Background: an optimization exercise with open tools, aiming at small area. Do not read the settings as production practice. Where RTL was checked, it was by simulation tests only, not by an equivalence proof against the original. Not every run is shown, and edits may drop behaviour that the tests do not exercise. No functional check of the RTL was part of run 16. Power figures rest on the tool's default switching activity, not on a simulated workload.

### flow/run.sh
#!/bin/bash
# synth_recipe.tcl (not shown) runs the flow's synth.tcl, then flattens the netlist and writes it again
# the make line also repeats each setting of config.mk as NAME=value (left out here)
make -C /OpenROAD-flow-scripts/flow DESIGN_CONFIG=/design/flow/config.mk WORK_HOME=/design/flow/orfs CLKGATE_MAP_FILE= SYNTH_SCRIPT=/design/flow/synth_recipe.tcl finish
### flow/config.mk
export PLATFORM = sky130hd
export DESIGN_NAME = axis_rotate
export DESIGN_NICKNAME = axis_rotate
export VERILOG_FILES = /design/flow/design.v
export SDC_FILE = /design/flow/constraint.sdc
export NUM_CORES = 4
export LEC_CHECK = 0
export CAP_MARGIN = 20
export CORE_MARGIN = 2
export CORE_UTILIZATION = 40
export SLEW_MARGIN = 20
### flow/constraint.sdc
create_clock -name core_clock -period 5.0 [get_ports {aclk}]
set_input_delay 1.0000 -clock core_clock [delete_from_list [all_inputs] [get_ports {aclk}]]
set_output_delay 1.0000 -clock core_clock [all_outputs]
set_load 0.01 [all_outputs]
### flow/design.v
module axis_rotate
#(
    parameter   DATA_WIDTH          = 128,
    parameter   USER_WIDTH          = 64
)
(
    input   logic                       aclk,
    input   logic                       aresetn,
    input   logic   [DATA_WIDTH-1:0]    s_axis_tdata,
    input   logic   [USER_WIDTH-1:0]    s_axis_tuser,
    input   logic                       s_axis_tvalid,
    output  logic                       s_axis_tready,
    input   logic                       s_axis_tlast,
    input   logic   [DATA_WIDTH/8-1:0]  s_axis_tkeep,
    output   logic  [DATA_WIDTH-1:0]    m_axis_tdata,
    output   logic  [USER_WIDTH-1:0]    m_axis_tuser,
    output   logic                      m_axis_tvalid,
    input    logic                      m_axis_tready,
    output   logic                      m_axis_tlast,
    output   logic  [DATA_WIDTH/8-1:0]  m_axis_tkeep
);
logic s_axis_tready_int;
logic m_axis_tvalid_int;
integer i;
always @(posedge aclk or negedge aresetn)
begin
    if(!aresetn) begin
        m_axis_tdata        <= {DATA_WIDTH{1'b0}};
        m_axis_tuser        <= {USER_WIDTH{1'b0}};
        m_axis_tvalid_int   <= 1'b0;
        m_axis_tlast        <= 1'b0;
        m_axis_tkeep        <= {DATA_WIDTH/8{1'b0}};
    end
    else begin
        if (s_axis_tready_int==1'b1) begin
            m_axis_tvalid_int   <= s_axis_tvalid;
            m_axis_tlast        <= s_axis_tlast;
            m_axis_tuser        <= s_axis_tuser;
            i = s_axis_tuser[$clog2(DATA_WIDTH/8)-1:0];
            if (s_axis_tuser[$clog2(DATA_WIDTH/8)-1:0]==0) begin
                m_axis_tdata <= s_axis_tdata;
                m_axis_tkeep <= s_axis_tkeep;
            end
            if (s_axis_tuser[$clog2(DATA_WIDTH/8)]==1'b0) begin
                m_axis_tdata <= (s_axis_tdata << i*8) | (s_axis_tdata >> DATA_WIDTH-i*8);
                m_axis_tkeep <= (s_axis_tkeep << i) | (s_axis_tkeep >> DATA_WIDTH/8-i);
            end
            if (s_axis_tuser[$clog2(DATA_WIDTH/8)]==1'b1) begin
                m_axis_tdata <= (s_axis_tdata >> i*8) | (s_axis_tdata << DATA_WIDTH-i*8);
                m_axis_tkeep <= (s_axis_tkeep >> i) | (s_axis_tkeep << DATA_WIDTH/8-i);
            end
        end
    end
end
assign s_axis_tready_int = m_axis_tready | ~m_axis_tvalid_int;
assign s_axis_tready = s_axis_tready_int;
assign m_axis_tvalid = m_axis_tvalid_int;
endmodule
**Run 1: gate families picked out**

Drawn at 3 px/um.
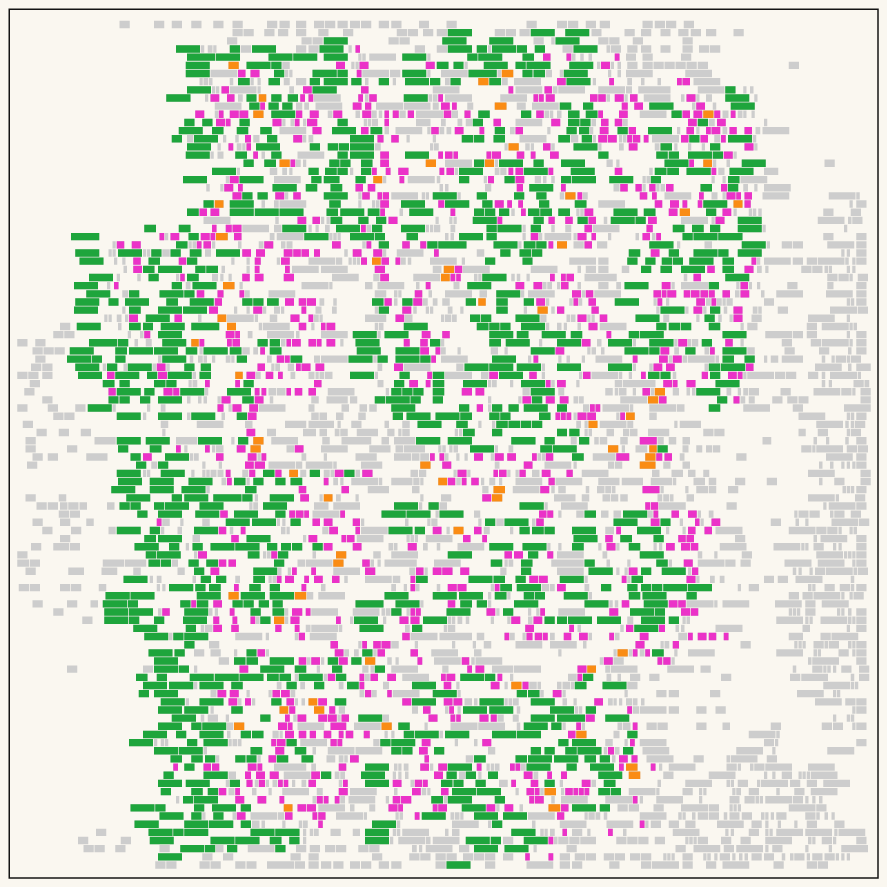
- non-inverting ao/oa cells: orange (cells 66)
- mux cells: green (cells 866)
- aoi and oai cells: magenta (cells 744)

**Run 1: port wiring**

Drawn at 1 px/um.
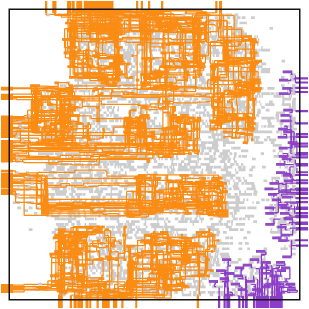
- s_axis_tdata: orange (bits 128; direction input; edge 60 left, 42 top, 26 bottom; end cells 648; buffers 136; wire 36.9 mm)
- m_axis_tuser: purple (bits 64; direction output; edge 36 right, 28 bottom; end cells 64; buffers 64; wire 1,550 um)

==> summary.md, run 1 <==
Summing the areas of all compound-gate instances in the mapped netlist gives 18.2% of the synthesized area. For this run, asynchronously set or reset flops after synthesis account for 100%. The floorplan step set the die width to 289 um.

For the total placed cells including tap cells, the log shows 4,643. The path with the worst hold slack has its endpoint at m_axis_tuser[31]$_DFFE_PN0P_. For the data arrival time at the worst-slack endpoint, the log shows 2790 ps.

The vias after detailed routing is 35,500. For this run, design rule violations remaining after detail routing come to 0. In the synthesized netlist, the cells that appear most often are nor2_1 (431), nand2_1 (410), mux4_2 (376). The run gives 4,714 as the count of non-filler cells in the finished layout.

The library cell used most frequently in the layout, excluding fill and tap cells, is nor2_1. The total routing usage reported by global routing was 39.9%. The tools report the core footprint as 0.0805 mm2. The share of the cycle needed by the critical path after routing was 75.7%; the number of warnings printed during yosys synthesis was 1. Cells fill 47.1% of the core in the end. In this run, synthesis produced a sequential element count of 210. The number of max-slew violations in the final report is 0.

In this run the cell area of the synthesized design comes to 0.0325 mm2. Number of placement rows: 104. Data on the critical path is required at its endpoint by 4000 ps. At the end of routability-driven placement, the weighted congestion stood at 1.00. Summing the sequential cell areas from Yosys gives 16.2% of the chip area.

The clock period could shrink to 3790 ps. Prior to clock tree synthesis, the placed netlist has a worst setup slack of 728 ps. TritonCTS created 30 clock buffers. Global routing finished with a remaining overflow of 0. The flow ran to the end and the layout has no timing, DRC or antenna violations.

The switching power was 4140 uW; the post-detailed-route wirelength per cell was 36.6 um. Pin placement for this block handled 424 I/O pins. The run gives 29 as the initial antenna violation count. The xor-xnor portion of the synthesized cell area works out to 0.112%.

Via count of the first global-routing pass: 32,700. Power in combinational cells: 4790 uW. The number of port buffers is 423, and the total routed wirelength is 172,000 um. The switching power as a share of total power works out to 42.6%. The endpoint identified for the worst register-to-register timing path is m_axis_tkeep[5]$_DFFE_PN0P_.

For the floorplan die area, the log shows 0.0836 mm2. The group that draws the most power in this run is combinational logic. Worst-case clock buffer depth: 3. Once the clock tree was built, the setup fixing pass inserted 0 buffers. The most instantiated library cell after synthesis is nor2_1.
**Run 1: placed cells, one color a class**

Drawn at 2 px/um. Fill, decap, tap and diode cells in gray.
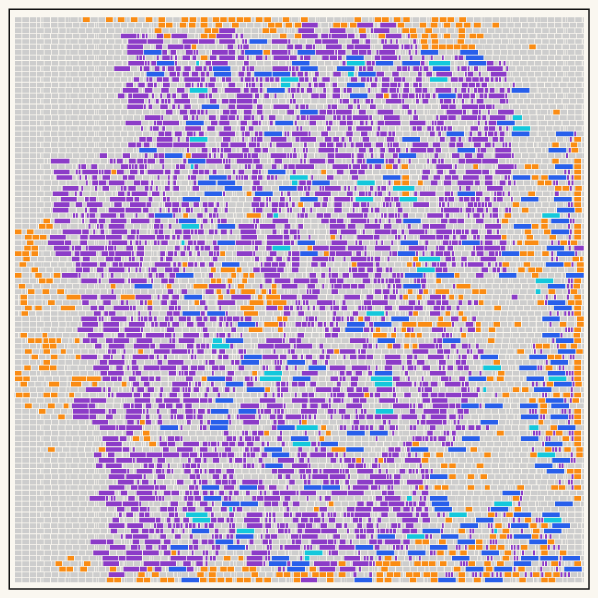
- clock drivers and dummy loads: cyan (cells 54; share of their area 3.1%)
- registers: blue (cells 210; share of their area 14%)
- remaining buffers and delay cells: orange (cells 552; share of their area 15%)
- remaining logic cells: purple (cells 2,821; share of their area 67%)

==> run 1: layout make-up <==
cell class / instances / area [um2]
antenna: 17 / 42.5
sequential: 210 / 5260
multi-input combinational: 2812 / 24600
tap: 1060 / 1330
inverter: 9 / 48.8
clock inverter: 19 / 288
fill: 7668 / 42600
timing repair buffer: 552 / 5520
clock buffer: 35 / 831
==> run 1: worst max-delay path, stage by stage <==
cell and delay (ps):
clkdlybuf4s50_1 500, nor2b_4 100, inv_6 470, clkdlybuf4s50_1 680
==> run 1: how the worst max path moves through the flow <==
stage,start,to,slack [ps],depth (start not counted)
finish,m_axis_tready,s_axis_tready,1210,4
global route,s_axis_tuser[0],m_axis_tdata[61]$_DFFE_PN0P_,1170,9
CTS,m_axis_tready,s_axis_tready,1220,4
detailed placement,s_axis_tuser[0],m_axis_tdata[61]$_DFFE_PN0P_,730,9
global placement,s_axis_tuser[0],m_axis_tdata[61]$_DFFE_PN0P_,810,9
floorplan,s_axis_tuser[0],m_axis_tkeep[4]$_DFFE_PN0P_,810,16
==> run 1: registers in the layout, summed over array words and instances (netlist names) <==
name and cells:
m_axis_tdata 128, m_axis_tkeep 16, m_axis_tlast 1, m_axis_tuser 64
m_axis_tvalid_int 1
## Run 2: what changed since run 1
==> flow/design.v (replaced) <==
module axr_oai22 (input logic a1, a2, b1, b2, output logic y);
    assign y = ~((a1 | a2) & (b1 | b2));
endmodule
module axr_aoi222 (input logic a1, a2, b1, b2, c1, c2, output logic y);
    assign y = ~((a1 & a2) | (b1 & b2) | (c1 & c2));
endmodule
module axr_inv (input logic a, output logic y);
    assign y = ~a;
endmodule
module axis_rotate
#(
    parameter   DATA_WIDTH          = 128,
    parameter   USER_WIDTH          = 64
)
(
    input   logic                       aclk,
    input   logic                       aresetn,
    input   logic   [DATA_WIDTH-1:0]    s_axis_tdata,
    input   logic   [USER_WIDTH-1:0]    s_axis_tuser,
    input   logic                       s_axis_tvalid,
    output  logic                       s_axis_tready,
    input   logic                       s_axis_tlast,
    input   logic   [DATA_WIDTH/8-1:0]  s_axis_tkeep,
    output   logic  [DATA_WIDTH-1:0]    m_axis_tdata,
    output   logic  [USER_WIDTH-1:0]    m_axis_tuser,
    output   logic                      m_axis_tvalid,
    input    logic                      m_axis_tready,
    output   logic                      m_axis_tlast,
    output   logic  [DATA_WIDTH/8-1:0]  m_axis_tkeep
);
localparam NB = DATA_WIDTH/8;        
localparam SW = $clog2(NB);          
localparam LW = 9*NB;                
logic m_valid;
wire  load = m_axis_tready | ~m_valid;
assign s_axis_tready = load;
assign m_axis_tvalid = m_valid;
always_ff @(posedge aclk or negedge aresetn) begin
    if (!aresetn)
        m_valid <= 1'b0;
    else if (load)
        m_valid <= s_axis_tvalid;
end
wire [SW-1:0] n   = s_axis_tuser[SW-1:0];
wire [SW-1:0] amt = s_axis_tuser[SW] ? (~n + 1'b1) : n;
wire [SW-1:0] amt_n = ~amt;
wire sel_keep = load & ~amt[SW-1];
wire sel_rot  = load &  amt[SW-1];
wire sel_hold = ~load;
logic [LW-1:0] lanes;
always_comb begin
    for (int k = 0; k < NB; k++)
        lanes[9*k +: 9] = {s_axis_tkeep[k], s_axis_tdata[8*k +: 8]};
end
wire [LW-1:0] st [0:SW-1];
assign st[0] = lanes;
genvar s, i;
generate
    for (s = 0; s < SW-1; s = s + 1) begin : g_stage
        for (i = 0; i < LW; i = i + 1) begin : g_bit
            axr_oai22 u_mux (
                .a1(amt[s]),   .a2(st[s][i]),
                .b1(amt_n[s]), .b2(st[s][(i + LW - 9*(1<<s)) % LW]),
                .y (st[s+1][i]));
        end
    end
endgenerate
logic [LW-1:0] r;         
wire  [LW-1:0] r_n;       
wire  [LW-1:0] r_d;
generate
    for (i = 0; i < LW; i = i + 1) begin : g_out
        axr_inv u_inv (.a(r[i]), .y(r_n[i]));
        axr_aoi222 u_last (
            .a1(sel_keep), .a2(st[SW-1][i]),
            .b1(sel_rot),  .b2(st[SW-1][(i + LW - 9*(NB/2)) % LW]),
            .c1(sel_hold), .c2(r_n[i]),
            .y (r_d[i]));
    end
endgenerate
always_ff @(posedge aclk)
    r <= r_d;
always_ff @(posedge aclk) begin
    if (load) begin
        m_axis_tuser <= s_axis_tuser;
        m_axis_tlast <= s_axis_tlast;
    end
end
always_comb begin
    for (int k = 0; k < NB; k++) begin
        m_axis_tdata[8*k +: 8] = r[9*k +: 8];
        m_axis_tkeep[k]        = r[9*k + 8];
    end
end
endmodule
==> flow/flow/run.sh (new file) <==
#!/bin/bash
# Standard layout, with the smallest buffer on the ports.
set -euo pipefail
export BUFFER_PORTS_ARGS="-buffer_cell sky130_fd_sc_hd__buf_1"
bash standard.sh finish > flow_make.log 2>&1
==> flow/standard.sh (new file) <==
#!/bin/bash
# synth_recipe.tcl (not shown) runs the flow's synth.tcl, then flattens the netlist and writes it again
# the make line also repeats each setting of config.mk as NAME=value (left out here)
make -C /OpenROAD-flow-scripts/flow DESIGN_CONFIG=/design/flow/config.mk WORK_HOME=/design/flow/orfs CLKGATE_MAP_FILE= SYNTH_SCRIPT=/design/flow/synth_recipe.tcl "${@:-finish}"
--- a/flow/config.mk
+++ b/flow/config.mk
@@ -7,5 +7,8 @@
 export LEC_CHECK = 0
 export CAP_MARGIN = 20
 export CORE_MARGIN = 2
-export CORE_UTILIZATION = 40
+export CORE_UTILIZATION = 60
+export CTS_BUF_LIST = sky130_fd_sc_hd__clkbuf_4 sky130_fd_sc_hd__clkbuf_8
 export SLEW_MARGIN = 20
+export SYNTH_HIERARCHICAL = 1
+export SYNTH_MINIMUM_KEEP_SIZE = 0
removed: flow/run.sh
==> run 2 against run 1 <==
Register-to-register slack improved by 710 ps; clock power down 44%; synthesized cell count decreased by 73%; highest routed layer is now met4; still clean on timing, DRC and antenna; worst hold slack worse by 240 ps; sequential share of layout area grew 25 points; die area fell by 80%; critical path type is now primary input to flop; sequential power shrank 5%; first-iteration DRC count fell by 67%.
==> summary.md, run 2 <==
Share of the cycle needed by the critical path after routing: 65.6% (-10 points). For the count of multi-input gates, the log shows 587 (-79%). The largest registers in the layout are r x144, m_axis_tuser x64. Number of flip-flops and latches: 210 (unchanged). More flip-flops sit in one register than any other, and that register is r.

The residual DRC count is 0 (unchanged). The relative slew slack was 29.0%; the area share of buffers outside the clock network was 14.1% (-0.40 points). TritonCTS built the clock tree.

The sequential cell area is 0.00486 mm2 (-7.5%). The post-synthesis register bit count is 210 (unchanged), and the worst setup slack after placement is 1380 ps (+652 ps). The run gives 46 (-56%) as the number of placement rows. The vias after detailed routing came out at 11,800 (-67%). The root buffer cell is clkbuf_8.

The tools report the global placement routability congestion as 0.937 (-6.7%). The number of port buffers was 423 (unchanged); the post-synthesis compound-gate area fraction was 43.2% (+25 points). Summing all non-filler instances in the final layout gives an area of 0.0124 mm2. The most instantiated library cell after synthesis is o22ai_1. Clock network area share: 5.11% (+2.2 points).

The most critical setup path has its startpoint at s_axis_tuser[0]. Post-detailed-route wirelength per cell: 21.6 um (-41%). The endpoint identified for the worst register-to-register timing path is r[25]$_DFF_P_. The xor-xnor portion of the synthesized cell area came out at 0.182% (+0.070 points).

In the synthesized netlist, the cells that appear most often are o22ai_1 (432), inv_1 (149), a222oi_1 (144), dfxtp_1 (144), edfxtp_1 (65). The multi-input combinational cell area is 0.00428 mm2 (-83%). For this run, the detailed router's first-pass iteration total came to 13. The run gives 7 (+6) as the number of warnings printed during yosys synthesis. The count of plain and timing-repair buffers in the layout is 439 (-20%).

The maximum number of pins on one net before global-route repair came out at 101. STA classifies the critical path startpoint as a primary input. The logs give 10,200 (-69%) for the via count of the first global-routing pass and 46.7% for the met1 capacity usage during global routing.

The run finished with no timing, DRC or antenna violations. The run gives 424 (unchanged) as the I/O pin total. The count of clock-net buffers in the final layout was 47 (+34%). Global routing consumed, on the met2 layer, 64.6% of the routing resources. Setup slack closes at 1720 ps. The tools report the synthesized cell area as 0.00964 mm2 (-70%). For the worst endpoint required time, the log shows 5330 ps (+1330 ps).

CTS buffer count: 34 (+13%). The horizontal extent of the die is 131 um (-55%). For the data arrival time at the worst-slack endpoint, the log shows 3610 ps (+820 ps).

For the core footprint, the log shows 0.0158 mm2 (-80%). The number of logic inverters in the finished layout came out at 149 (+140). The number of flip-flops under the largest register name was 144 (+13%); the count of inserted antenna diode cells was 3 (-14). The logs give 2 (-93%) for the initial antenna violation count and 0.0171 mm2 (-80%) for the floorplan die area. The logs give 0 (unchanged) for the number of buffers inserted to repair setup after CTS and 3 (unchanged) for the worst-case clock buffer depth. After detailed routing, the met3 layer carries 4310 um of wire. In the layout the commonest cells are o22ai_1 (432), buf_1 (422), inv_1 (145). The number of max-slew violations in the final report is 0 (unchanged), and the global-route track usage on met3 is 10.5%. The total routed wirelength is 35,900 um (-79%). The sequential share of the synthesized area was 50.4% (+34 points); the total routing usage reported by global routing was 39.2% (-0.69 points).
[run 2: how the worst max path moves through the flow]
stage	end	slack, ps
finish	r[25]$_DFF_P_	1720
global route	r[127]$_DFF_P_	1620
CTS	r[127]$_DFF_P_	1830
detailed placement	r[96]$_DFF_P_	1380
global placement	r[7]$_DFF_P_	1420
floorplan	r[0]$_DFF_P_	-3180
[run 2: metrics by stage]
step                      hold slack [ps]  TNS, ps  std cells
final                                 222        0       1662
after global routing                  232        0       1661
after CTS                             216        0       1659
after detailed placement              461        0       1601
after global placement                458        0       1601
after floorplan                       495  -458710        946
[run 2: per-module statistics from Yosys, one instance, submodules excluded]
module / area (um2) / times used
axr_inv: 3.75 / 144
axis_rotate: 4960 / 1
axr_aoi222: 10.0 / 144
axr_oai22: 6.26 / 432
[run 2: critical path, stage by stage]
cell      delay [ps]
clkbuf_4         130
buf_4            530
o31ai_2          120
xnor2_1          430
and2_4           820
buf_12           350
a222oi_1         130
[run 2: where the power goes]
part	switching, uW	internal (uW)	total [uW]
combinational	1120	617	1730
sequential	181	2100	2290
clock	669	748	1420
**Run 2: placed standard cells**

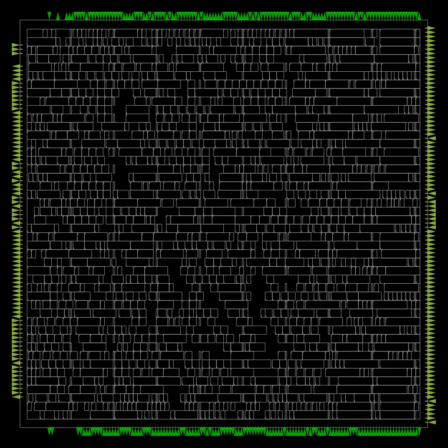
number of fillers in the final layout: 1,107
tapcell count: 216
sequential share of cell area: 39.3%
share of the core filled with cells: 78.4%

**Run 2: gate families picked out**

Drawn at 6 px/um.
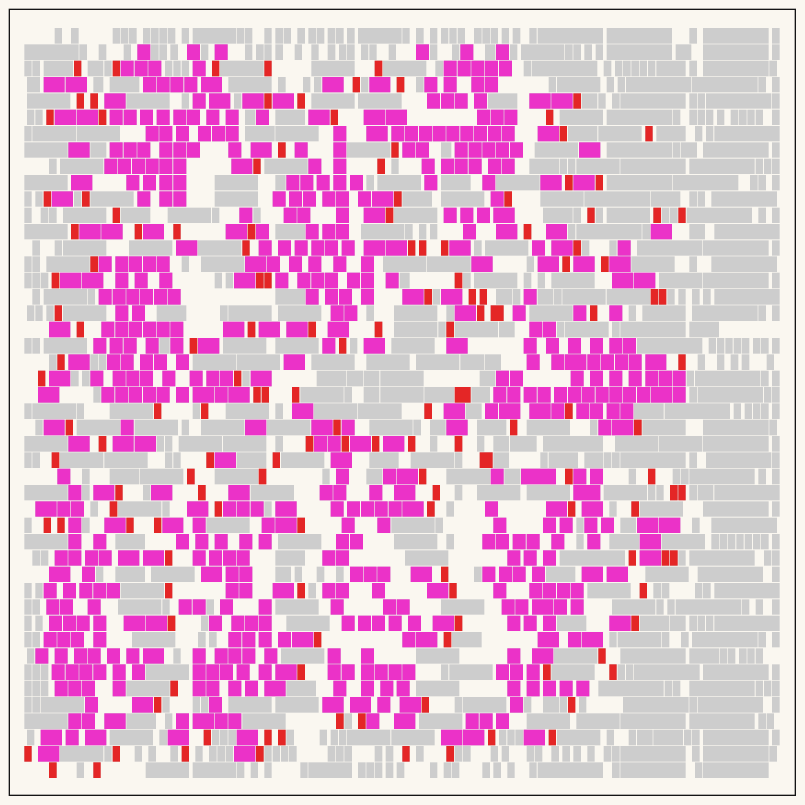
multi-input logic portion of the cell area: 34.6%
post-route insts no fill: 1,662
most common library cell in the layout ignoring fill and taps: o22ai_1

**Run 2: port wiring**

Drawn at 3 px/um.
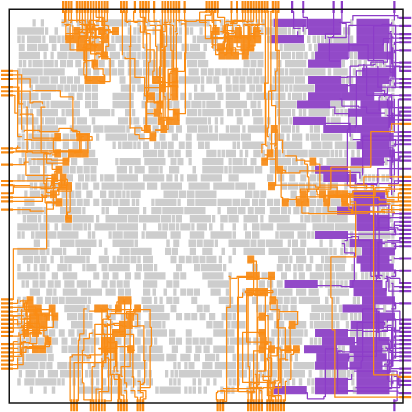
- m_axis_tuser: purple (bits 64; direction output; edge 58 right, 5 top, 1 bottom; end cells 64; buffers 64; wire 1,360 um)
- s_axis_tdata: orange (bits 128; direction input; edge 53 top, 32 bottom, 32 left, 11 right; end cells 128; buffers 128; wire 4,490 um)

## Run 3: what changed since run 2
==> flow/run.sh (new file) <==
#!/bin/bash
# synth_recipe.tcl (not shown) runs the flow's synth.tcl, then flattens the netlist and writes it again
# the make line also repeats each setting of config.mk as NAME=value (left out here)
make -C /OpenROAD-flow-scripts/flow DESIGN_CONFIG=/design/flow/config.mk WORK_HOME=/design/flow/orfs CLKGATE_MAP_FILE= SYNTH_SCRIPT=/design/flow/synth_recipe.tcl finish
--- a/flow/config.mk
+++ b/flow/config.mk
@@ -7,8 +7,7 @@
 export LEC_CHECK = 0
 export CAP_MARGIN = 20
 export CORE_MARGIN = 2
-export CORE_UTILIZATION = 60
-export CTS_BUF_LIST = sky130_fd_sc_hd__clkbuf_4 sky130_fd_sc_hd__clkbuf_8
+export CORE_UTILIZATION = 40
 export SLEW_MARGIN = 20
 export SYNTH_HIERARCHICAL = 1
 export SYNTH_MINIMUM_KEEP_SIZE = 0
removed: flow/flow/run.sh
removed: flow/standard.sh
==> run 3 against run 2 <==
Synthesized area did not move; combinational power rose by 29%; total power increased by 14%; critical path type unchanged; non-clock buffer count up 2; worst setup slack worse by 140 ps; via count is 5.7% lower; global-route usage decreased by 11 points; design area is 23% higher; still clean on timing, DRC and antenna; sequential share of layout area shrank 7.4 points; largest power group unchanged.
==> summary.md, run 3 <==
Internal power summed over all cells: 4190 uW (+21%). The number of warnings printed during yosys synthesis came out at 7 (unchanged). Ranked by power, first place goes to registers. The synthesized cell area was 0.00964 mm2 (unchanged); the maximum cell stage delay along the critical path was 590 ps (-230 ps).

The post-synthesis register bit count is 210 (unchanged), and the share of the cycle needed by the critical path after routing is 68.5% (+2.8 points). The tools report the startpoint class of the critical path as a primary input. Family of cells with the greatest summed delay on the critical path: buffers and inverters.

The logs give 7 (+5) for the initial antenna violation count and 2240 uW (+29%) for the power in combinational cells. The data arrival time at the worst-slack endpoint came out at 3760 ps (+150 ps). The vias after detailed routing is 11,100 (-5.7%), and the part of the total power dissipated in combinational logic is 36.3% (+4.4 points).

The flow ran to the end and the layout has no timing, DRC or antenna violations. The most instantiated library cell after synthesis was o22ai_1. The cell with the largest stage delay on the worst path is clkdlybuf4s50_1. The post-detailed-route wirelength per cell works out to 22.3 um (+2.9%). The run gives 0 (unchanged) as the number of buffers inserted to repair setup after CTS.

The number of buffers and inverters on the critical path works out to 4 (+1). The tools report the power drawn by the sequential cells as 2300 uW (about the same). The critical path goes through clkdlybuf4s50_1, inv_1, ha_1, nand2_1, o21ai_4, inv_4, buf_4, o22ai_1, o22ai_1, a222oi_1. The CTS buffer count was 23 (-32%); the total routing usage reported by global routing was 28.6% (-11 points).

The xor-xnor portion of the synthesized cell area was 0.182% (unchanged). The first-pass iteration count of the detailed router is 13 (unchanged). For the via count of the first global-routing pass, the log shows 10,100 (-0.93%). The global placement routability congestion is 0.903 (-3.5%), and the total negative setup slack is 0 ps (unchanged). Number of cells on the critical path: 10 (+3). The number of max-slew violations in the final report came out at 0 (unchanged). For the floorplan die area, the log shows 0.0254 mm2 (+48%). The routing usage on met2 was 49.5% (-15 points); the worst-case clock buffer depth was 3 (unchanged). The number of port buffers is 423 (unchanged). The met3 layer wire length in the routed design is 4220 um (-2.2%). The I/O pin total was 424 (unchanged).

The switching power as a share of total power was 32.1% (-4.0 points). The relative slew slack came out at 36.5% (+7.5 points). The clock network power is 1640 uW (+15%), and the maximum number of pins on one net before global-route repair is 145 (+44%). Leaving out fill and tap cells, the most frequent cell in the layout is o22ai_1.

Counting stages on the worst path, the most repeated cell is o22ai_1. The number of placement rows came out at 56 (+22%). Sorting the synthesized cells by how often they occur yields o22ai_1 (432), inv_1 (149), a222oi_1 (144), dfxtp_1 (144), edfxtp_1 (65). The total routed wirelength came out at 38,900 um (+8.4%). The run gives 64.8% (-14 points) as the utilization after layout.

The met1 capacity usage during global routing is 33.2% (-14 points), and the worst endpoint required time is 5340 ps (about the same). Root buffer cell: clkbuf_16.
-- run 3: cell types whose count changed in the layout (fill, tap and decap cells not counted), moves of 2 or more --
cell / delta
clkdlybuf4s50_1: +422
buf_1: -422
clkbuf_1: +3
clkbuf_4: -12
buf_4: +2
clkbuf_2: +3
clkinv_2: -5
clkbuf_8: -32
clkbuf_16: +23
-- run 3: per-stage QoR --
| stage | instances | instance area (um2) | setup slack, ps |
|---|---|---|---|
| after floorplan | 946 | 9690 | -3180 |
| after CTS | 1747 | 15200 | 1640 |
| final | 1750 | 15300 | 1580 |
| after detailed placement | 1706 | 14500 | 1100 |
| after global routing | 1750 | 15300 | 1420 |
| after global placement | 1706 | 14500 | 1170 |
-- run 3: cells by family after synthesis --
family / Yosys count
AO/OA/AOI/OAI: 578
XOR/XNOR: 2
adder cells (fa/ha/maj): 1
buffers and inverters: 149
flip-flops: 210
AND/OR/NAND/NOR: 6
-- run 3: layout make-up --
cell class	count	area (um2)
Clock buffer	33	657
Antenna cell	3	7.51
Tap cell	319	399
Multi-Input combinational cell	587	4280
Timing Repair Buffer	441	4420
Sequential cell	210	4860
Fill cell	2014	8290
Inverter	149	568
Clock inverter	8	63.8
**Run 3: placed standard cells**

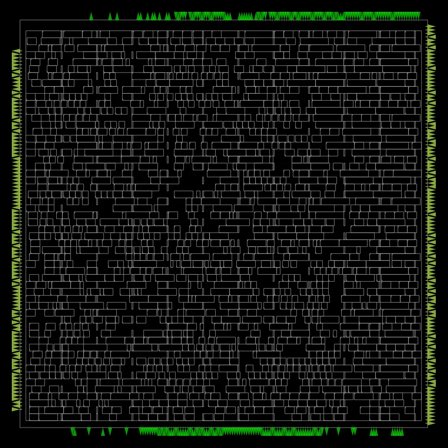
number of fillers in the final layout: 2,014
tapcell count: 319

**Run 3: gate families picked out**

Drawn at 4 px/um.
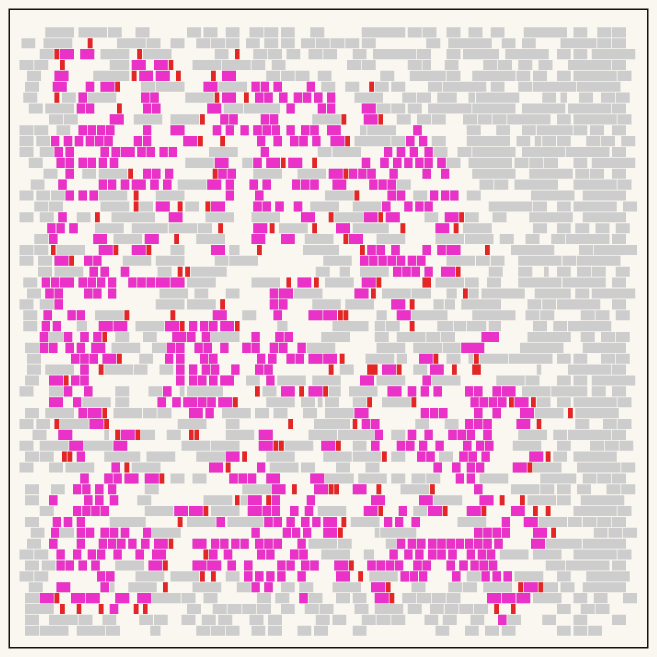
post-route insts no fill: 1,750
multi-input logic portion of the cell area: 28.1%

**Run 3: placement density heat map**

Drawn at 2 px/um. The die is cut into 16 by 16 equal tiles; dark blue is low, red is high, 0 to 100% covered.
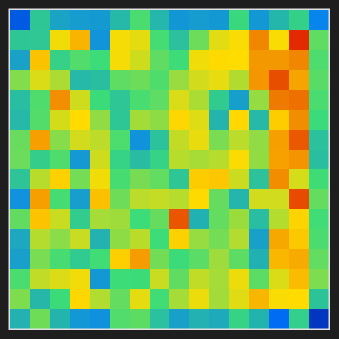
- fullest tile: 95%
- mean over tiles: 59%
- tiles over 75% full: 18%

## Run 4: what changed since run 3
--- a/flow/design.v
+++ b/flow/design.v
@@ -4,8 +4,8 @@
 module axr_aoi222 (input logic a1, a2, b1, b2, c1, c2, output logic y);
     assign y = ~((a1 & a2) | (b1 & b2) | (c1 & c2));
 endmodule
-module axr_inv (input logic a, output logic y);
-    assign y = ~a;
+module axr_ao22 (input logic a1, a2, b1, b2, output logic y);
+    assign y = (a1 & a2) | (b1 & b2);
 endmodule
 module axis_rotate
 #(
@@ -33,6 +33,7 @@
 localparam LW = 9*NB;                
 logic m_valid;
 wire  load = m_axis_tready | ~m_valid;
+wire  hold = ~load;
 assign s_axis_tready = load;
 assign m_axis_tvalid = m_valid;
 always_ff @(posedge aclk or negedge aresetn) begin
@@ -41,22 +42,28 @@
     else if (load)
         m_valid <= s_axis_tvalid;
 end
-wire [SW-1:0] n   = s_axis_tuser[SW-1:0];
-wire [SW-1:0] amt = s_axis_tuser[SW] ? (~n + 1'b1) : n;
+wire [SW-1:0] n     = s_axis_tuser[SW-1:0];
+wire [SW-1:0] amt   = {SW{load}} & (s_axis_tuser[SW] ? (~n + 1'b1) : n);
 wire [SW-1:0] amt_n = ~amt;
-wire sel_keep = load & ~amt[SW-1];
-wire sel_rot  = load &  amt[SW-1];
-wire sel_hold = ~load;
+wire sel_str = load & ~amt[0];
+wire sel_rot = load &  amt[0];
 logic [LW-1:0] lanes;
 always_comb begin
     for (int k = 0; k < NB; k++)
         lanes[9*k +: 9] = {s_axis_tkeep[k], s_axis_tdata[8*k +: 8]};
 end
-wire [LW-1:0] st [0:SW-1];
-assign st[0] = lanes;
+logic [LW-1:0] r;                    
+wire  [LW-1:0] st [0:SW];            
 genvar s, i;
 generate
-    for (s = 0; s < SW-1; s = s + 1) begin : g_stage
+    for (i = 0; i < LW; i = i + 1) begin : g_first
+        axr_aoi222 u_mux (
+            .a1(sel_str), .a2(lanes[i]),
+            .b1(sel_rot), .b2(lanes[(i + LW - 9) % LW]),
+            .c1(hold),    .c2(r[i]),
+            .y (st[1][i]));
+    end
+    for (s = 1; s < SW; s = s + 1) begin : g_stage
         for (i = 0; i < LW; i = i + 1) begin : g_bit
             axr_oai22 u_mux (
                 .a1(amt[s]),   .a2(st[s][i]),
@@ -65,31 +72,25 @@
         end
     end
 endgenerate
-logic [LW-1:0] r;         
-wire  [LW-1:0] r_n;       
-wire  [LW-1:0] r_d;
-generate
-    for (i = 0; i < LW; i = i + 1) begin : g_out
-        axr_inv u_inv (.a(r[i]), .y(r_n[i]));
-        axr_aoi222 u_last (
-            .a1(sel_keep), .a2(st[SW-1][i]),
-            .b1(sel_rot),  .b2(st[SW-1][(i + LW - 9*(NB/2)) % LW]),
-            .c1(sel_hold), .c2(r_n[i]),
-            .y (r_d[i]));
-    end
-endgenerate
 always_ff @(posedge aclk)
-    r <= r_d;
-always_ff @(posedge aclk) begin
-    if (load) begin
-        m_axis_tuser <= s_axis_tuser;
-        m_axis_tlast <= s_axis_tlast;
-    end
-end
+    r <= st[SW];
 always_comb begin
     for (int k = 0; k < NB; k++) begin
         m_axis_tdata[8*k +: 8] = r[9*k +: 8];
         m_axis_tkeep[k]        = r[9*k + 8];
     end
 end
+logic [USER_WIDTH:0] u_q, u_d;
+generate
+    for (i = 0; i <= USER_WIDTH; i = i + 1) begin : g_user
+        axr_ao22 u_hold (
+            .a1(load), .a2(i < USER_WIDTH ? s_axis_tuser[i] : s_axis_tlast),
+            .b1(hold), .b2(u_q[i]),
+            .y (u_d[i]));
+    end
+endgenerate
+always_ff @(posedge aclk)
+    u_q <= u_d;
+assign m_axis_tuser = u_q[USER_WIDTH-1:0];
+assign m_axis_tlast = u_q[USER_WIDTH];
 endmodule
==> flow/flow/run.sh (new file) <==
#!/bin/bash
# Standard layout, with the smallest buffer on the ports.
set -euo pipefail
export BUFFER_PORTS_ARGS="-buffer_cell sky130_fd_sc_hd__buf_1"
bash standard.sh finish > flow_make.log 2>&1
==> flow/standard.sh (new file) <==
#!/bin/bash
# synth_recipe.tcl (not shown) runs the flow's synth.tcl, then flattens the netlist and writes it again
# the make line also repeats each setting of config.mk as NAME=value (left out here)
make -C /OpenROAD-flow-scripts/flow DESIGN_CONFIG=/design/flow/config.mk WORK_HOME=/design/flow/orfs CLKGATE_MAP_FILE= SYNTH_SCRIPT=/design/flow/synth_recipe.tcl "${@:-finish}"
--- a/flow/config.mk
+++ b/flow/config.mk
@@ -7,7 +7,8 @@
 export LEC_CHECK = 0
 export CAP_MARGIN = 20
 export CORE_MARGIN = 2
-export CORE_UTILIZATION = 40
+export CORE_UTILIZATION = 60
+export CTS_BUF_LIST = sky130_fd_sc_hd__clkbuf_4 sky130_fd_sc_hd__clkbuf_8
 export SLEW_MARGIN = 20
 export SYNTH_HIERARCHICAL = 1
 export SYNTH_MINIMUM_KEEP_SIZE = 0
removed: flow/run.sh
==> run 4 against run 3 <==
Utilization is 16 points higher; worst hold slack worse by 210 ps; synthesized area is 6.2% lower; synthesized cell count is 7.9% lower; critical path depth stayed put; die area is 37% lower; first-iteration DRC count is 93% higher; via count is 7.8% higher; non-clock buffer count is 2 higher; sequential share of layout area is 3.5 points higher; clock skew is 2.5 ps higher; worst setup slack worse by 130 ps.
==> summary.md, run 4 <==
By area, multi-input gates come first. The total routed wirelength is 37,400 um (-3.8%). CTS placed an instance of clkbuf_8 at the clock tree root. The cell area after layout came out at 0.0119 mm2 (-22%). Switching power as a share of total power: 36.9% (+4.7 points). The number of logic inverters in the finished layout is 4 (-97%). The synthesized cell area is 0.00905 mm2 (-6.2%), and the worst-case clock buffer depth is 3 (unchanged).

For the multi-input combinational cell area, the log shows 0.00486 mm2 (+14%). The number of sinks on the clock net was 210; the count of plain and timing-repair buffers in the layout was 443 (+0.45%). The commonest cells after synthesis are o22ai_1 (432), dfxtp_1 (209), a222oi_1 (144).

The worst endpoint required time is 5350 ps (about the same), and the number of gates resized after CTS is 0. The internal power summed over all cells was 3780 uW (-10%). The tools report the total placed cells including tap cells as 1,496 (-12%). The tap cell instance count is 184 (-42%). Walking the worst path, the cells encountered are buf_1, inv_1, ha_1, mux2i_1, or2_4, buf_4, buf_4, o22ai_1, o22ai_1, o22ai_1.

The run gives 42.8% (+14 points) as the total routing usage reported by global routing. The share of the final layout cell area in multi-input gates is 40.9% (+13 points). The post-detailed-placement cell area was 0.0111 mm2 (-23%).

The maximum number of pins on one net before global-route repair was 173 (+19%); the number of nets in the layout was 1,564. The library cell used most frequently in the layout, excluding fill and tap cells, is o22ai_1. The count of multi-input gates came out at 656 (+12%).

The most common cell in the synthesized netlist is o22ai_1. Number of cells on the critical path: 10 (unchanged). For the number of max-slew violations in the final report, the log shows 0 (unchanged). The run gives 0 (-7) as the initial antenna violation count. The clock network area share is 6.30% (+1.6 points). The largest individual stage delay along the critical path comes from the cell buf_4. Max-cap violations in this run came to 0. The met3 layer wire length in the routed design is 5170 um (+22%), and the share of the cycle needed by the critical path after routing is 71.1% (+2.6 points). The number of buffers and inverters on the critical path came out at 4 (unchanged).

The data arrival time at the worst-slack endpoint came out at 3900 ps (+140 ps). The run gives 1,033 (-49%) as the final-layout fill cell count. CTS buffer count: 35 (+52%). The post-detailed-route wirelength per cell works out to 24.0 um (+8.1%).

The logs give 12,000 (+7.8%) for the vias after detailed routing and 0.00421 mm2 (-13%) for the sequential cell area. The final critical-path setup slack is 1450 ps (-129 ps), and the number of warnings printed during yosys synthesis is 7 (unchanged). The met1 capacity usage during global routing came out at 52.2% (+19 points). For the number of flip-flops and latches, the log shows 210 (unchanged).

The cell occurring most often along the worst timing path was o22ai_1. The design draws 5980 uW. The worst setup slack after placement was 1090 ps (-14.0 ps). Part of the total power dissipated in combinational logic: 33.3% (-3.0 points).

The flow ran to the end and the layout has no timing, DRC or antenna violations. Of the total power, the clock network draws 27.5%. The global placement routability congestion is 0.969 (+7.3%). The average cell area after synthesis was 10.4 um2. The utilization after layout was 81.3% (+16 points); the number of buffers inserted to repair setup after CTS was 0 (unchanged). The total negative setup slack was 0 ps (unchanged); the via count of the first global-routing pass was 10,300 (+2.6%). The count of clock-net buffers in the final layout was 51 (+55%); the post-synthesis register bit count was 210 (unchanged).
-- run 4: cell types whose count changed after synthesis, moves of 3 or more --
| cell | before | now |
|---|---|---|
| dfxtp_1 | 144 | 209 |
| edfxtp_1 | 65 | 0 |
| a22o_1 | 0 | 65 |
| nor2_1 | 1 | 4 |
| or2_1 | 0 | 3 |
| inv_1 | 149 | 4 |
-- run 4: Yosys stat by module, one instance, submodules excluded --
| module | cells inside | area, um2 | flip-flops and latches |
|---|---|---|---|
| axis_rotate | 230 | 4340 | 210 |
| axr_ao22 | 1 | 8.76 | 0 |
| axr_aoi222 | 1 | 10.0 | 0 |
| axr_oai22 | 1 | 6.26 | 0 |
-- run 4: power groups by stage --
stage                     combinational [uW]  clock [uW]  sequential (uW)
after global placement                  1880           0             2350
final                                   1990        1650             2340
after CTS                               1930        1650             2320
after global routing                    2120        1740             2360
after detailed placement                1910           0             2340
after floorplan                         1100           0             2450
-- run 4: logic make-up after synthesis --
kind of cell	Yosys count	synth area share [%]
AOI/OAI and AO/OA	642	52.2
xor gates and xnor gates	2	0.194
DFF	210	46.5
adders and majority gates	1	0.138
buffers and inverters	5	0.221
and+or+nand+nor	10	0.595
muxes	1	0.111
**Run 4: placed standard cells**

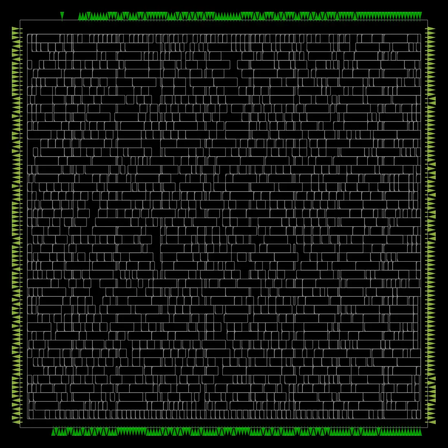
post-route insts no fill: 1,557
sequential share of cell area: 35.4%
site row count: 44

**Run 4: port wiring**

Drawn at 3 px/um.
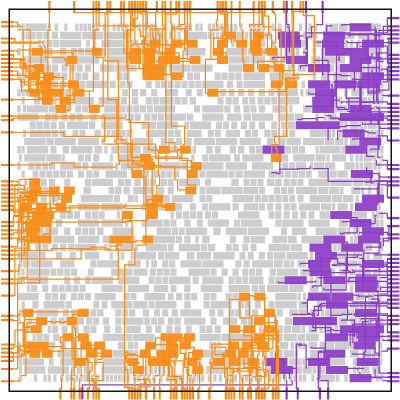
Boundary Pins: 424
number of buffer cells added on primary ports: 423

**Run 4: placement density heat map**

Drawn at 3 px/um. The die is cut into 13 by 13 equal tiles; dark blue is low, red is high, 0 to 100% covered.
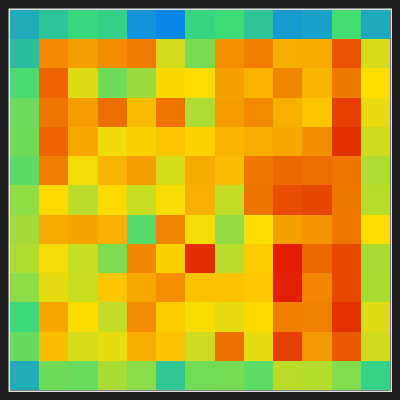
- mean over tiles: 73%
- tiles over 75% full: 53%
- fullest tile: 96%

## Run 5: what changed since run 4
==> flow/flow/run.sh (replaced) <==
#!/bin/bash
# Standard layout, with the smallest buffer on the ports and a leaner clock tree
# (larger sink clusters, no dummy loads).
set -euo pipefail
export BUFFER_PORTS_ARGS="-buffer_cell sky130_fd_sc_hd__buf_1"
export CTS_ARGS="-sink_clustering_enable -repair_clock_nets -sink_clustering_size 24 -sink_clustering_max_diameter 60 -buf_list {sky130_fd_sc_hd__clkbuf_8} -dont_use_dummy_load"
bash standard.sh finish > flow_make.log 2>&1
--- a/flow/config.mk
+++ b/flow/config.mk
@@ -7,8 +7,7 @@
 export LEC_CHECK = 0
 export CAP_MARGIN = 20
 export CORE_MARGIN = 2
-export CORE_UTILIZATION = 60
-export CTS_BUF_LIST = sky130_fd_sc_hd__clkbuf_4 sky130_fd_sc_hd__clkbuf_8
+export CORE_UTILIZATION = 70
 export SLEW_MARGIN = 20
 export SYNTH_HIERARCHICAL = 1
 export SYNTH_MINIMUM_KEEP_SIZE = 0
==> run 5 against run 4 <==
The run now fails in I/O pin placement; synthesized cell count stayed put; synthesized area did not move.
==> summary.md, run 5 <==
The most instantiated flip-flop cell in the synthesis netlist is dfxtp_1. The post-synthesis compound-gate area fraction came out at 52.2% (unchanged). Post-synthesis register bit count: 210 (unchanged).

Fraction of registers with async set/reset: 0.476%. In this run, synthesis inferred 0 flip-flops with an integrated enable. Once the floorplan was initialized, standard cells occupied 71.7% of the core.

The average cell area after synthesis works out to 10.4 um2 (unchanged). The tools report the net count of the mapped netlist as 1,085. The share of synthesized area in the top cell type comes to 46.2%. By instance count, the leading cell after synthesis is o22ai_1. Horizontal extent of the die: 118 um.

By count the netlist is led by o22ai_1 (432), dfxtp_1 (209), a222oi_1 (144). The tool reported: "[ERROR PPL-0024] Number of IO pins (424) exceeds maximum number of available positions (418). Increase the die perimeter from 470.78um to 576.64um". The flow did not finish.

dfxtp_1 takes more of the synthesized area than any other cell. For the number of unique standard cell types used by synthesis, the log shows 17. In the post-synthesis netlist, the biggest area contributors are dfxtp_1 (46%), o22ai_1 (30%), a222oi_1 (16%). Number of placement rows: 41 (-6.8%).

Counting every instance in the synthesized netlist gives 871. The die is 118 um tall. The adder and majority cell fraction of the synthesized area is 0.138% (unchanged), and the number of warnings printed during yosys synthesis is 7 (unchanged). The stage where the run came to a stop is I/O pin placement. The basic-gate share of the synthesized area counting and, or, nand and nor cells is 0.595% (unchanged). By area, the combinational part of the netlist is dominated by compound AO/OA/AOI/OAI gates. The xor-xnor portion of the synthesized cell area is 0.194% (unchanged). Synthesized cell area: 0.00905 mm2 (unchanged). After synthesis, flip-flops and latches occupy 46.5% of the total area. The proportion of synthesized area in mux cells is 0.111% (unchanged).
==> run 5: cell counts after synthesis <==
No cell type changed its count.
==> run 5: logic make-up after synthesis <==
family | Yosys count
compound gates | 642
flops | 210
simple gates | 10
buf+inv | 5
xor+xnor | 2
mux | 1
fa+ha+maj | 1
==> run 5: Yosys stat by module (local to each module, per instance) <==
| module | times used | flip-flops and latches | cells inside | area, um2 |
|---|---|---|---|---|
| axr_ao22 | 65 | 0 | 1 | 8.76 |
| axr_oai22 | 432 | 0 | 1 | 6.26 |
| axis_rotate | 1 | 210 | 230 | 4340 |
| axr_aoi222 | 144 | 0 | 1 | 10.0 |
## Run 6: what changed since run 5
==> flow/flow/run.sh (replaced) <==
#!/bin/bash
# Standard layout, with the smallest buffer on the ports and a leaner clock tree
# (larger sink clusters, no dummy loads).
set -euo pipefail
export BUFFER_PORTS_ARGS="-buffer_cell sky130_fd_sc_hd__buf_1"
export CTS_ARGS="-sink_clustering_enable -repair_clock_nets -sink_clustering_size 28 -sink_clustering_max_diameter 60 -buf_list {sky130_fd_sc_hd__clkbuf_16} -dont_use_dummy_load"
bash standard.sh finish > flow_make.log 2>&1
==> flow/config.mk (replaced) <==
export PLATFORM = sky130hd
export DESIGN_NAME = axis_rotate
export DESIGN_NICKNAME = axis_rotate
export VERILOG_FILES = /design/flow/design.v
export SDC_FILE = /design/flow/constraint.sdc
export NUM_CORES = 4
export LEC_CHECK = 0
export CAP_MARGIN = 0
export CORE_MARGIN = 2
export CORE_UTILIZATION = 45
export SLEW_MARGIN = 0
export SYNTH_HIERARCHICAL = 1
export SYNTH_MINIMUM_KEEP_SIZE = 0
==> run 6 against run 5 <==
The run now finishes clean; synthesized cell count unchanged; synthesized area unchanged.
==> summary.md, run 6 <==
The post-synthesis register bit count was 210 (unchanged); the sequential share of the synthesized area was 46.5% (unchanged). The run gives 7 (unchanged) as the number of warnings printed during yosys synthesis. The largest registers in the layout are r x144, u_q x65, m_valid x1. Final count of hold timing violations: 0. In the synthesized netlist, the cells that appear most often are o22ai_1 (432), dfxtp_1 (209), a222oi_1 (144). The synthesized netlist cell count was 871 (unchanged).

The routed metal-1 wire length came out at 14,100 um. The logs give 0.0213 mm2 for the floorplan die area and 0.00905 mm2 (unchanged) for the synthesized cell area. The net count of the mapped netlist is 1,085 (unchanged).

The most instantiated flip-flop cell in the synthesis netlist is dfxtp_1. The horizontal extent of the die came out at 146 um (+24%). In this run the cell area measured after placement is 0.0112 mm2. Top-area cell type share of the netlist area: 46.2% (unchanged).

Based on the critical path, the design can be clocked at up to 0.295 GHz. The number of unique standard cell types used by synthesis is 17 (unchanged), and the die extent in y is 146 um (+24%). In the post-synthesis netlist, the biggest area contributors are dfxtp_1 (46%), o22ai_1 (30%), a222oi_1 (16%). Maximum number of pins on one net before global-route repair: 145. The logs give 51 (+24%) for the number of placement rows and 46.2% (-26 points) for the initial core utilization. The leading area contributor after synthesis is dfxtp_1. The number of cells traversed by the worst register-to-register path is 7.

The number of synthesized flops with an enable pin works out to 0 (unchanged). The average cell area after synthesis came out at 10.4 um2 (unchanged). The critical path class was primary input to primary output.

The tools report the number of nets in the layout as 1,544. The fraction of registers with async set/reset works out to 0.476% (unchanged). The run finished with no timing, DRC or antenna violations. The critical path capture point type is a primary output. The largest voltage drop on the vdd net was 219 uV. The most common cell in the synthesized netlist is o22ai_1.
run 6: critical path, stage by stage:
cell and delay (ps):
buf_1 100, nor2b_4 190, buf_4 500, inv_2 40, buf_4 330, buf_1 210
run 6: per-stage QoR:
step | total power [uW] | hold slack (ps)
after detailed placement | 4260 | 451
after global routing | 5760 | 253
after CTS | 5470 | 255
after global placement | 4260 | 450
final | 5490 | 267
after floorplan | 3540 | 511
run 6: area by class of cell:
type	instances	share of cell area (%)
diodes	7	0.150
well taps	265	2.84
clock buffers	18	3.86
multi-input cells	656	41.7
repair buffers	440	15.1
inverters	4	0.161
flip-flops and latches	210	36.1
run 6: kinds of logic after synthesis:
kind of cell	count (synthesis)	share of synthesized area [%]
AO/OA/AOI/OAI	642	52.2
flip-flops	210	46.5
AND/OR/NAND/NOR	10	0.595
buffers and inverters	5	0.221
XOR/XNOR	2	0.194
multiplexers	1	0.111
adder cells (fa/ha/maj)	1	0.138
run 6: where the power goes:
group,switching (uW),total [uW],internal [uW]
clock network,582,1220,635
logic,1200,1960,757
registers,260,2320,2060
total,2040,5490,3450
**Run 6: placement density heat map**

Drawn at 2 px/um. The die is cut into 15 by 15 equal tiles; dark blue is low, red is high, 0 to 100% covered.
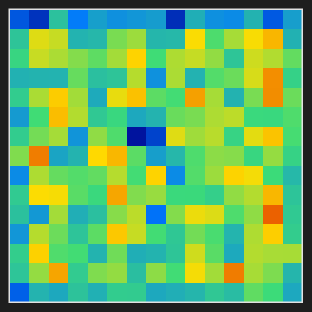
- mean over tiles: 53%
- tiles over 75% full: 9.8%
- fullest tile: 89%

**Run 6: port wiring**

Drawn at 2 px/um.
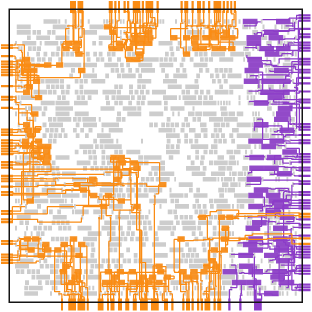
- m_axis_tuser: purple (bits 64; direction output; edge 58 right, 6 bottom; end cells 64; buffers 64; wire 1,500 um)
- s_axis_tdata: orange (bits 128; direction input; edge 45 bottom, 41 left, 38 top, 4 right; end cells 128; buffers 128; wire 4,420 um)

**Run 6: gate families picked out**

Drawn at 6 px/um.
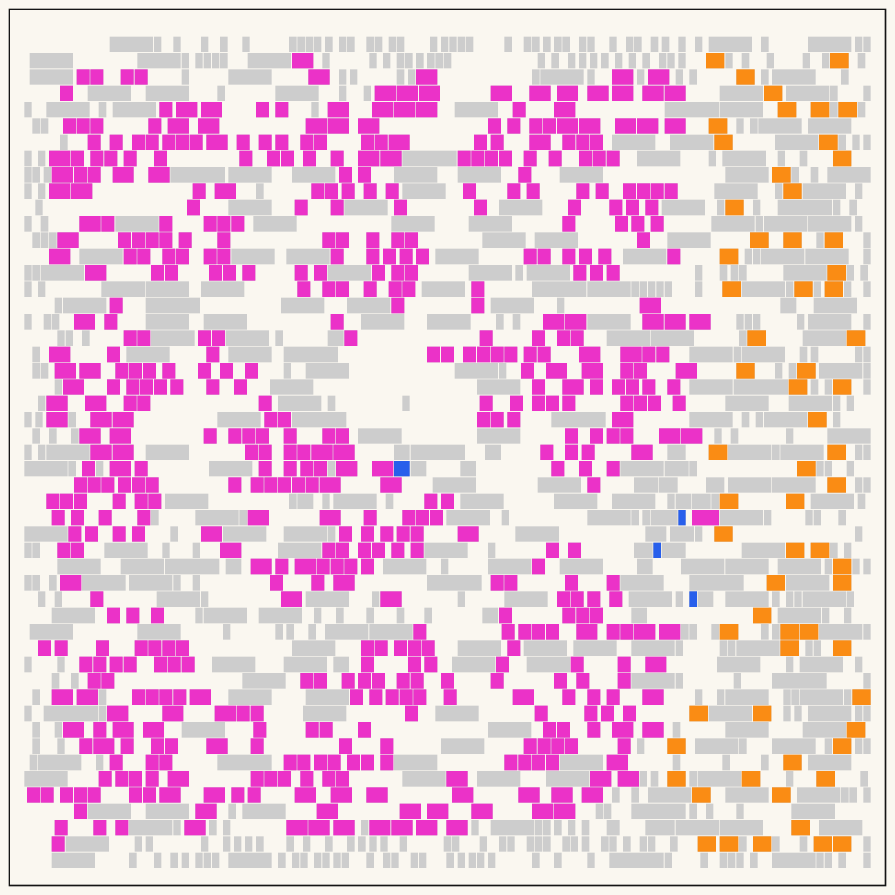
- aoi and oai cells: magenta (cells 577)
- inv cells: blue (cells 4; where right middle)
- non-inverting ao/oa cells: orange (cells 65; where a vertical strip on the right)

## Run 7: what changed since run 6
==> flow/flow/run.sh (replaced) <==
#!/bin/bash
# Standard layout, with the smallest buffer on the ports and a leaner clock tree
# (larger sink clusters, no dummy loads).
set -euo pipefail
export BUFFER_PORTS_ARGS="-buffer_cell sky130_fd_sc_hd__buf_1"
export CTS_ARGS="-sink_clustering_enable -repair_clock_nets -sink_clustering_size 18 -sink_clustering_max_diameter 100 -buf_list {sky130_fd_sc_hd__clkbuf_8} -dont_use_dummy_load"
bash standard.sh finish > flow_make.log 2>&1
==> run 7 against run 6 <==
Count of clock-buffer cells in the layout shrank 3; final cell count is 0.25% lower; synthesized cell count stayed put; fmax grew 0.21%; worst hold slack lost 47 ps; critical path type unchanged; first-iteration DRC count decreased by 0.83%; register-to-register slack improved by 30 ps; die area unchanged; global-route usage fell by 0.19 points; largest cell class unchanged; via count decreased by 0.51%; sequential cell count is the same; clock power shrank 35%.
==> summary.md, run 7 <==
The proportion of synthesized area in mux cells is 0.111% (unchanged). The worst setup path is captured at a primary output. For the maximum number of pins on one net before global-route repair, the log shows 145 (unchanged).

The number of unique standard cell types used by synthesis was 17 (unchanged); the floorplan die area was 0.0213 mm2 (unchanged). The tools report the switching power as 1980 uW (-3.1%). The tools report the net count of the mapped netlist as 1,085 (unchanged). The adder and majority cell fraction of the synthesized area is 0.138% (unchanged), and the switching power as a share of total power is 39.1% (+1.9 points). The synthesized design spends more area on one cell type than any other, namely dfxtp_1. The number of synthesized flops with an enable pin is 0 (unchanged), and the post-synthesis compound-gate area fraction is 52.2% (unchanged). The synthesized cell area was 0.00905 mm2 (unchanged); the internal power summed over all cells was 3080 uW (-11%). The setup path with the least slack is of type primary input to primary output.

The horizontal extent of the die is 146 um (unchanged), and the number of placement rows is 51 (unchanged). The final count of hold timing violations is 0 (unchanged). For the total chip power, the log shows 5060 uW (-7.8%). The biggest power consumer among the groups was registers. The tools report the part of the total power dissipated in combinational logic as 38.6% (+3.0 points). Yosys instantiated no cell more often than o22ai_1. The portion of total power attributed to sequential cells is 45.6% (+3.4 points).

The average cell area after synthesis is 10.4 um2 (unchanged), and the worst hold slack after final layout is 220 ps (-47.0 ps). The number of nets in the layout is 1,541 (-0.19%), and the power drawn by the sequential cells is 2310 uW (about the same). The clock group share of total power came out at 15.8% (-6.4 points). The flow ran to the end and the layout has no timing, DRC or antenna violations.

The die extent in y is 146 um (unchanged). The fraction of registers with async set/reset was 0.476% (unchanged). Yosys attributes the largest share of cell area to dfxtp_1 (46%), o22ai_1 (30%), a222oi_1 (16%).

Basic-gate share of the synthesized area counting and, or, nand and nor cells: 0.595% (unchanged).
==> run 7: cell count changes in the layout (fill, tap and decap cells not counted), sizes merged <==
cell,delta
clkbuf,-3
diode,-1
==> run 7: stage by stage <==
stage	cells	area (um2)	worst slack, ps
after floorplan	871	9100	-419
after global placement	1575	11200	1340
after detailed placement	1575	11200	1320
after CTS	1590	11400	1600
after global routing	1594	11400	1500
final	1596	11400	1610
==> run 7: worst max-delay path, cell delays in order <==
cell     delay [ps]
buf_1           100
nor2b_4         190
buf_4           490
inv_2            40
buf_4           340
buf_1           210
==> run 7: area by class of cell <==
class	instances	area, um2	share of cell area, %
Tap cell	265	332	2.91
Timing Repair Buffer	440	1770	15.5
Sequential cell	210	4210	36.9
Clock buffer	15	206	1.81
Inverter	4	18.8	0.164
Antenna cell	6	15.0	0.132
Multi-Input combinational cell	656	4860	42.6
==> run 7: per-layer routing <==
layer / global-route usage [%] / up-vias / share of wire (%)
met1: 39.2 / 5202 / 38
li1: - / 5161 / -
met5: 0 / - / 0
met2: 51.1 / 766 / 48
met4: 11.5 / 0 / 3.6
met3: 7.34 / 79 / 11
**Run 7: placement density heat map**

Drawn at 2 px/um. The die is cut into 15 by 15 equal tiles; dark blue is low, red is high, 0 to 100% covered.
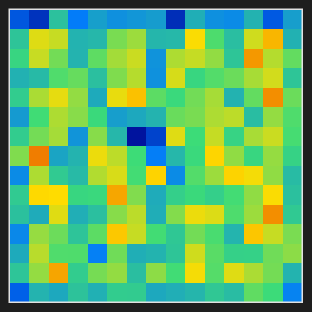
- mean over tiles: 52%
- tiles over 75% full: 6.7%
- fullest tile: 86%

**Run 7: placed cells, one color a class**

Drawn at 4 px/um. Fill, decap, tap and diode cells in gray.
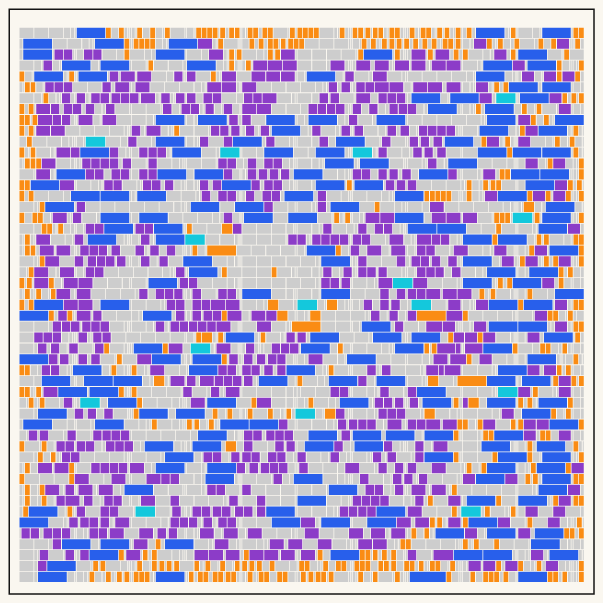
- clock-net drivers: cyan (cells 15; share of their area 1.9%)
- remaining buffers and delay cells: orange (cells 440; share of their area 16%)
- remaining logic cells: purple (cells 660; share of their area 44%)
- registers: blue (cells 210; share of their area 38%)

**Run 7: placed standard cells**

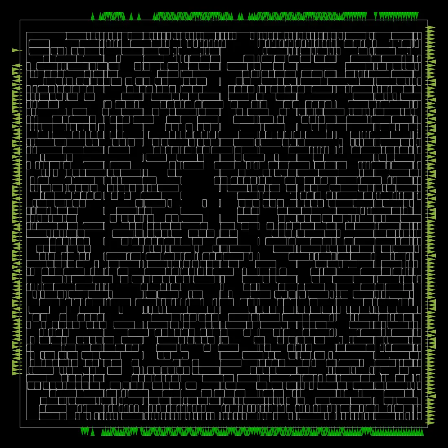
Seq Cell Count: 210
sequential share of cell area: 36.9%

## Run 8: what changed since run 7
==> flow/flow/run.sh (replaced) <==
#!/bin/bash
# Standard layout, with the smallest buffer on the ports and a leaner clock tree
# (larger sink clusters, no dummy loads).
set -euo pipefail
export BUFFER_PORTS_ARGS="-buffer_cell sky130_fd_sc_hd__buf_1"
export CTS_ARGS="-sink_clustering_enable -repair_clock_nets -sink_clustering_size 16 -sink_clustering_max_diameter 100 -buf_list {sky130_fd_sc_hd__clkbuf_8} -dont_use_dummy_load"
bash standard.sh finish > flow_make.log 2>&1
==> run 8 against run 7 <==
Synthesized area unchanged; first-iteration DRC count down 3.2%; via count hardly changed; clock skew increased by 43 ps; critical path type unchanged; sequential power about the same; die area did not move; worst setup slack worse by 5.6 ps; critical endpoint unchanged; global-route usage is 0.085 points higher; design area is 0.26% higher.
==> summary.md, run 8 <==
The run finished with no timing, DRC or antenna violations. The count of multi-input gates was 656 (unchanged). The number of unique standard cell types used by synthesis is 17 (unchanged), and the area share of buffers outside the clock network is 15.4% (-0.041 points). The fraction of registers with async set/reset was 0.476% (unchanged). The most area-hungry cell class in the final design was multi-input gates. The count of non-filler cells in the finished layout was 1,599 (+0.19%); the cell area after layout was 0.0114 mm2 (+0.26%).

The number of synthesized flops with an enable pin was 0 (unchanged). The switching power came out at 2000 uW (+1.2%). The tools report the final count of hold timing violations as 0 (unchanged). The total placed cells including tap cells was 1,575 (unchanged). o22ai_1 is the most common cell in the netlist. The number of buffers and inverters on the critical path was 5 (unchanged); the count of inserted antenna diode cells was 7 (+1). The tools report the worst setup slack after placement as 1320 ps (unchanged).

The tools report the count of clock-net buffers in the final layout as 17 (+2). The leading area contributor after synthesis was dfxtp_1. The group that draws the most power in this run is registers. The run gives 0.0112 mm2 (unchanged) as the post-detailed-placement cell area. The run gives 50.9% (-0.19 points) as the routing usage on met2. The net count of the mapped netlist is 1,085 (unchanged). The critical path class is primary input to primary output. The worst setup path is captured at a primary output. The tools report the routed metal-1 wire length as 14,000 um (+2.4%).

For the global-route track usage on met3, the log shows 6.99% (-0.34 points). The horizontal extent of the die was 146 um (unchanged); the worst hold slack after final layout was 210 ps (-10.5 ps). The met3 layer wire length in the routed design was 3800 um (-2.0%); the average cell area after synthesis was 10.4 um2 (unchanged). The tools report the maximum number of pins on one net before global-route repair as 145 (unchanged). The switching power as a share of total power is 39.1% (about the same), and the number of logic inverters in the finished layout is 4 (unchanged). The die extent in y was 146 um (unchanged); the final critical-path setup slack was 1610 ps (-5.57 ps). In the post-synthesis netlist, the biggest area contributors are dfxtp_1 (46%), o22ai_1 (30%), a222oi_1 (16%).
-- run 8: cells by family (layout without fill, tap and decap cells) --
logic type / count (synthesis) / after routing / synth area share, %
compound gates: 642 / 642 / 52.2
xor+xnor: 2 / 2 / 0.194
fa+ha+maj: 1 / 1 / 0.138
buf+inv: 5 / 461 / 0.221
flops: 210 / 210 / 46.5
mux: 1 / 1 / 0.111
other cells: 0 / 7 / 0
simple gates: 10 / 10 / 0.595
-- run 8: path summary, 6_finish.rpt --
path | depth (start not counted) | endpoint | slack [ps]
max | 6 | s_axis_tready | 1610
min reg2reg | 1 | u_q[41]$_DFF_P_ | 470
max in group asynchronous | 1 | m_valid$_DFFE_PN0N_ | 4690
max reg2reg | 5 | r[121]$_DFF_P_ | 2120
min in group core_clock | 1 | u_q[41]$_DFF_P_ | 470
min | 1 | m_valid$_DFFE_PN0N_ | 210
-- run 8: modules after synthesis, one instance, submodules excluded --
module	flip-flops and latches	cell area, um2	cells inside	copies in the design
axr_aoi222	0	10.0	1	144
axr_ao22	0	8.76	1	65
axis_rotate	210	4340	230	1
axr_oai22	0	6.26	1	432
**Run 8: placed standard cells**

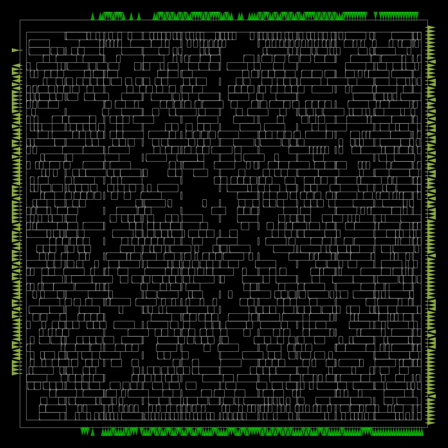
sequential share of cell area: 36.8%
tapcell count: 265

**Run 8: gate families picked out**

Drawn at 6 px/um.
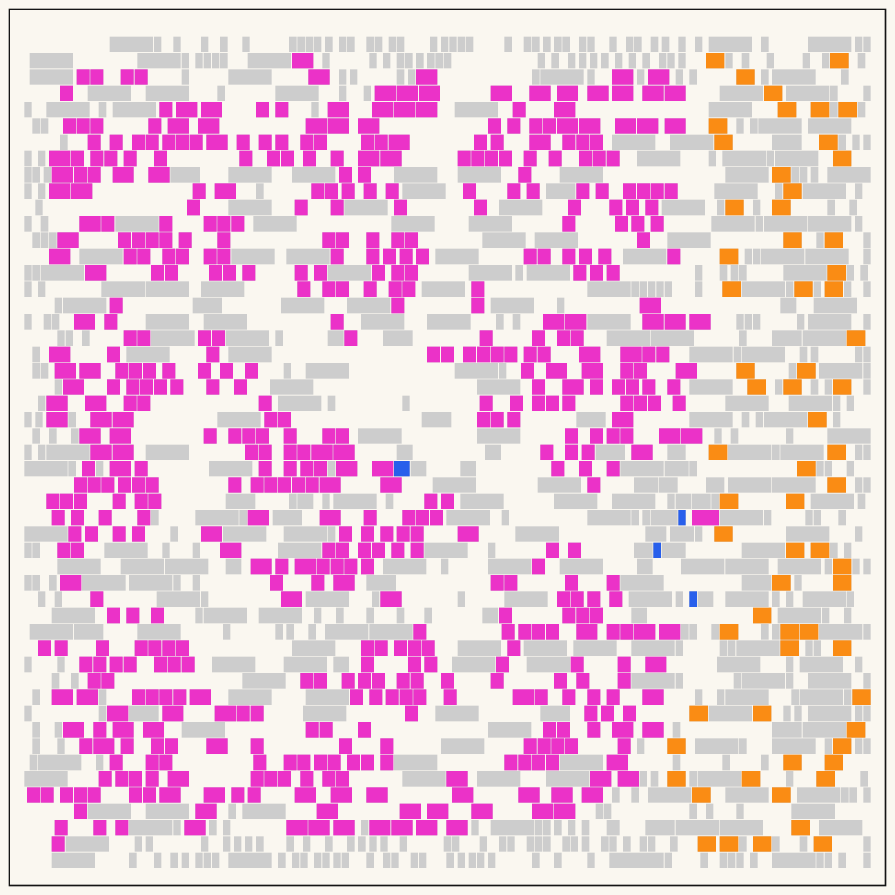
- inv cells: blue (cells 4; where right middle)
- aoi and oai cells: magenta (cells 577)
- non-inverting ao/oa cells: orange (cells 65; where a vertical strip on the right)

**Run 8: placed cells, one color a class**

Drawn at 4 px/um. Fill, decap, tap and diode cells in gray.
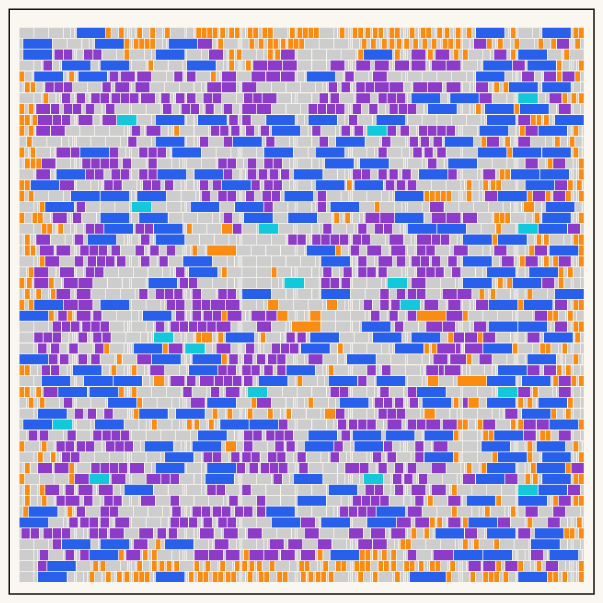
- remaining logic cells: purple (cells 660; share of their area 44%)
- registers: blue (cells 210; share of their area 38%)
- clock-net drivers: cyan (cells 17; share of their area 2.1%)
- remaining buffers and delay cells: orange (cells 440; share of their area 16%)

## Run 9: what changed since run 8
==> flow/flow/run.sh (replaced) <==
#!/bin/bash
# Standard layout, with the smallest buffer on the ports and a leaner clock tree
# (larger sink clusters, no dummy loads).
set -euo pipefail
export BUFFER_PORTS_ARGS="-buffer_cell sky130_fd_sc_hd__buf_1"
export CTS_ARGS="-sink_clustering_enable -repair_clock_nets -sink_clustering_size 17 -sink_clustering_max_diameter 80 -buf_list {sky130_fd_sc_hd__clkbuf_4 sky130_fd_sc_hd__clkbuf_8} -dont_use_dummy_load"
bash standard.sh finish > flow_make.log 2>&1
==> run 9 against run 8 <==
Count of clock-buffer cells in the layout down 1; final cell count about the same; worst setup slack worse by 2.1 ps; total power down 0.61%; critical endpoint unchanged; fmax about the same; combinational power about the same; utilization down 0.070 points; global-route usage down 0.065 points; synthesized cell count unchanged; non-clock buffer count unchanged; first-iteration DRC count up 4.4%; sequential cell count unchanged.
==> summary.md, run 9 <==
The number of synthesized flops with an enable pin was 0 (unchanged). The number of buffers and inverters on the critical path was 5 (unchanged). The total placed cells including tap cells is 1,575 (unchanged). The proportion of synthesized area in mux cells works out to 0.111% (unchanged). The global-route track usage on met3 is 6.80% (-0.19 points), and the fraction of registers with async set/reset is 0.476% (unchanged). The routed metal-1 wire length was 14,000 um (-0.57%); the met3 layer wire length in the routed design was 3870 um (+1.9%).

The average cell area after synthesis is 10.4 um2 (unchanged), and the final count of hold timing violations is 0 (unchanged). Leading area contributor after synthesis: dfxtp_1. The final critical-path setup slack is 1600 ps (-2.10 ps). The worst setup slack after placement came out at 1320 ps (unchanged). The most common cell in the synthesized netlist is o22ai_1.

The worst setup path is of the primary input to primary output kind. The tools report the maximum number of pins on one net before global-route repair as 145 (unchanged). STA classifies the critical path endpoint as a primary output. The run finished with no timing, DRC or antenna violations. The horizontal extent of the die is 146 um (unchanged), and the number of cells traversed by the worst register-to-register path is 7 (+2). The adder and majority cell fraction of the synthesized area is 0.138% (unchanged). Number of cells on the critical path: 6 (unchanged). The capturing instance or port of the critical path was s_axis_tready. The post-synthesis compound-gate area fraction was 52.2% (unchanged); the total routed wirelength was 36,200 um. The logs give 2080 ps (-40 ps) for the setup slack of the worst register-to-register path and 17 (unchanged) for the number of unique standard cell types used by synthesis. The count of non-filler cells in the finished layout came out at 1,598 (-0.063%).

The endpoint identified for the worst register-to-register timing path is r[3]$_DFF_P_. The xor-xnor portion of the synthesized cell area was 0.194% (unchanged). The total power density per cell area works out to 445 mW/mm2. By area the synthesized netlist is led by dfxtp_1 (46%), o22ai_1 (30%), a222oi_1 (16%). The logs give 1,085 (unchanged) for the net count of the mapped netlist and 0.0114 mm2 (-0.12%) for the cell area after layout.
## run 9: final cells by class
class                      count  area share (%)
tap                          265            2.90
antenna                        7           0.153
timing repair buffer         440            15.4
multi-input combinational    656            42.6
clock buffer                  16            1.93
sequential                   210            36.8
inverter                       4           0.164
## run 9: metrics by stage
step           total power (uW)  TNS (ps)  hold slack [ps]  util [%]
2_1_floorplan              3540    -60280              511         -
3_3_place_gp               4260         0              450      57.1
3_5_place_dp               4260         0              451      57.1
4_1_cts                    5070         0              217      58.2
5_1_grt                    5350         0              214      58.3
6_report                   5090         0              235      58.3
## run 9: power breakdown
group / switching, uW / total [uW] / internal, uW
registers: 258 / 2310 / 2050
clock network: 529 / 820 / 291
logic: 1200 / 1960 / 757
## run 9: worst reg2reg max path, stage by stage, from the launching register on
cell and delay (ps):
dfrtp_1 390, nor2b_4 150, nor2_4 850, buf_12 420
a222oi_1 350, o22ai_1 320, o22ai_1 150, o22ai_1 190
## run 9: per-module statistics from Yosys (local to each module, per instance)
module,copies in the design,cell area (um2)
axr_ao22,65,8.76
axis_rotate,1,4340
axr_aoi222,144,10.0
axr_oai22,432,6.26
**Run 9: placement density heat map**

Drawn at 2 px/um. The die is cut into 15 by 15 equal tiles; dark blue is low, red is high, 0 to 100% covered.
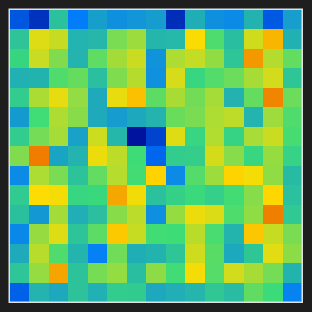
share of the core filled with cells: 58.3%
core area: 0.0196 mm2
initial cell density of the core: 46.2%

**Run 9: port wiring**

Drawn at 2 px/um.
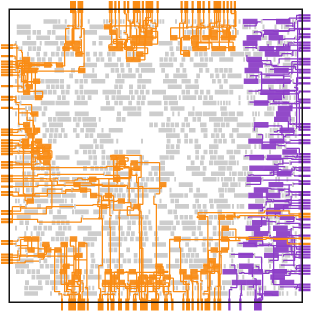
- s_axis_tdata: orange (bits 128; direction input; edge 45 bottom, 41 left, 38 top, 4 right; end cells 128; buffers 128; wire 4,460 um)
- m_axis_tuser: purple (bits 64; direction output; edge 58 right, 6 bottom; end cells 64; buffers 64; wire 1,450 um)

**Run 9: placed standard cells**

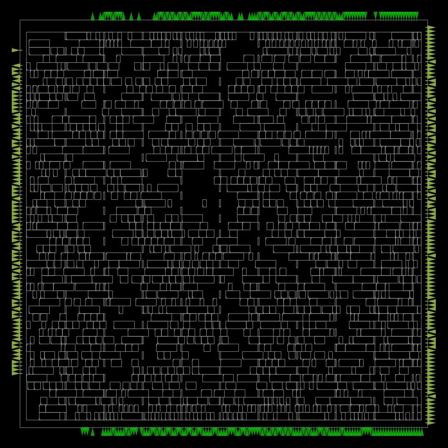
site row count: 51
number of fillers in the final layout: 1,886
sequential share of cell area: 36.8%

## Run 10: what changed since run 9
==> flow/flow/run.sh (replaced) <==
#!/bin/bash
# Standard layout, with the smallest buffer on the ports and a leaner clock tree
# (larger sink clusters, no dummy loads).
set -euo pipefail
export BUFFER_PORTS_ARGS="-buffer_cell sky130_fd_sc_hd__buf_1"
export CTS_ARGS="-sink_clustering_enable -repair_clock_nets -sink_clustering_size 30 -sink_clustering_max_diameter 80 -buf_list {sky130_fd_sc_hd__clkbuf_16} -dont_use_dummy_load"
bash standard.sh finish > flow_make.log 2>&1
==> run 10 against run 9 <==
Largest cell class unchanged; combinational power about the same; die area unchanged; first-iteration DRC count increased by 6.5%; clock power increased by 13%; largest power group unchanged; sequential cell count unchanged; clock skew about the same; worst hold slack improved by 30 ps.
==> summary.md, run 10 <==
The flow ran to the end and the layout has no timing, DRC or antenna violations. The post-synthesis compound-gate area fraction works out to 52.2% (unchanged). Utilization after layout: 58.6% (+0.28 points).

By startpoint and endpoint, the worst setup path is classified as primary input to primary output. After synthesis, the cell types taking the most area are dfxtp_1 (46%), o22ai_1 (30%), a222oi_1 (16%). The logs give 0 (unchanged) for the final count of hold timing violations and 6.96% (+0.16 points) for the global-route track usage on met3. The logs give 35,900 um (-0.63%) for the total routed wirelength and 14,000 um (+0.19%) for the routed metal-1 wire length. Total placed cells including tap cells: 1,575 (unchanged). The leading area contributor after synthesis was dfxtp_1. Number of cells traversed by the worst register-to-register path: 7 (unchanged). The run gives 0.0115 mm2 (+0.48%) as the cell area after layout. The capture point of the worst reg-to-reg path was r[3]$_DFF_P_. For the net count of the mapped netlist, the log shows 1,085 (unchanged).

The initial core utilization was 46.2% (unchanged); the fraction of registers with async set/reset was 0.476% (unchanged). The total negative setup slack came out at 0 ps (unchanged). The final critical-path setup slack is 1610 ps (+3.85 ps), and the setup slack of the worst register-to-register path is 2110 ps (+30 ps). The met3 layer wire length in the routed design came out at 3720 um (-4.1%).

Number of placement rows: 51 (unchanged). The adder and majority cell fraction of the synthesized area is 0.138% (unchanged), and the horizontal extent of the die is 146 um (unchanged). The logs give 17 (unchanged) for the number of unique standard cell types used by synthesis and 145 (unchanged) for the maximum number of pins on one net before global-route repair. The capturing instance or port of the critical path is s_axis_tready.
==> run 10: cell counts after synthesis <==
No cell type changed its count.
==> run 10: final cells by class <==
type | count | area, um2 | share of cell area [%]
Multi-Input combinational cell | 656 | 4860 | 42.4
Sequential cell | 210 | 4210 | 36.7
Timing Repair Buffer | 440 | 1770 | 15.4
Tap cell | 265 | 332 | 2.89
Clock buffer | 11 | 275 | 2.40
Inverter | 4 | 18.8 | 0.163
Antenna cell | 7 | 17.5 | 0.153
==> run 10: worst max-delay path, cell delays in order <==
cell     delay (ps)
buf_1           100
nor2b_4         190
buf_4           500
inv_2            40
buf_4           340
buf_1           210
==> run 10: logic make-up after synthesis <==
family / count (synthesis)
xor gates and xnor gates: 2
buffers and inverters: 5
adders and majority gates: 1
and+or+nand+nor: 10
muxes: 1
DFF: 210
AOI/OAI and AO/OA: 642
==> run 10: stage by stage <==
stage / total power (uW) / hold WS [ps]
CTS: 5180 / 257
global route: 5460 / 244
finish: 5190 / 265
floorplan: 3540 / 511
global placement: 4260 / 450
detailed placement: 4260 / 451
==> run 10: power by group <==
part           total [uW]  switching, uW  internal (uW)
sequential           2310            257           2050
combinational        1950           1200            757
clock                 926            527            399
**Run 10: port wiring**

Drawn at 2 px/um.
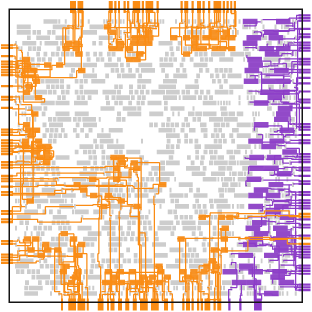

**Run 10: gate families picked out**

Drawn at 6 px/um.
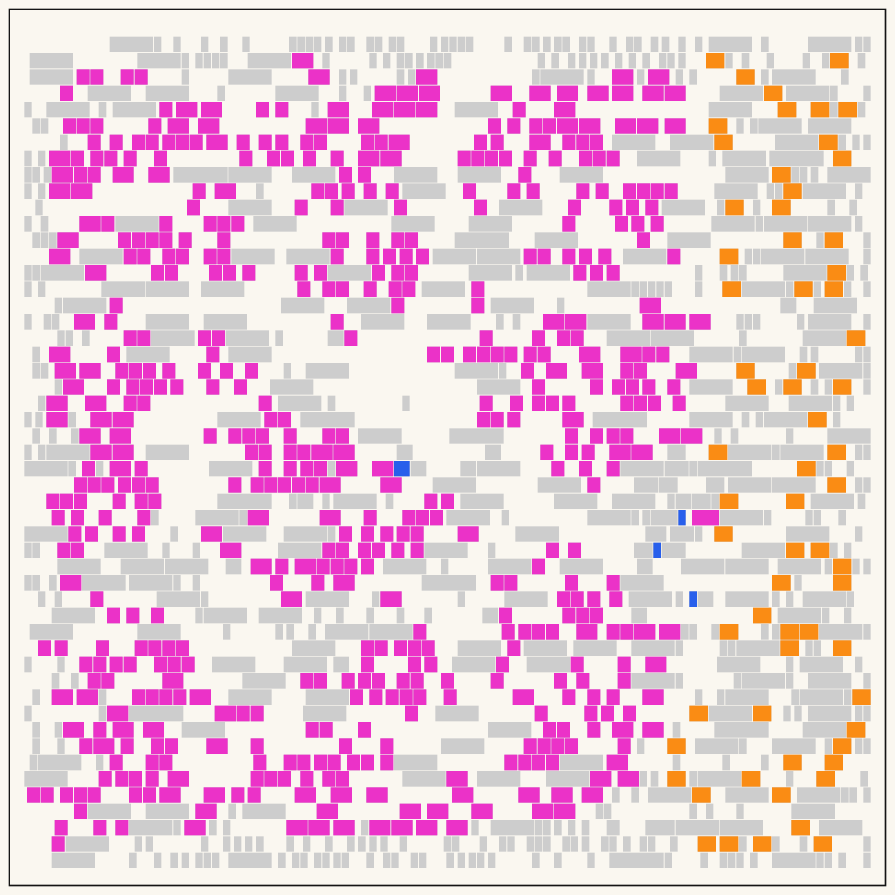
- inv cells: blue (cells 4; where right middle)
- non-inverting ao/oa cells: orange (cells 65; where a vertical strip on the right)
- aoi and oai cells: magenta (cells 577)

**Run 10: placed standard cells**

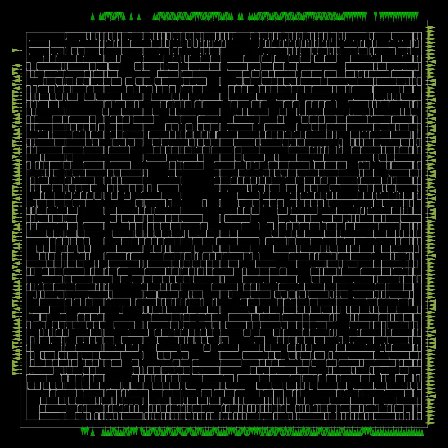
post-route insts no fill: 1,593
number of fillers in the final layout: 1,890

## Run 11: what changed since run 10
==> flow/flow/run.sh (replaced) <==
#!/bin/bash
# Standard layout, with the smallest buffer on the ports and a leaner clock tree
# (larger sink clusters, no dummy loads).
set -euo pipefail
export BUFFER_PORTS_ARGS="-buffer_cell sky130_fd_sc_hd__buf_1"
export CTS_ARGS="-sink_clustering_enable -repair_clock_nets -sink_clustering_size 16 -sink_clustering_max_diameter 50 -buf_list {sky130_fd_sc_hd__clkbuf_8} -dont_use_dummy_load"
bash standard.sh finish > flow_make.log 2>&1
==> run 11 against run 10 <==
Utilization increased by 0.27 points; still clean; die area unchanged; synthesized area unchanged; largest cell class unchanged.
==> summary.md, run 11 <==
The capture point of the worst reg-to-reg path was r[3]$_DFF_P_. The run gives 0 (unchanged) as the final count of hold timing violations. The tools report the total placed cells including tap cells as 1,575 (unchanged). The number of cells traversed by the worst register-to-register path came out at 7 (unchanged). The final critical-path setup slack was 1590 ps (-16.8 ps).

The adder and majority cell fraction of the synthesized area works out to 0.138% (unchanged). The flow ran to the end and the layout has no timing, DRC or antenna violations. Number of max-cap violations: 0. Main combinational cell family by area after synthesis: compound AO/OA/AOI/OAI gates.

The first global-routing pass estimated 54,000 um of wire. The worst hold slack after final layout was 215 ps (-50.2 ps). After synthesis, the cell types taking the most area are dfxtp_1 (46%), o22ai_1 (30%), a222oi_1 (16%). The cell sitting at the root of the clock tree is a clkbuf_8. The net count of the mapped netlist is 1,085 (unchanged).

For the final-layout fill cell count, the log shows 1,871 (-1.0%). For the sequential cell area, the log shows 0.00421 mm2 (unchanged). The utilization after layout is 58.9% (+0.27 points).

Number of placement rows: 51 (unchanged). The total power density per cell area works out to 456 mW/mm2. From synthesis to final layout, the design area changed by 27.5%.

The total chip power is 5250 uW (+1.2%). The fraction of registers with async set/reset was 0.476% (unchanged). The leading area contributor after synthesis was dfxtp_1. Setup slack of the worst register-to-register path: 2100 ps (about the same). The total routed wirelength was 36,300 um (+1.1%); the clock slew seen by the registers of the worst setup and hold paths was 80 ps.

In this run the worst setup path terminates at s_axis_tready. Initial core utilization: 46.2% (unchanged). The synthesized netlist cell count is 871, and the initial antenna violation count is 6. The horizontal extent of the die was 146 um (unchanged); the maximum number of pins on one net before global-route repair was 145 (unchanged). The post-synthesis compound-gate area fraction works out to 52.2% (unchanged). The logs give 0.0115 mm2 (+0.46%) for the cell area after layout and 0 ps (unchanged) for the total negative setup slack. The multi-input combinational cell area is 0.00486 mm2 (unchanged), and the clock latency on the worst-skew pair is 530 ps. The tools report the count of non-filler cells in the finished layout as 1,605 (+0.75%). The critical path is of the primary input to primary output type. For this block, the via count after detailed routing is 11,300.

For the number of unique standard cell types used by synthesis, the log shows 17 (unchanged).
==> run 11: cell types whose count changed in the layout (fill, tap and decap cells not counted), sizes merged <==
cell	change
clkbuf	+13
diode	-1
==> run 11: area by class of cell <==
class	count	share of cell area, %
multi-input cells	656	42.2
flip-flops and latches	210	36.5
repair buffers	440	15.3
well taps	265	2.87
clock buffers	24	2.86
inverters	4	0.163
diodes	6	0.130
==> run 11: worst max-delay path, stage by stage <==
cell	delay, ps
buf_1	100
nor2b_4	190
buf_4	500
inv_2	40
buf_4	340
buf_1	210
==> run 11: metal layers <==
metal | vias up | track usage (%) | part of all wire [%]
met5 | - | 0 | 0
met4 | 0 | 13.6 | 3.7
met3 | 88 | 7.08 | 11
met2 | 745 | 50.6 | 47
met1 | 5235 | 39.0 | 38
li1 | 5192 | - | -
==> run 11: where the power goes <==
| part | total, uW | internal, uW | leakage, uW | switching [uW] |
|---|---|---|---|---|
| combinational | 1960 | 757 | 0.00179 | 1200 |
| clock | 982 | 425 | 0.000173 | 557 |
| sequential | 2310 | 2060 | 0.00177 | 257 |
| total | 5250 | 3240 | 0.00374 | 2020 |
**Run 11: placed cells, one color a class**

Drawn at 4 px/um. Fill, decap, tap and diode cells in gray.
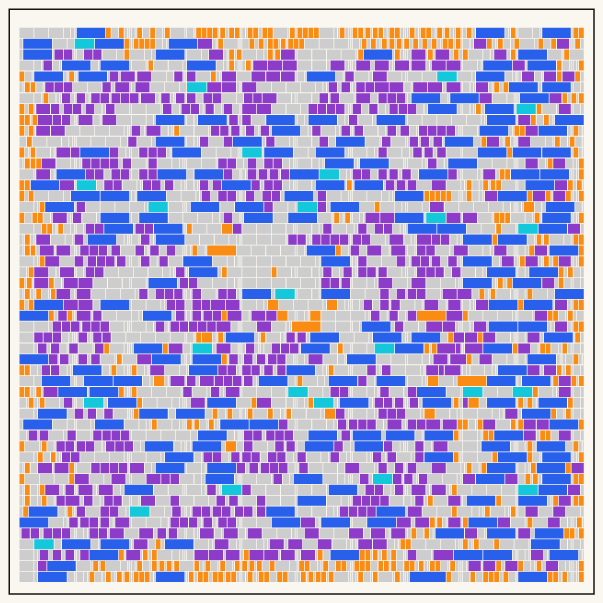
- remaining buffers and delay cells: orange (cells 440; share of their area 16%)
- registers: blue (cells 210; share of their area 38%)
- clock-net drivers: cyan (cells 24; share of their area 3.0%)
- remaining logic cells: purple (cells 660; share of their area 44%)

**Run 11: port wiring**

Drawn at 2 px/um.
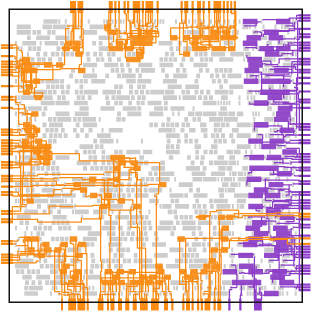

**Run 11: gate families picked out**

Drawn at 6 px/um.
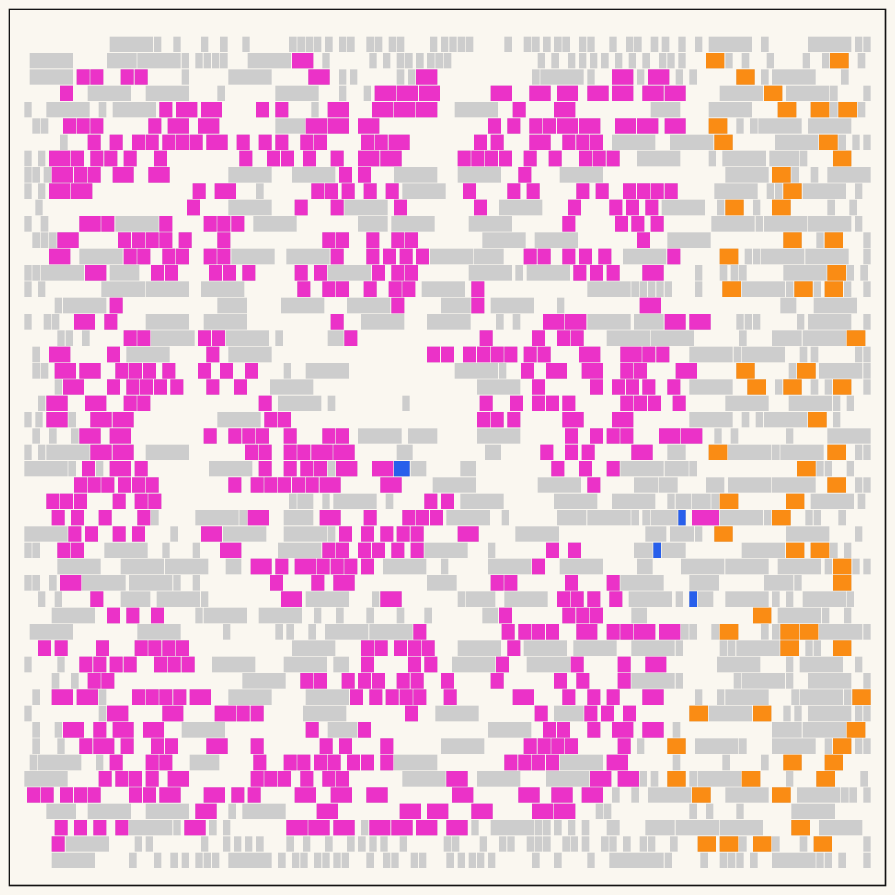
- inv cells: blue (cells 4; where right middle)
- non-inverting ao/oa cells: orange (cells 65; where a vertical strip on the right)
- aoi and oai cells: magenta (cells 577)

## Run 12: what changed since run 11
==> flow/flow/run.sh (replaced) <==
#!/bin/bash
# Standard layout, with the smallest buffer on the ports and a leaner clock tree
# (larger sink clusters, no dummy loads).
set -euo pipefail
export BUFFER_PORTS_ARGS="-buffer_cell sky130_fd_sc_hd__buf_1"
export CTS_ARGS="-sink_clustering_enable -repair_clock_nets -sink_clustering_size 17 -sink_clustering_max_diameter 80 -buf_list {sky130_fd_sc_hd__clkbuf_8} -dont_use_dummy_load"
bash standard.sh finish > flow_make.log 2>&1
--- a/flow/config.mk
+++ b/flow/config.mk
@@ -8,6 +8,7 @@
 export CAP_MARGIN = 0
 export CORE_MARGIN = 2
 export CORE_UTILIZATION = 45
+export PLACE_DENSITY = 0.8
 export SLEW_MARGIN = 0
 export SYNTH_HIERARCHICAL = 1
 export SYNTH_MINIMUM_KEEP_SIZE = 0
==> run 12 against run 11 <==
Via count up 3.0%; worst setup slack gained 130 ps; count of clock-buffer cells in the layout down 8; fmax is 3.8% higher; first-iteration DRC count grew 22%; largest cell class unchanged; critical path depth shrank 1; worst hold slack better by 50 ps; sequential power barely moved; still clean; non-clock buffer count up 1; clock power decreased by 17%; combinational power hardly changed.
==> summary.md, run 12 <==
The capturing instance or port of the critical path is s_axis_tready. The total routed wirelength was 35,900 um (-1.3%). The tools report the worst hold slack after final layout as 265 ps (+49.7 ps). Post-synthesis compound-gate area fraction: 52.2% (unchanged).

The capture point of the worst reg-to-reg path was r[34]$_DFF_P_. The synthesized netlist cell count was 871 (unchanged). The min-delay analysis places its worst path in the category primary input to async pin. The run gives 3 (-3) as the initial antenna violation count.

Counting along the longest clock path gives a buffer depth of 3. Global-route track usage on met3: 5.86% (-1.2 points). The total negative setup slack came out at 0 ps (unchanged). By area the synthesized netlist is led by dfxtp_1 (46%), o22ai_1 (30%), a222oi_1 (16%). Critical path class: primary input to primary output. The horizontal extent of the die is 146 um (unchanged), and the number of cells traversed by the worst register-to-register path is 7 (unchanged). OpenSTA, run right after detailed placement, puts the worst setup slack at 1520 ps. The logs give 0.0114 mm2 (-0.80%) for the cell area after layout and 51 (unchanged) for the number of placement rows. The run gives 5100 uW (-3.0%) as the total chip power. The most heavily used metal layer in global routing was met2.

The root buffer cell chosen for the clock tree is clkbuf_8. The run gives 1,085 (unchanged) as the net count of the mapped netlist. Maximum cell stage delay along the critical path: 520 ps (+20 ps).

The met1 capacity usage during global routing was 38.9% (-0.10 points); the met2 wirelength from detailed routing was 17,200 um (+0.30%). The clock slew seen by the registers of the worst setup and hold paths is 100 ps (+20 ps). The total placed cells including tap cells is 1,576 (+0.063%). The biggest area contributor in the post-synthesis netlist is dfxtp_1.

For the number of max-cap violations, the log shows 0 (unchanged). In this design, the largest share of critical-path delay is due to buffers and inverters. The cell with the largest stage delay on the worst path is nor2b_4. The run gives 46.2% (unchanged) as the initial core utilization. The flow ran to the end and the layout has no timing, DRC or antenna violations.

The setup slack of the worst register-to-register path came out at 2130 ps (+30 ps). The clock latency on the worst-skew pair came out at 510 ps (-20 ps). The number of buffers and inverters on the critical path was 4 (-1).

The tools report the final count of hold timing violations as 0 (unchanged). The number of cells on the critical path was 5 (-1). Routed signal wires occupy layers up through met4. The wire length of the first global-routing pass is 53,700 um (-0.47%).
## run 12: how the worst min path moves through the flow
stage          cells after the start             endpoint             from
2_1_floorplan                      1       u_q[0]$_DFF_P_   u_q[0]$_DFF_P_
3_3_place_gp                       1      u_q[13]$_DFF_P_  u_q[13]$_DFF_P_
3_5_place_dp                       1      u_q[41]$_DFF_P_  u_q[41]$_DFF_P_
4_1_cts                            1  m_valid$_DFFE_PN0N_          aresetn
5_1_grt                            1  m_valid$_DFFE_PN0N_          aresetn
6_report                           1  m_valid$_DFFE_PN0N_          aresetn
## run 12: layout make-up
type	count	area (um2)
Sequential cell	210	4210
Inverter	4	18.8
Multi-Input combinational cell	656	4860
Fill cell	1814	8150
Tap cell	265	332
Timing Repair Buffer	441	1790
Clock buffer	16	220
Antenna cell	5	12.5
## run 12: Yosys stat by module, one instance, submodules excluded
module | cell area [um2] | flip-flops and latches
axis_rotate | 4340 | 210
axr_aoi222 | 10.0 | 0
axr_ao22 | 8.76 | 0
axr_oai22 | 6.26 | 0
## run 12: report_power, final
part           switching [uW]  internal [uW]
combinational            1200            760
sequential                265           2050
clock                     529            290
total                    1990           3100
**Run 12: placed cells, one color a class**

Drawn at 4 px/um. Fill, decap, tap and diode cells in gray.
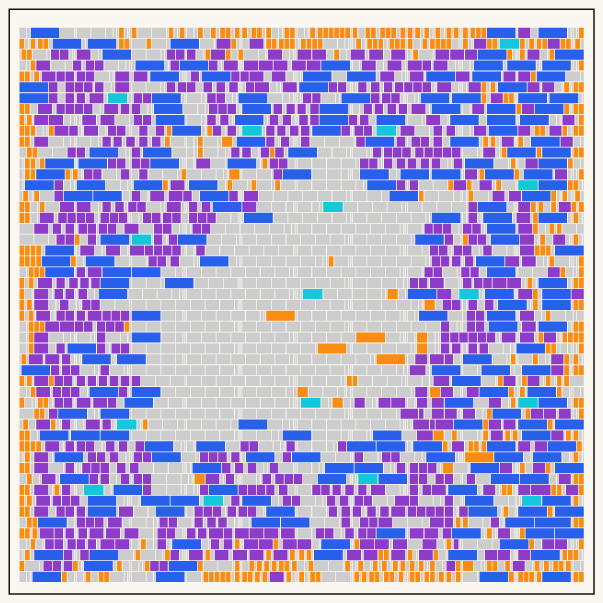
- remaining logic cells: purple (cells 660; share of their area 44%)
- remaining buffers and delay cells: orange (cells 441; share of their area 16%)
- registers: blue (cells 210; share of their area 38%)
- clock-net drivers: cyan (cells 16; share of their area 2.0%)

**Run 12: placed standard cells**

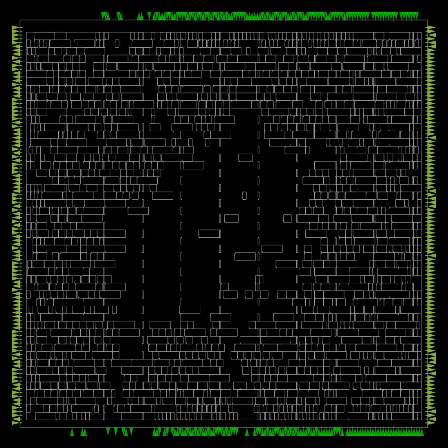
post-route insts no fill: 1,597
share of the core filled with cells: 58.4%
number of fillers in the final layout: 1,814
sequential share of cell area: 36.8%

**Run 12: gate families picked out**

Drawn at 6 px/um.
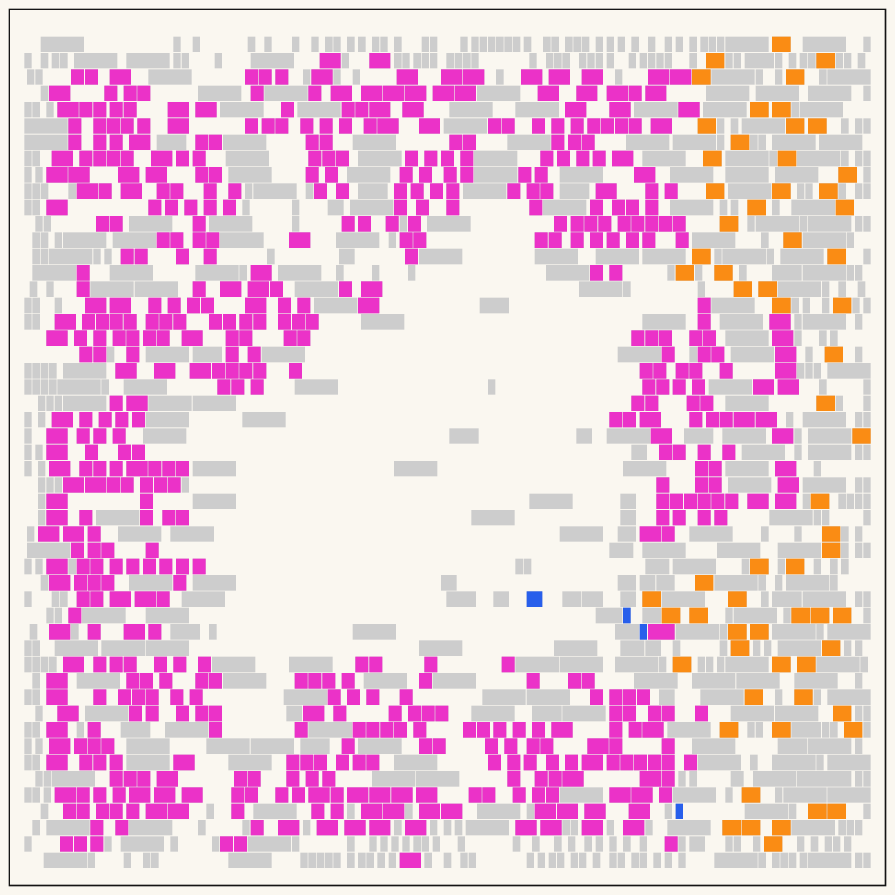
multi-input logic portion of the cell area: 42.5%

## Run 13: what changed since run 12
--- a/flow/config.mk
+++ b/flow/config.mk
@@ -8,7 +8,7 @@
 export CAP_MARGIN = 0
 export CORE_MARGIN = 2
 export CORE_UTILIZATION = 45
-export PLACE_DENSITY = 0.8
+export GPL_TIMING_DRIVEN = 0
 export SLEW_MARGIN = 0
 export SYNTH_HIERARCHICAL = 1
 export SYNTH_MINIMUM_KEEP_SIZE = 0
==> run 13 against run 12 <==
Still clean; sequential share of layout area fell by 0.73 points; utilization increased by 1.2 points; fmax is 25% lower; global-route usage up 0.86 points; final cell count up 0.13%; via count decreased by 3.4%; synthesized area stayed put; count of clock-buffer cells in the layout is the same; clock power hardly changed; design area grew 2.0%; critical endpoint is now r[74]$_DFF_P_; highest routed layer unchanged.
==> summary.md, run 13 <==
The flow ran to the end and the layout has no timing, DRC or antenna violations. The count of plain and timing-repair buffers in the layout was 442 (+0.23%); the total routed wirelength was 36,600 um (+2.0%). The root buffer cell is clkbuf_8. The number of max-cap violations is 0 (unchanged), and the worst setup slack after placement is -821 ps (-2340 ps). The logs give 871 (unchanged) for the synthesized netlist cell count and 5140 uW (+0.76%) for the total chip power. The run gives 16 (unchanged) as the count of clock-net buffers in the final layout. The uppermost layer routed is met4. The area share of buffers outside the clock network is 17.3% (+1.7 points).

Wire length of the first global-routing pass: 54,400 um (+1.3%). The total placed cells including tap cells was 1,576 (unchanged); the number of placement rows was 51 (unchanged). By area the synthesized netlist is led by dfxtp_1 (46%), o22ai_1 (30%), a222oi_1 (16%).

The net count of the mapped netlist is 1,085 (unchanged), and the worst-case clock buffer depth is 3 (unchanged). The run gives 3 (unchanged) as the initial antenna violation count. The clock slew seen by the registers of the worst setup and hold paths was 100 ps (about the same). The number of flip-flops and latches is 210 (unchanged), and the horizontal extent of the die is 146 um (unchanged). The setup path with the least slack is of type primary input to flop. The total negative setup slack is 0 ps (unchanged), and the clock network area share is 1.89% (-0.038 points).

The sequential cell area is 0.00421 mm2 (unchanged). The tools report the tap cell instance count as 265 (unchanged). The share of the final layout cell area in multi-input gates was 41.6% (-0.91 points).

For the initial core utilization, the log shows 46.2% (unchanged). The worst hold slack after final layout is 232 ps (-32.9 ps), and the final count of hold timing violations is 0 (unchanged). The count of multi-input gates is 656 (unchanged), and the met2 wirelength from detailed routing is 17,500 um (+2.1%).

Most area-hungry cell class in the final design: multi-input gates.
-- run 13: critical path, stage by stage --
cell	delay (ps)
buf_1	70
nor2b_1	120
bufbuf_16	750
or2_4	630
buf_16	380
clkinvlp_4	630
buf_12	400
o22ai_1	290
o22ai_1	160
o22ai_1	190
-- run 13: metal layers --
layer	vias to the layer above	global-route usage, %
li1	5174	-
met1	5254	39.1
met2	711	53.0
met3	72	7.99
met4	0	10.0
met5	-	0
-- run 13: path summary, 6_finish.rpt --
check	from	end	slack, ps	depth (start not counted)
min reg2reg	u_q[10]$_DFF_P_	u_q[10]$_DFF_P_	480	1
min	aresetn	m_valid$_DFFE_PN0N_	230	1
max	m_axis_tready	r[74]$_DFF_P_	640	10
min in group core_clock	u_q[10]$_DFF_P_	u_q[10]$_DFF_P_	480	1
max in group asynchronous	aresetn	m_valid$_DFFE_PN0N_	4670	1
max reg2reg	m_valid$_DFFE_PN0N_	r[74]$_DFF_P_	830	9
-- run 13: power by group --
group / switching (uW) / internal [uW] / total [uW] / leakage (uW)
logic: 1210 / 797 / 2010 / 0.00189
registers: 253 / 2050 / 2310 / 0.00177
clock network: 527 / 291 / 818 / 0.000115
**Run 13: placed cells, one color a class**

Drawn at 4 px/um. Fill, decap, tap and diode cells in gray.
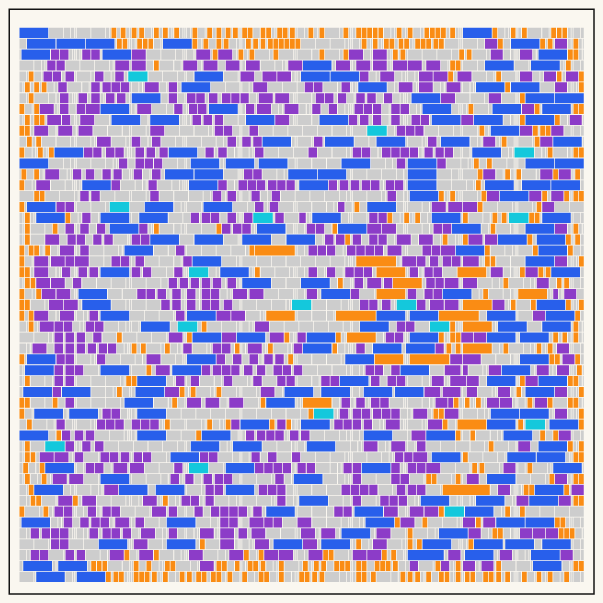
sequential share of cell area: 36.1%
share of the core filled with cells: 59.6%

**Run 13: placed standard cells**

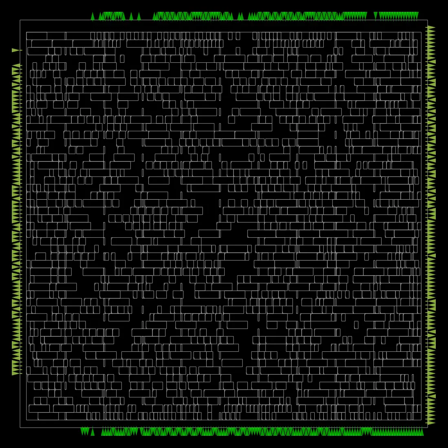
post-route insts no fill: 1,599
number of fillers in the final layout: 1,898

**Run 13: placement density heat map**

Drawn at 2 px/um. The die is cut into 15 by 15 equal tiles; dark blue is low, red is high, 0 to 100% covered.
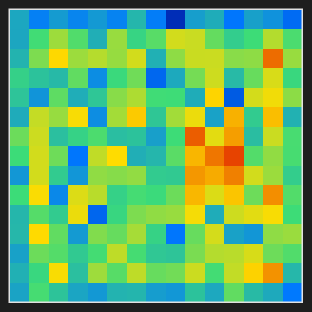

## Run 14: what changed since run 13
--- a/flow/config.mk
+++ b/flow/config.mk
@@ -8,7 +8,6 @@
 export CAP_MARGIN = 0
 export CORE_MARGIN = 2
 export CORE_UTILIZATION = 45
-export GPL_TIMING_DRIVEN = 0
 export SLEW_MARGIN = 0
 export SYNTH_HIERARCHICAL = 1
 export SYNTH_MINIMUM_KEEP_SIZE = 0
==> run 14 against run 13 <==
Critical path depth shrank 4; fmax grew 28%; utilization shrank 1.3 points; synthesized area is the same; clock skew shrank 4.5 ps; critical path type is now primary input to primary output; largest power group unchanged.
==> summary.md, run 14 <==
The portion of total power attributed to sequential cells is 45.4% (+0.5 points), and the power in combinational cells is 1960 uW (-2%). The run gives 235 ps (+3.21 ps) as the worst hold slack after final layout. The flow ran to the end and the layout has no timing, DRC or antenna violations. Ranked by power, first place goes to registers.

The number of max-cap violations is 0 (unchanged). The net count of the mapped netlist is 1,085 (unchanged). The horizontal extent of the die works out to 146 um (unchanged).

The maximum cell stage delay along the critical path was 500 ps (-250 ps). The number of placement rows is 51 (unchanged), and the part of the total power dissipated in combinational logic is 38.4% (-0.8 points). The cell family contributing the most delay on the critical path is buffers and inverters. The initial antenna violation count was 6 (+3); the switching power was 1990 uW (-0.47%). The root buffer cell is clkbuf_8. The clock group share of total power was 16.1% (+0.2 points). The run gives 3 (unchanged) as the worst-case clock buffer depth.

The wire length of the first global-routing pass was 53,900 um (-0.96%). The tools report the total chip power as 5090 uW (-0.95%). Walking the worst path, the cells encountered are buf_1, nor2b_4, buf_4, inv_2, buf_4, buf_1. The critical path class was primary input to primary output.

For the clock network power, the log shows 820 uW (about the same). The run gives 871 (unchanged) as the synthesized netlist cell count. The total routed wirelength was 36,200 um (-1.1%); the clock slew seen by the registers of the worst setup and hold paths was 110 ps (about the same). The cell with the largest stage delay on the worst path is buf_4. The final-layout fill cell count was 1,886 (-0.63%); the switching power as a share of total power was 39.0% (+0.19 points). Sorting the synthesized cells by area gives the leading types as dfxtp_1 (46%), o22ai_1 (30%), a222oi_1 (16%).

The total placed cells including tap cells was 1,575 (-0.063%).
[run 14: layout make-up]
type | instances | area (um2) | area share, %
Tap cell | 265 | 332 | 2.90
Multi-Input combinational cell | 656 | 4860 | 42.6
Sequential cell | 210 | 4210 | 36.8
Inverter | 4 | 18.8 | 0.164
Clock buffer | 16 | 220 | 1.93
Antenna cell | 7 | 17.5 | 0.153
Timing Repair Buffer | 440 | 1770 | 15.4
[run 14: worst paths after layout]
check | slack (ps) | endpoint | from | cells after the start
max in group asynchronous | 4670 | m_valid$_DFFE_PN0N_ | aresetn | 1
min in group core_clock | 480 | u_q[41]$_DFF_P_ | u_q[41]$_DFF_P_ | 1
setup reg to reg | 2080 | r[3]$_DFF_P_ | m_valid$_DFFE_PN0N_ | 7
setup / recovery | 1600 | s_axis_tready | m_axis_tready | 6
hold reg to reg | 480 | u_q[41]$_DFF_P_ | u_q[41]$_DFF_P_ | 1
hold / removal | 240 | m_valid$_DFFE_PN0N_ | aresetn | 1
[run 14: per-layer routing]
metal	track usage [%]	share of wire (%)
met1	39.4	39
met5	0	0
met2	50.8	47
met4	12.4	3.7
met3	6.80	11
**Run 14: gate families picked out**

Drawn at 6 px/um.
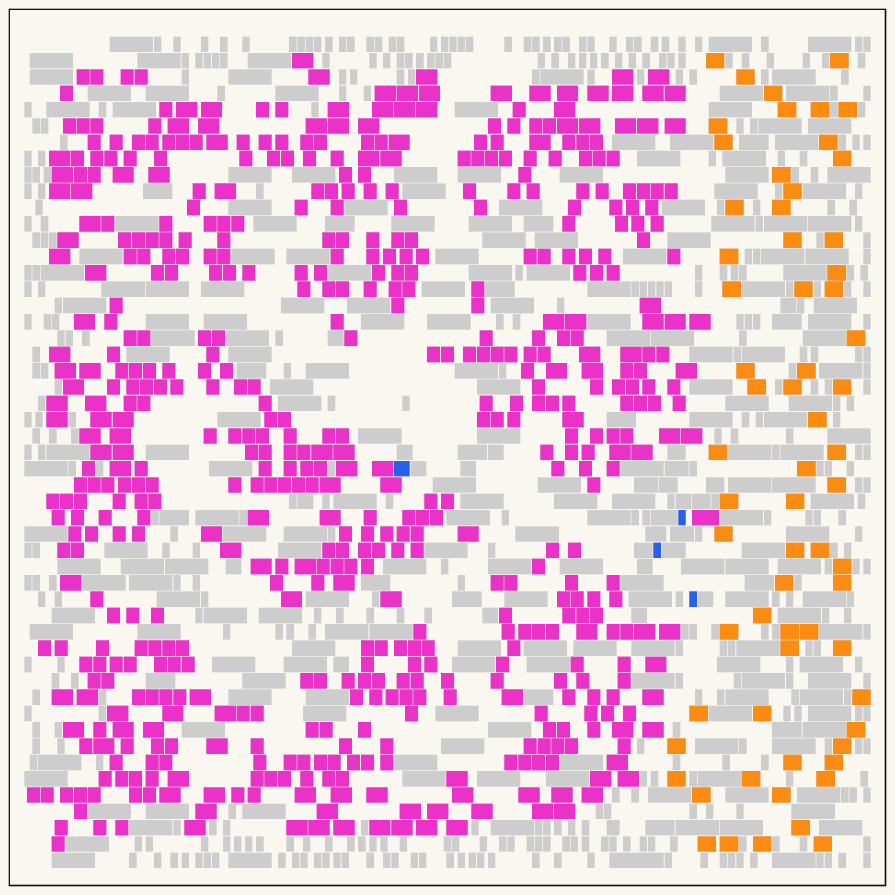
- aoi and oai cells: magenta (cells 577)
- non-inverting ao/oa cells: orange (cells 65; where a vertical strip on the right)
- inv cells: blue (cells 4; where right middle)

**Run 14: placed cells, one color a class**

Drawn at 4 px/um. Fill, decap, tap and diode cells in gray.
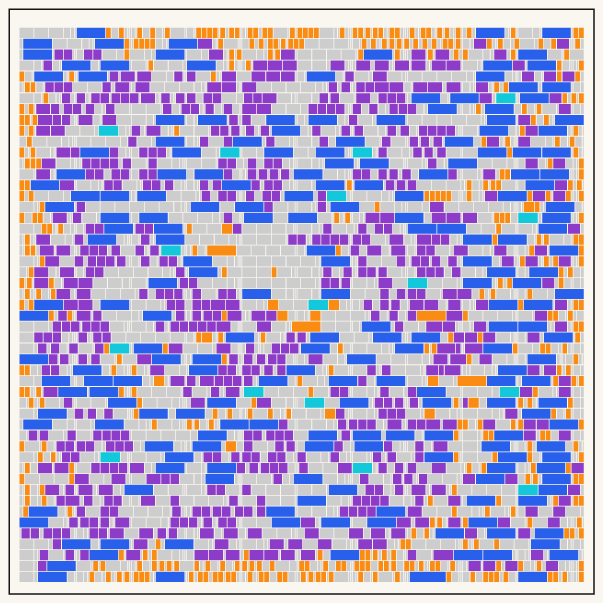
- remaining logic cells: purple (cells 660; share of their area 44%)
- registers: blue (cells 210; share of their area 38%)
- remaining buffers and delay cells: orange (cells 440; share of their area 16%)
- clock-net drivers: cyan (cells 16; share of their area 2.0%)

## Run 15: what changed since run 14
--- a/flow/config.mk
+++ b/flow/config.mk
@@ -7,7 +7,7 @@
 export LEC_CHECK = 0
 export CAP_MARGIN = 0
 export CORE_MARGIN = 2
-export CORE_UTILIZATION = 45
+export CORE_UTILIZATION = 52
 export SLEW_MARGIN = 0
 export SYNTH_HIERARCHICAL = 1
 export SYNTH_MINIMUM_KEEP_SIZE = 0
==> run 15 against run 14 <==
Clock power shrank 1%; design area is 0.26% lower; wire length shrank 2.6%; synthesized cell count is the same; non-clock buffer count increased by 1; synthesized area did not move; first-iteration DRC count increased by 25%; critical path type unchanged; largest cell class unchanged; highest routed layer unchanged.
==> summary.md, run 15 <==
The horizontal extent of the die is 136 um (-6.8%), and the starting DRC count in detailed routing is 2,263. The cell occurring most often along the worst timing path was buf_1. The number of cells traversed by the worst register-to-register path was 7 (unchanged).

The maximum cell stage delay along the critical path works out to 640 ps (+140 ps). CTS placed an instance of clkbuf_8 at the clock tree root. Together, buffers and inverters on the worst path number 4. The logs give 0 for the residual DRC count and 1,085 (unchanged) for the net count of the mapped netlist. The largest registers in the layout are r x144, u_q x65, m_valid x1. The number of placement rows was 48 (-5.9%); the setup slack of the worst register-to-register path was 2070 ps (about the same).

The number of H-tree levels was 1; the total routing usage reported by global routing was 34.8%. The run gives 0.294 GHz as the highest clock frequency the design can meet. The worst hold slack after final layout was 262 ps (+27.4 ps). The signal on the critical path passes through buf_1, nor2b_4, buf_4, inv_2, buf_1.

The timing startpoint of the critical path is m_axis_tready. The capturing instance or port of the critical path was s_axis_tready. The final-layout fill cell count was 1,545 (-18%). Headroom to the max-slew limit came out at 25.7%. The number of max-cap violations is 0 (unchanged). Hold repair after CTS inserted 0 buffers.

The total routed wirelength came out at 35,200 um (-2.6%). Dividing the detail-routed wire length by the instance count gives 22.6 um. The number of nets in the layout is 1,543.

The run finished with no timing, DRC or antenna violations. Number of cells on the critical path: 5 (-1). The run gives 0.0172 mm2 as the core footprint. Yosys attributes the largest share of cell area to dfxtp_1 (46%), o22ai_1 (30%), a222oi_1 (16%). The clock latency on the worst-skew pair was 510 ps. The run gives 6 (unchanged) as the initial antenna violation count. The worst-case clock buffer depth was 3 (unchanged); the total placed cells including tap cells was 1,536 (-2.5%).

The critical path class is primary input to primary output. The most instantiated library cell after synthesis was o22ai_1. The clock slew seen by the registers of the worst setup and hold paths was 100 ps (about the same); the wire length of the first global-routing pass was 51,600 um (-4.2%).

Top-area cell type share of the netlist area: 46.2%. The worst hold path belongs to the class primary input to async pin. Cell with the largest stage delay on the worst path: buf_4. The startpoint identified for the worst register-to-register timing path is m_valid$_DFFE_PN0N_. For the total chip power, the log shows 5080 uW (-0.11%). The family of cells with the greatest summed delay on the critical path was buffers and inverters.

The tools report the number of gates resized after CTS as 0. For the pin with the worst max-slew slack, the measured transition is 1110 ps. The synthesized netlist cell count was 871 (unchanged). The capture point of the worst reg-to-reg path was r[32]$_DFF_P_.
==> run 15: layout make-up <==
type	count	area [um2]	area share, %
Tap cell	225	282	2.47
Sequential cell	210	4210	36.9
Inverter	4	18.8	0.165
Timing Repair Buffer	441	1790	15.7
Antenna cell	7	17.5	0.154
Multi-Input combinational cell	656	4860	42.7
Clock buffer	16	220	1.93
==> run 15: logic make-up (layout without fill, tap and decap cells) <==
family | after synthesis | in the layout | synth area share [%]
other | 0 | 7 | 0
XOR/XNOR | 2 | 2 | 0.194
AO/OA/AOI/OAI | 642 | 642 | 52.2
flip-flops | 210 | 210 | 46.5
multiplexers | 1 | 1 | 0.111
adder cells (fa/ha/maj) | 1 | 1 | 0.138
AND/OR/NAND/NOR | 10 | 10 | 0.595
buffers and inverters | 5 | 461 | 0.221
==> run 15: metal layers <==
layer / GRT usage [%] / vias to the layer above / wire length, um
li1: - / 5165 / -
met3: 9.28 / 116 / 4260
met2: 56.1 / 879 / 16500
met1: 43.0 / 5270 / 12900
met5: 0 / - / 0
met4: 17.3 / 0 / 1560
==> run 15: power breakdown <==
group	leakage (uW)	internal [uW]	switching [uW]
clock	0.000115	290	522
combinational	0.00180	760	1190
sequential	0.00177	2050	266
total	0.00369	3100	1980
**Run 15: gate families picked out**

Drawn at 6 px/um.
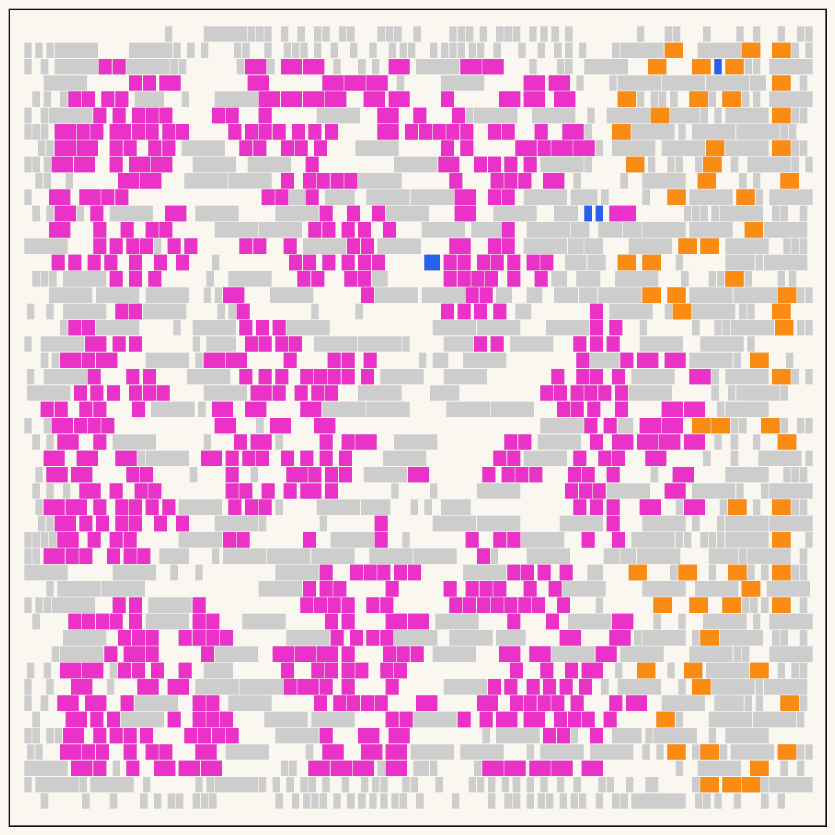
multi-input logic portion of the cell area: 42.7%
post-route insts no fill: 1,559

**Run 15: placement density heat map**

Drawn at 3 px/um. The die is cut into 14 by 14 equal tiles; dark blue is low, red is high, 0 to 100% covered.
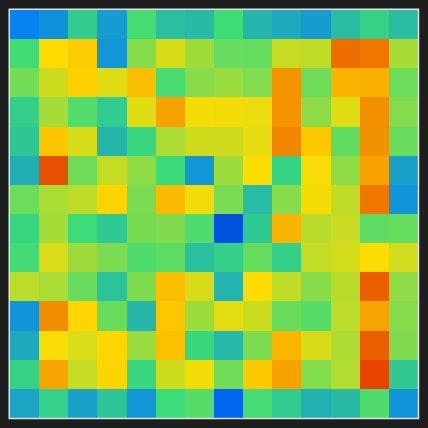
- fullest tile: 92%
- tiles over 75% full: 19%
- mean over tiles: 60%

**Run 15: port wiring**

Drawn at 3 px/um.
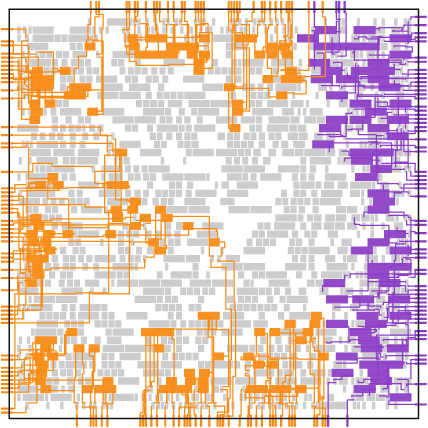
- s_axis_tdata: orange (bits 128; direction input; edge 53 left, 40 bottom, 35 top; end cells 128; buffers 128; wire 4,330 um)
- m_axis_tuser: purple (bits 64; direction output; edge 58 right, 4 top, 2 bottom; end cells 64; buffers 64; wire 1,560 um)

## Run 16: what changed since run 15
--- a/flow/design.v
+++ b/flow/design.v
@@ -6,6 +6,21 @@
 endmodule
 module axr_ao22 (input logic a1, a2, b1, b2, output logic y);
     assign y = (a1 & a2) | (b1 & b2);
+endmodule
+module axr_and2 (input logic a, b, output logic y);
+    assign y = a & b;
+endmodule
+module axr_nand2 (input logic a, b, output logic y);
+    assign y = ~(a & b);
+endmodule
+module axr_andn (input logic a, b, output logic y);    
+    assign y = a & ~b;
+endmodule
+module axr_nor2 (input logic a, b, output logic y);
+    assign y = ~(a | b);
+endmodule
+module axr_ornot (input logic a, b, output logic y);   
+    assign y = a | ~b;
 endmodule
 module axis_rotate
 #(
@@ -33,7 +48,6 @@
 localparam LW = 9*NB;                
 logic m_valid;
 wire  load = m_axis_tready | ~m_valid;
-wire  hold = ~load;
 assign s_axis_tready = load;
 assign m_axis_tvalid = m_valid;
 always_ff @(posedge aclk or negedge aresetn) begin
@@ -42,11 +56,25 @@
     else if (load)
         m_valid <= s_axis_tvalid;
 end
-wire [SW-1:0] n     = s_axis_tuser[SW-1:0];
-wire [SW-1:0] amt   = {SW{load}} & (s_axis_tuser[SW] ? (~n + 1'b1) : n);
-wire [SW-1:0] amt_n = ~amt;
-wire sel_str = load & ~amt[0];
-wire sel_rot = load &  amt[0];
+wire [SW-1:0] n   = s_axis_tuser[SW-1:0];
+wire [SW-1:0] rot = s_axis_tuser[SW] ? (~n + 1'b1) : n;
+localparam NC = 2;
+wire [NC-1:0] sel_str, sel_rot, sel_hold, sel_load;
+wire [NC-1:0] amt   [1:SW-1];
+wire [NC-1:0] amt_n [1:SW-1];
+genvar c, s, i;
+generate
+    for (c = 0; c < NC; c = c + 1) begin : g_sel
+        axr_andn  u_str  (.a(load), .b(rot[0]), .y(sel_str[c]));
+        axr_and2  u_rot  (.a(load), .b(rot[0]), .y(sel_rot[c]));
+        axr_nor2  u_hold (.a(m_axis_tready), .b(~m_valid), .y(sel_hold[c]));
+        axr_ornot u_load (.a(m_axis_tready), .b(m_valid), .y(sel_load[c]));
+        for (s = 1; s < SW; s = s + 1) begin : g_amt
+            axr_and2  u_a  (.a(load), .b(rot[s]), .y(amt[s][c]));
+            axr_nand2 u_an (.a(load), .b(rot[s]), .y(amt_n[s][c]));
+        end
+    end
+endgenerate
 logic [LW-1:0] lanes;
 always_comb begin
     for (int k = 0; k < NB; k++)
@@ -54,20 +82,19 @@
 end
 logic [LW-1:0] r;                    
 wire  [LW-1:0] st [0:SW];            
-genvar s, i;
 generate
     for (i = 0; i < LW; i = i + 1) begin : g_first
         axr_aoi222 u_mux (
-            .a1(sel_str), .a2(lanes[i]),
-            .b1(sel_rot), .b2(lanes[(i + LW - 9) % LW]),
-            .c1(hold),    .c2(r[i]),
+            .a1(sel_str[i*NC/LW]),  .a2(lanes[i]),
+            .b1(sel_rot[i*NC/LW]),  .b2(lanes[(i + LW - 9) % LW]),
+            .c1(sel_hold[i*NC/LW]), .c2(r[i]),
             .y (st[1][i]));
     end
     for (s = 1; s < SW; s = s + 1) begin : g_stage
         for (i = 0; i < LW; i = i + 1) begin : g_bit
             axr_oai22 u_mux (
-                .a1(amt[s]),   .a2(st[s][i]),
-                .b1(amt_n[s]), .b2(st[s][(i + LW - 9*(1<<s)) % LW]),
+                .a1(amt[s][i*NC/LW]),   .a2(st[s][i]),
+                .b1(amt_n[s][i*NC/LW]), .b2(st[s][(i + LW - 9*(1<<s)) % LW]),
                 .y (st[s+1][i]));
         end
     end
@@ -84,8 +111,8 @@
 generate
     for (i = 0; i <= USER_WIDTH; i = i + 1) begin : g_user
         axr_ao22 u_hold (
-            .a1(load), .a2(i < USER_WIDTH ? s_axis_tuser[i] : s_axis_tlast),
-            .b1(hold), .b2(u_q[i]),
+            .a1(sel_load[i*NC/(USER_WIDTH+1)]), .a2(i < USER_WIDTH ? s_axis_tuser[i] : s_axis_tlast),
+            .b1(sel_hold[i*NC/(USER_WIDTH+1)]), .b2(u_q[i]),
             .y (u_d[i]));
     end
 endgenerate
--- a/flow/config.mk
+++ b/flow/config.mk
@@ -7,7 +7,7 @@
 export LEC_CHECK = 0
 export CAP_MARGIN = 0
 export CORE_MARGIN = 2
-export CORE_UTILIZATION = 52
+export CORE_UTILIZATION = 45
 export SLEW_MARGIN = 0
 export SYNTH_HIERARCHICAL = 1
 export SYNTH_MINIMUM_KEEP_SIZE = 0
==> run 16 against run 15 <==
Still clean; first-iteration DRC count rose by 21%; worst hold slack got worse by 62 ps; largest cell class unchanged; count of clock-buffer cells in the layout did not move; largest power group unchanged.
==> summary.md, run 16 <==
The root buffer cell chosen for the clock tree is clkbuf_8. Total chip power: 5190 uW (+2.1%). The number of flip-flops and latches was 210 (unchanged).

The startpoint identified for the worst register-to-register timing path is m_valid$_DFFE_PN0P_. Setup slack of the worst register-to-register path: 1980 ps (-90 ps). The multi-input combinational cell area was 0.00494 mm2 (+1.6%). The met1 capacity usage during global routing was 46.9% (+3.9 points). Routed metal-1 wire length: 15,800 um (+22%). The number of gates resized after CTS came out at 0 (unchanged).

The number of max-cap violations came out at 0 (unchanged). The worst-case clock buffer depth was 3 (unchanged). The actual transition at the worst max-transition pin works out to 1210 ps (+96.1 ps).

The residual DRC count was 0 (unchanged). The initial antenna violation count came out at 2 (-4). The flow ran to the end and the layout has no timing, DRC or antenna violations. By area the synthesized netlist is led by dfxtp_1 (46%), o22ai_1 (30%), a222oi_1 (16%).

The xor-xnor portion of the synthesized cell area works out to 0.192% (-0.0016 points). The run gives 2 (-5) as the count of inserted antenna diode cells. For the total routing usage reported by global routing, the log shows 35.4% (+0.65 points). The synthesized netlist cell count was 883 (+1.4%); the adder and majority cell fraction of the synthesized area was 0.137% (-0.0011 points). The top-area cell type share of the netlist area was 45.9% (-0.38 points). The run gives 0 (unchanged) as the count of hold buffers inserted by post-cts repair.

Ranked by total area, the top cell class in this layout is multi-input gates. The clock slew seen by the registers of the worst setup and hold paths is 120 ps (+20 ps), and the part of the total power dissipated in combinational logic is 38.9% (+0.5 points). The biggest power consumer among the groups was registers. The clock group share of total power is 16.3% (+0.3 points). The clock network area share is 1.90% (-0.029 points).

Among cell families on the critical path, the largest total delay comes from simple AND/OR/NAND/NOR gates. The net count of the mapped netlist was 1,097 (+1.1%); the count of plain and timing-repair buffers in the layout was 447 (+1.4%). The horizontal extent of the die came out at 146 um (+7.7%). The total placed cells including tap cells was 1,600 (+4.2%).

Critical path class: primary input to flop. The tools report the met2 wirelength from detailed routing as 18,900 um (+15%). The power in combinational cells is 2020 uW (+4%). Count of clock-net buffers in the final layout: 16 (unchanged). Internal power summed over all cells: 3110 uW (+0.15%).

The portion of total power attributed to sequential cells is 44.8% (-0.9 points), and the worst hold slack after final layout is 200 ps (-62.3 ps). Highest clock frequency the design can meet: 0.297 GHz (+0.77%). The basic-gate share of the synthesized area counting and, or, nand and nor cells came out at 1.56% (+0.97 points). The tap cell instance count is 270 (+20%). The post-detailed-route wirelength per cell came out at 25.6 um (+13%). The global-route track usage on met3 came out at 7.50% (-1.8 points).

The slowest stage of the critical path belongs to the cell and2_2. The detailed router used layers up to and including met4. The starting DRC count in detailed routing is 2,727 (+21%), and the count of multi-input gates is 670 (+2.1%). The run gives 19.4% (-6.2 points) as the relative slew slack. The proportion of synthesized area in mux cells came out at 0% (-0.11 points). The area share of buffers outside the clock network is 15.9% (+0.26 points), and the number of buffers and inverters on the critical path is 2 (-2). The post-synthesis compound-gate area fraction came out at 51.9% (-0.37 points). Routing usage on met2: 57.8% (+1.7 points).

The number of cells traversed by the worst register-to-register path was 7 (unchanged); the power drawn by the sequential cells was 2320 uW (about the same).
## run 16: cell count changes in the layout (fill, tap and decap cells not counted), moves of 2 or more
cell and change:
nor2_4 -2, diode_2 -5, or2_4 -3, nand2_2 +6
nand2b_1 +5, buf_4 +5, and2_2 +8
## run 16: worst max-delay path by stage
stage                               start        endpoint  slack [ps]  cells past startpoint
after global routing      s_axis_tuser[0]  r[106]$_DFF_P_        1510                     10
final                       m_axis_tready   r[84]$_DFF_P_        1630                      8
after floorplan             m_axis_tready    r[0]$_DFF_P_         920                      5
after CTS                 s_axis_tuser[0]  r[100]$_DFF_P_        1740                     10
after global placement    s_axis_tuser[0]  r[100]$_DFF_P_        1220                     10
after detailed placement  s_axis_tuser[0]  r[100]$_DFF_P_        1180                     10
## run 16: Yosys stat by module, one instance, submodules excluded
module       area [um2]  cells
axr_ornot          6.26      1
axr_nor2           3.75      1
axr_nand2          3.75      1
axis_rotate        4290    222
axr_ao22           8.76      1
axr_aoi222         10.0      1
axr_and2           6.26      1
axr_andn           13.8      1
axr_oai22          6.26      1
**Run 16: placement density heat map**

Drawn at 2 px/um. The die is cut into 15 by 15 equal tiles; dark blue is low, red is high, 0 to 100% covered.
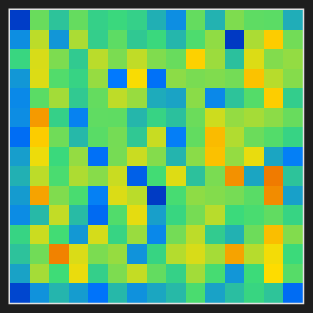
core area: 0.0200 mm2
initial cell density of the core: 45.5%
share of the core filled with cells: 57.7%

**Run 16: placed cells, one color a class**

Drawn at 4 px/um. Fill, decap, tap and diode cells in gray.
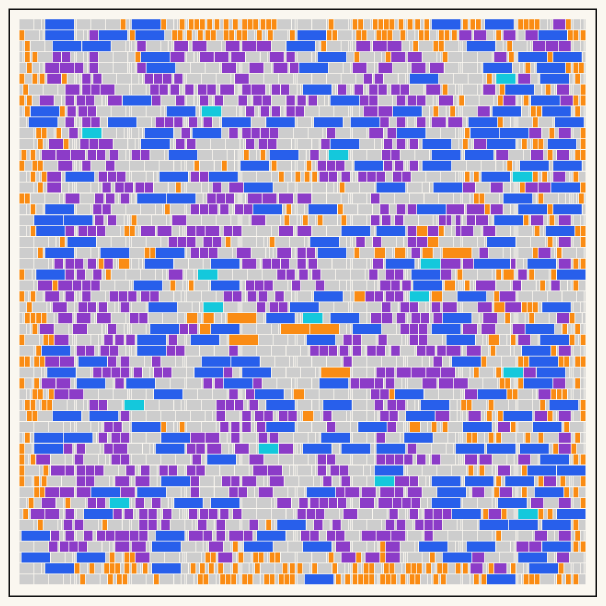
post-route cell area: 0.0116 mm2
site row count: 52
sequential share of cell area: 36.4%

**Run 16: gate families picked out**

Drawn at 4 px/um.
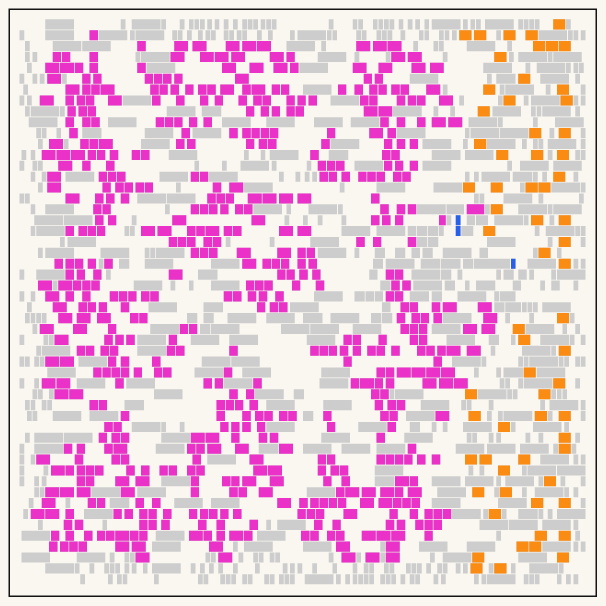
multi-input logic portion of the cell area: 42.7%
post-route insts no fill: 1,618

## re-timing with driven ports
How much do the figures lean on ideal ports? The routed layouts below were timed once more, with nothing changed but the port constraints. Step 1: set_driving_cell puts a clkbuf_16 on aclk and a buf_2 on each other input, an assumption about the parent block. Step 2, shift: input delay + t, output delay - t, t = (earliest + latest rising clock arrival at the registers) / 2. This alone moves slack from input paths to output paths. Slacks: ideal / step 1 / step 2; pairs: ideal / step 1.
run	t, ns	setup WS [ns]	latest minus earliest clock arrival (ns)
run 1	0.677	1.214 / 1.188 / 0.616	0.029 / 0.030
run 2	0.559	1.718 / 1.655 / 1.096	0.028 / 0.028
run 3	0.557	1.576 / 1.593 / 1.036	0.021 / 0.021
run 4	0.556	1.447 / 1.455 / 0.898	0.023 / 0.023
run 6	0.521	1.605 / 1.581 / 1.253	0.063 / 0.062
run 7	0.534	1.612 / 1.589 / 1.256	0.040 / 0.040
run 8	0.522	1.607 / 1.584 / 1.234	0.083 / 0.083
run 9	0.534	1.605 / 1.582 / 1.245	0.032 / 0.031
run 10	0.506	1.608 / 1.585 / 1.256	0.023 / 0.023
run 11	0.555	1.592 / 1.569 / 1.235	0.047 / 0.047
run 12	0.524	1.718 / 1.691 / 1.362	0.067 / 0.067
run 13	0.538	0.640 / 0.663 / 0.125	0.032 / 0.031
run 14	0.534	1.605 / 1.582 / 1.245	0.032 / 0.031
run 15	0.532	1.604 / 1.582 / 1.203	0.052 / 0.053
run 16	0.550	1.630 / 1.638 / 1.087	0.061 / 0.061
After both steps setup and hold are still met in every run listed. The setup slack of run 2, which loses most, moves by -0.063 ns with the drivers and by -0.622 ns with both steps.
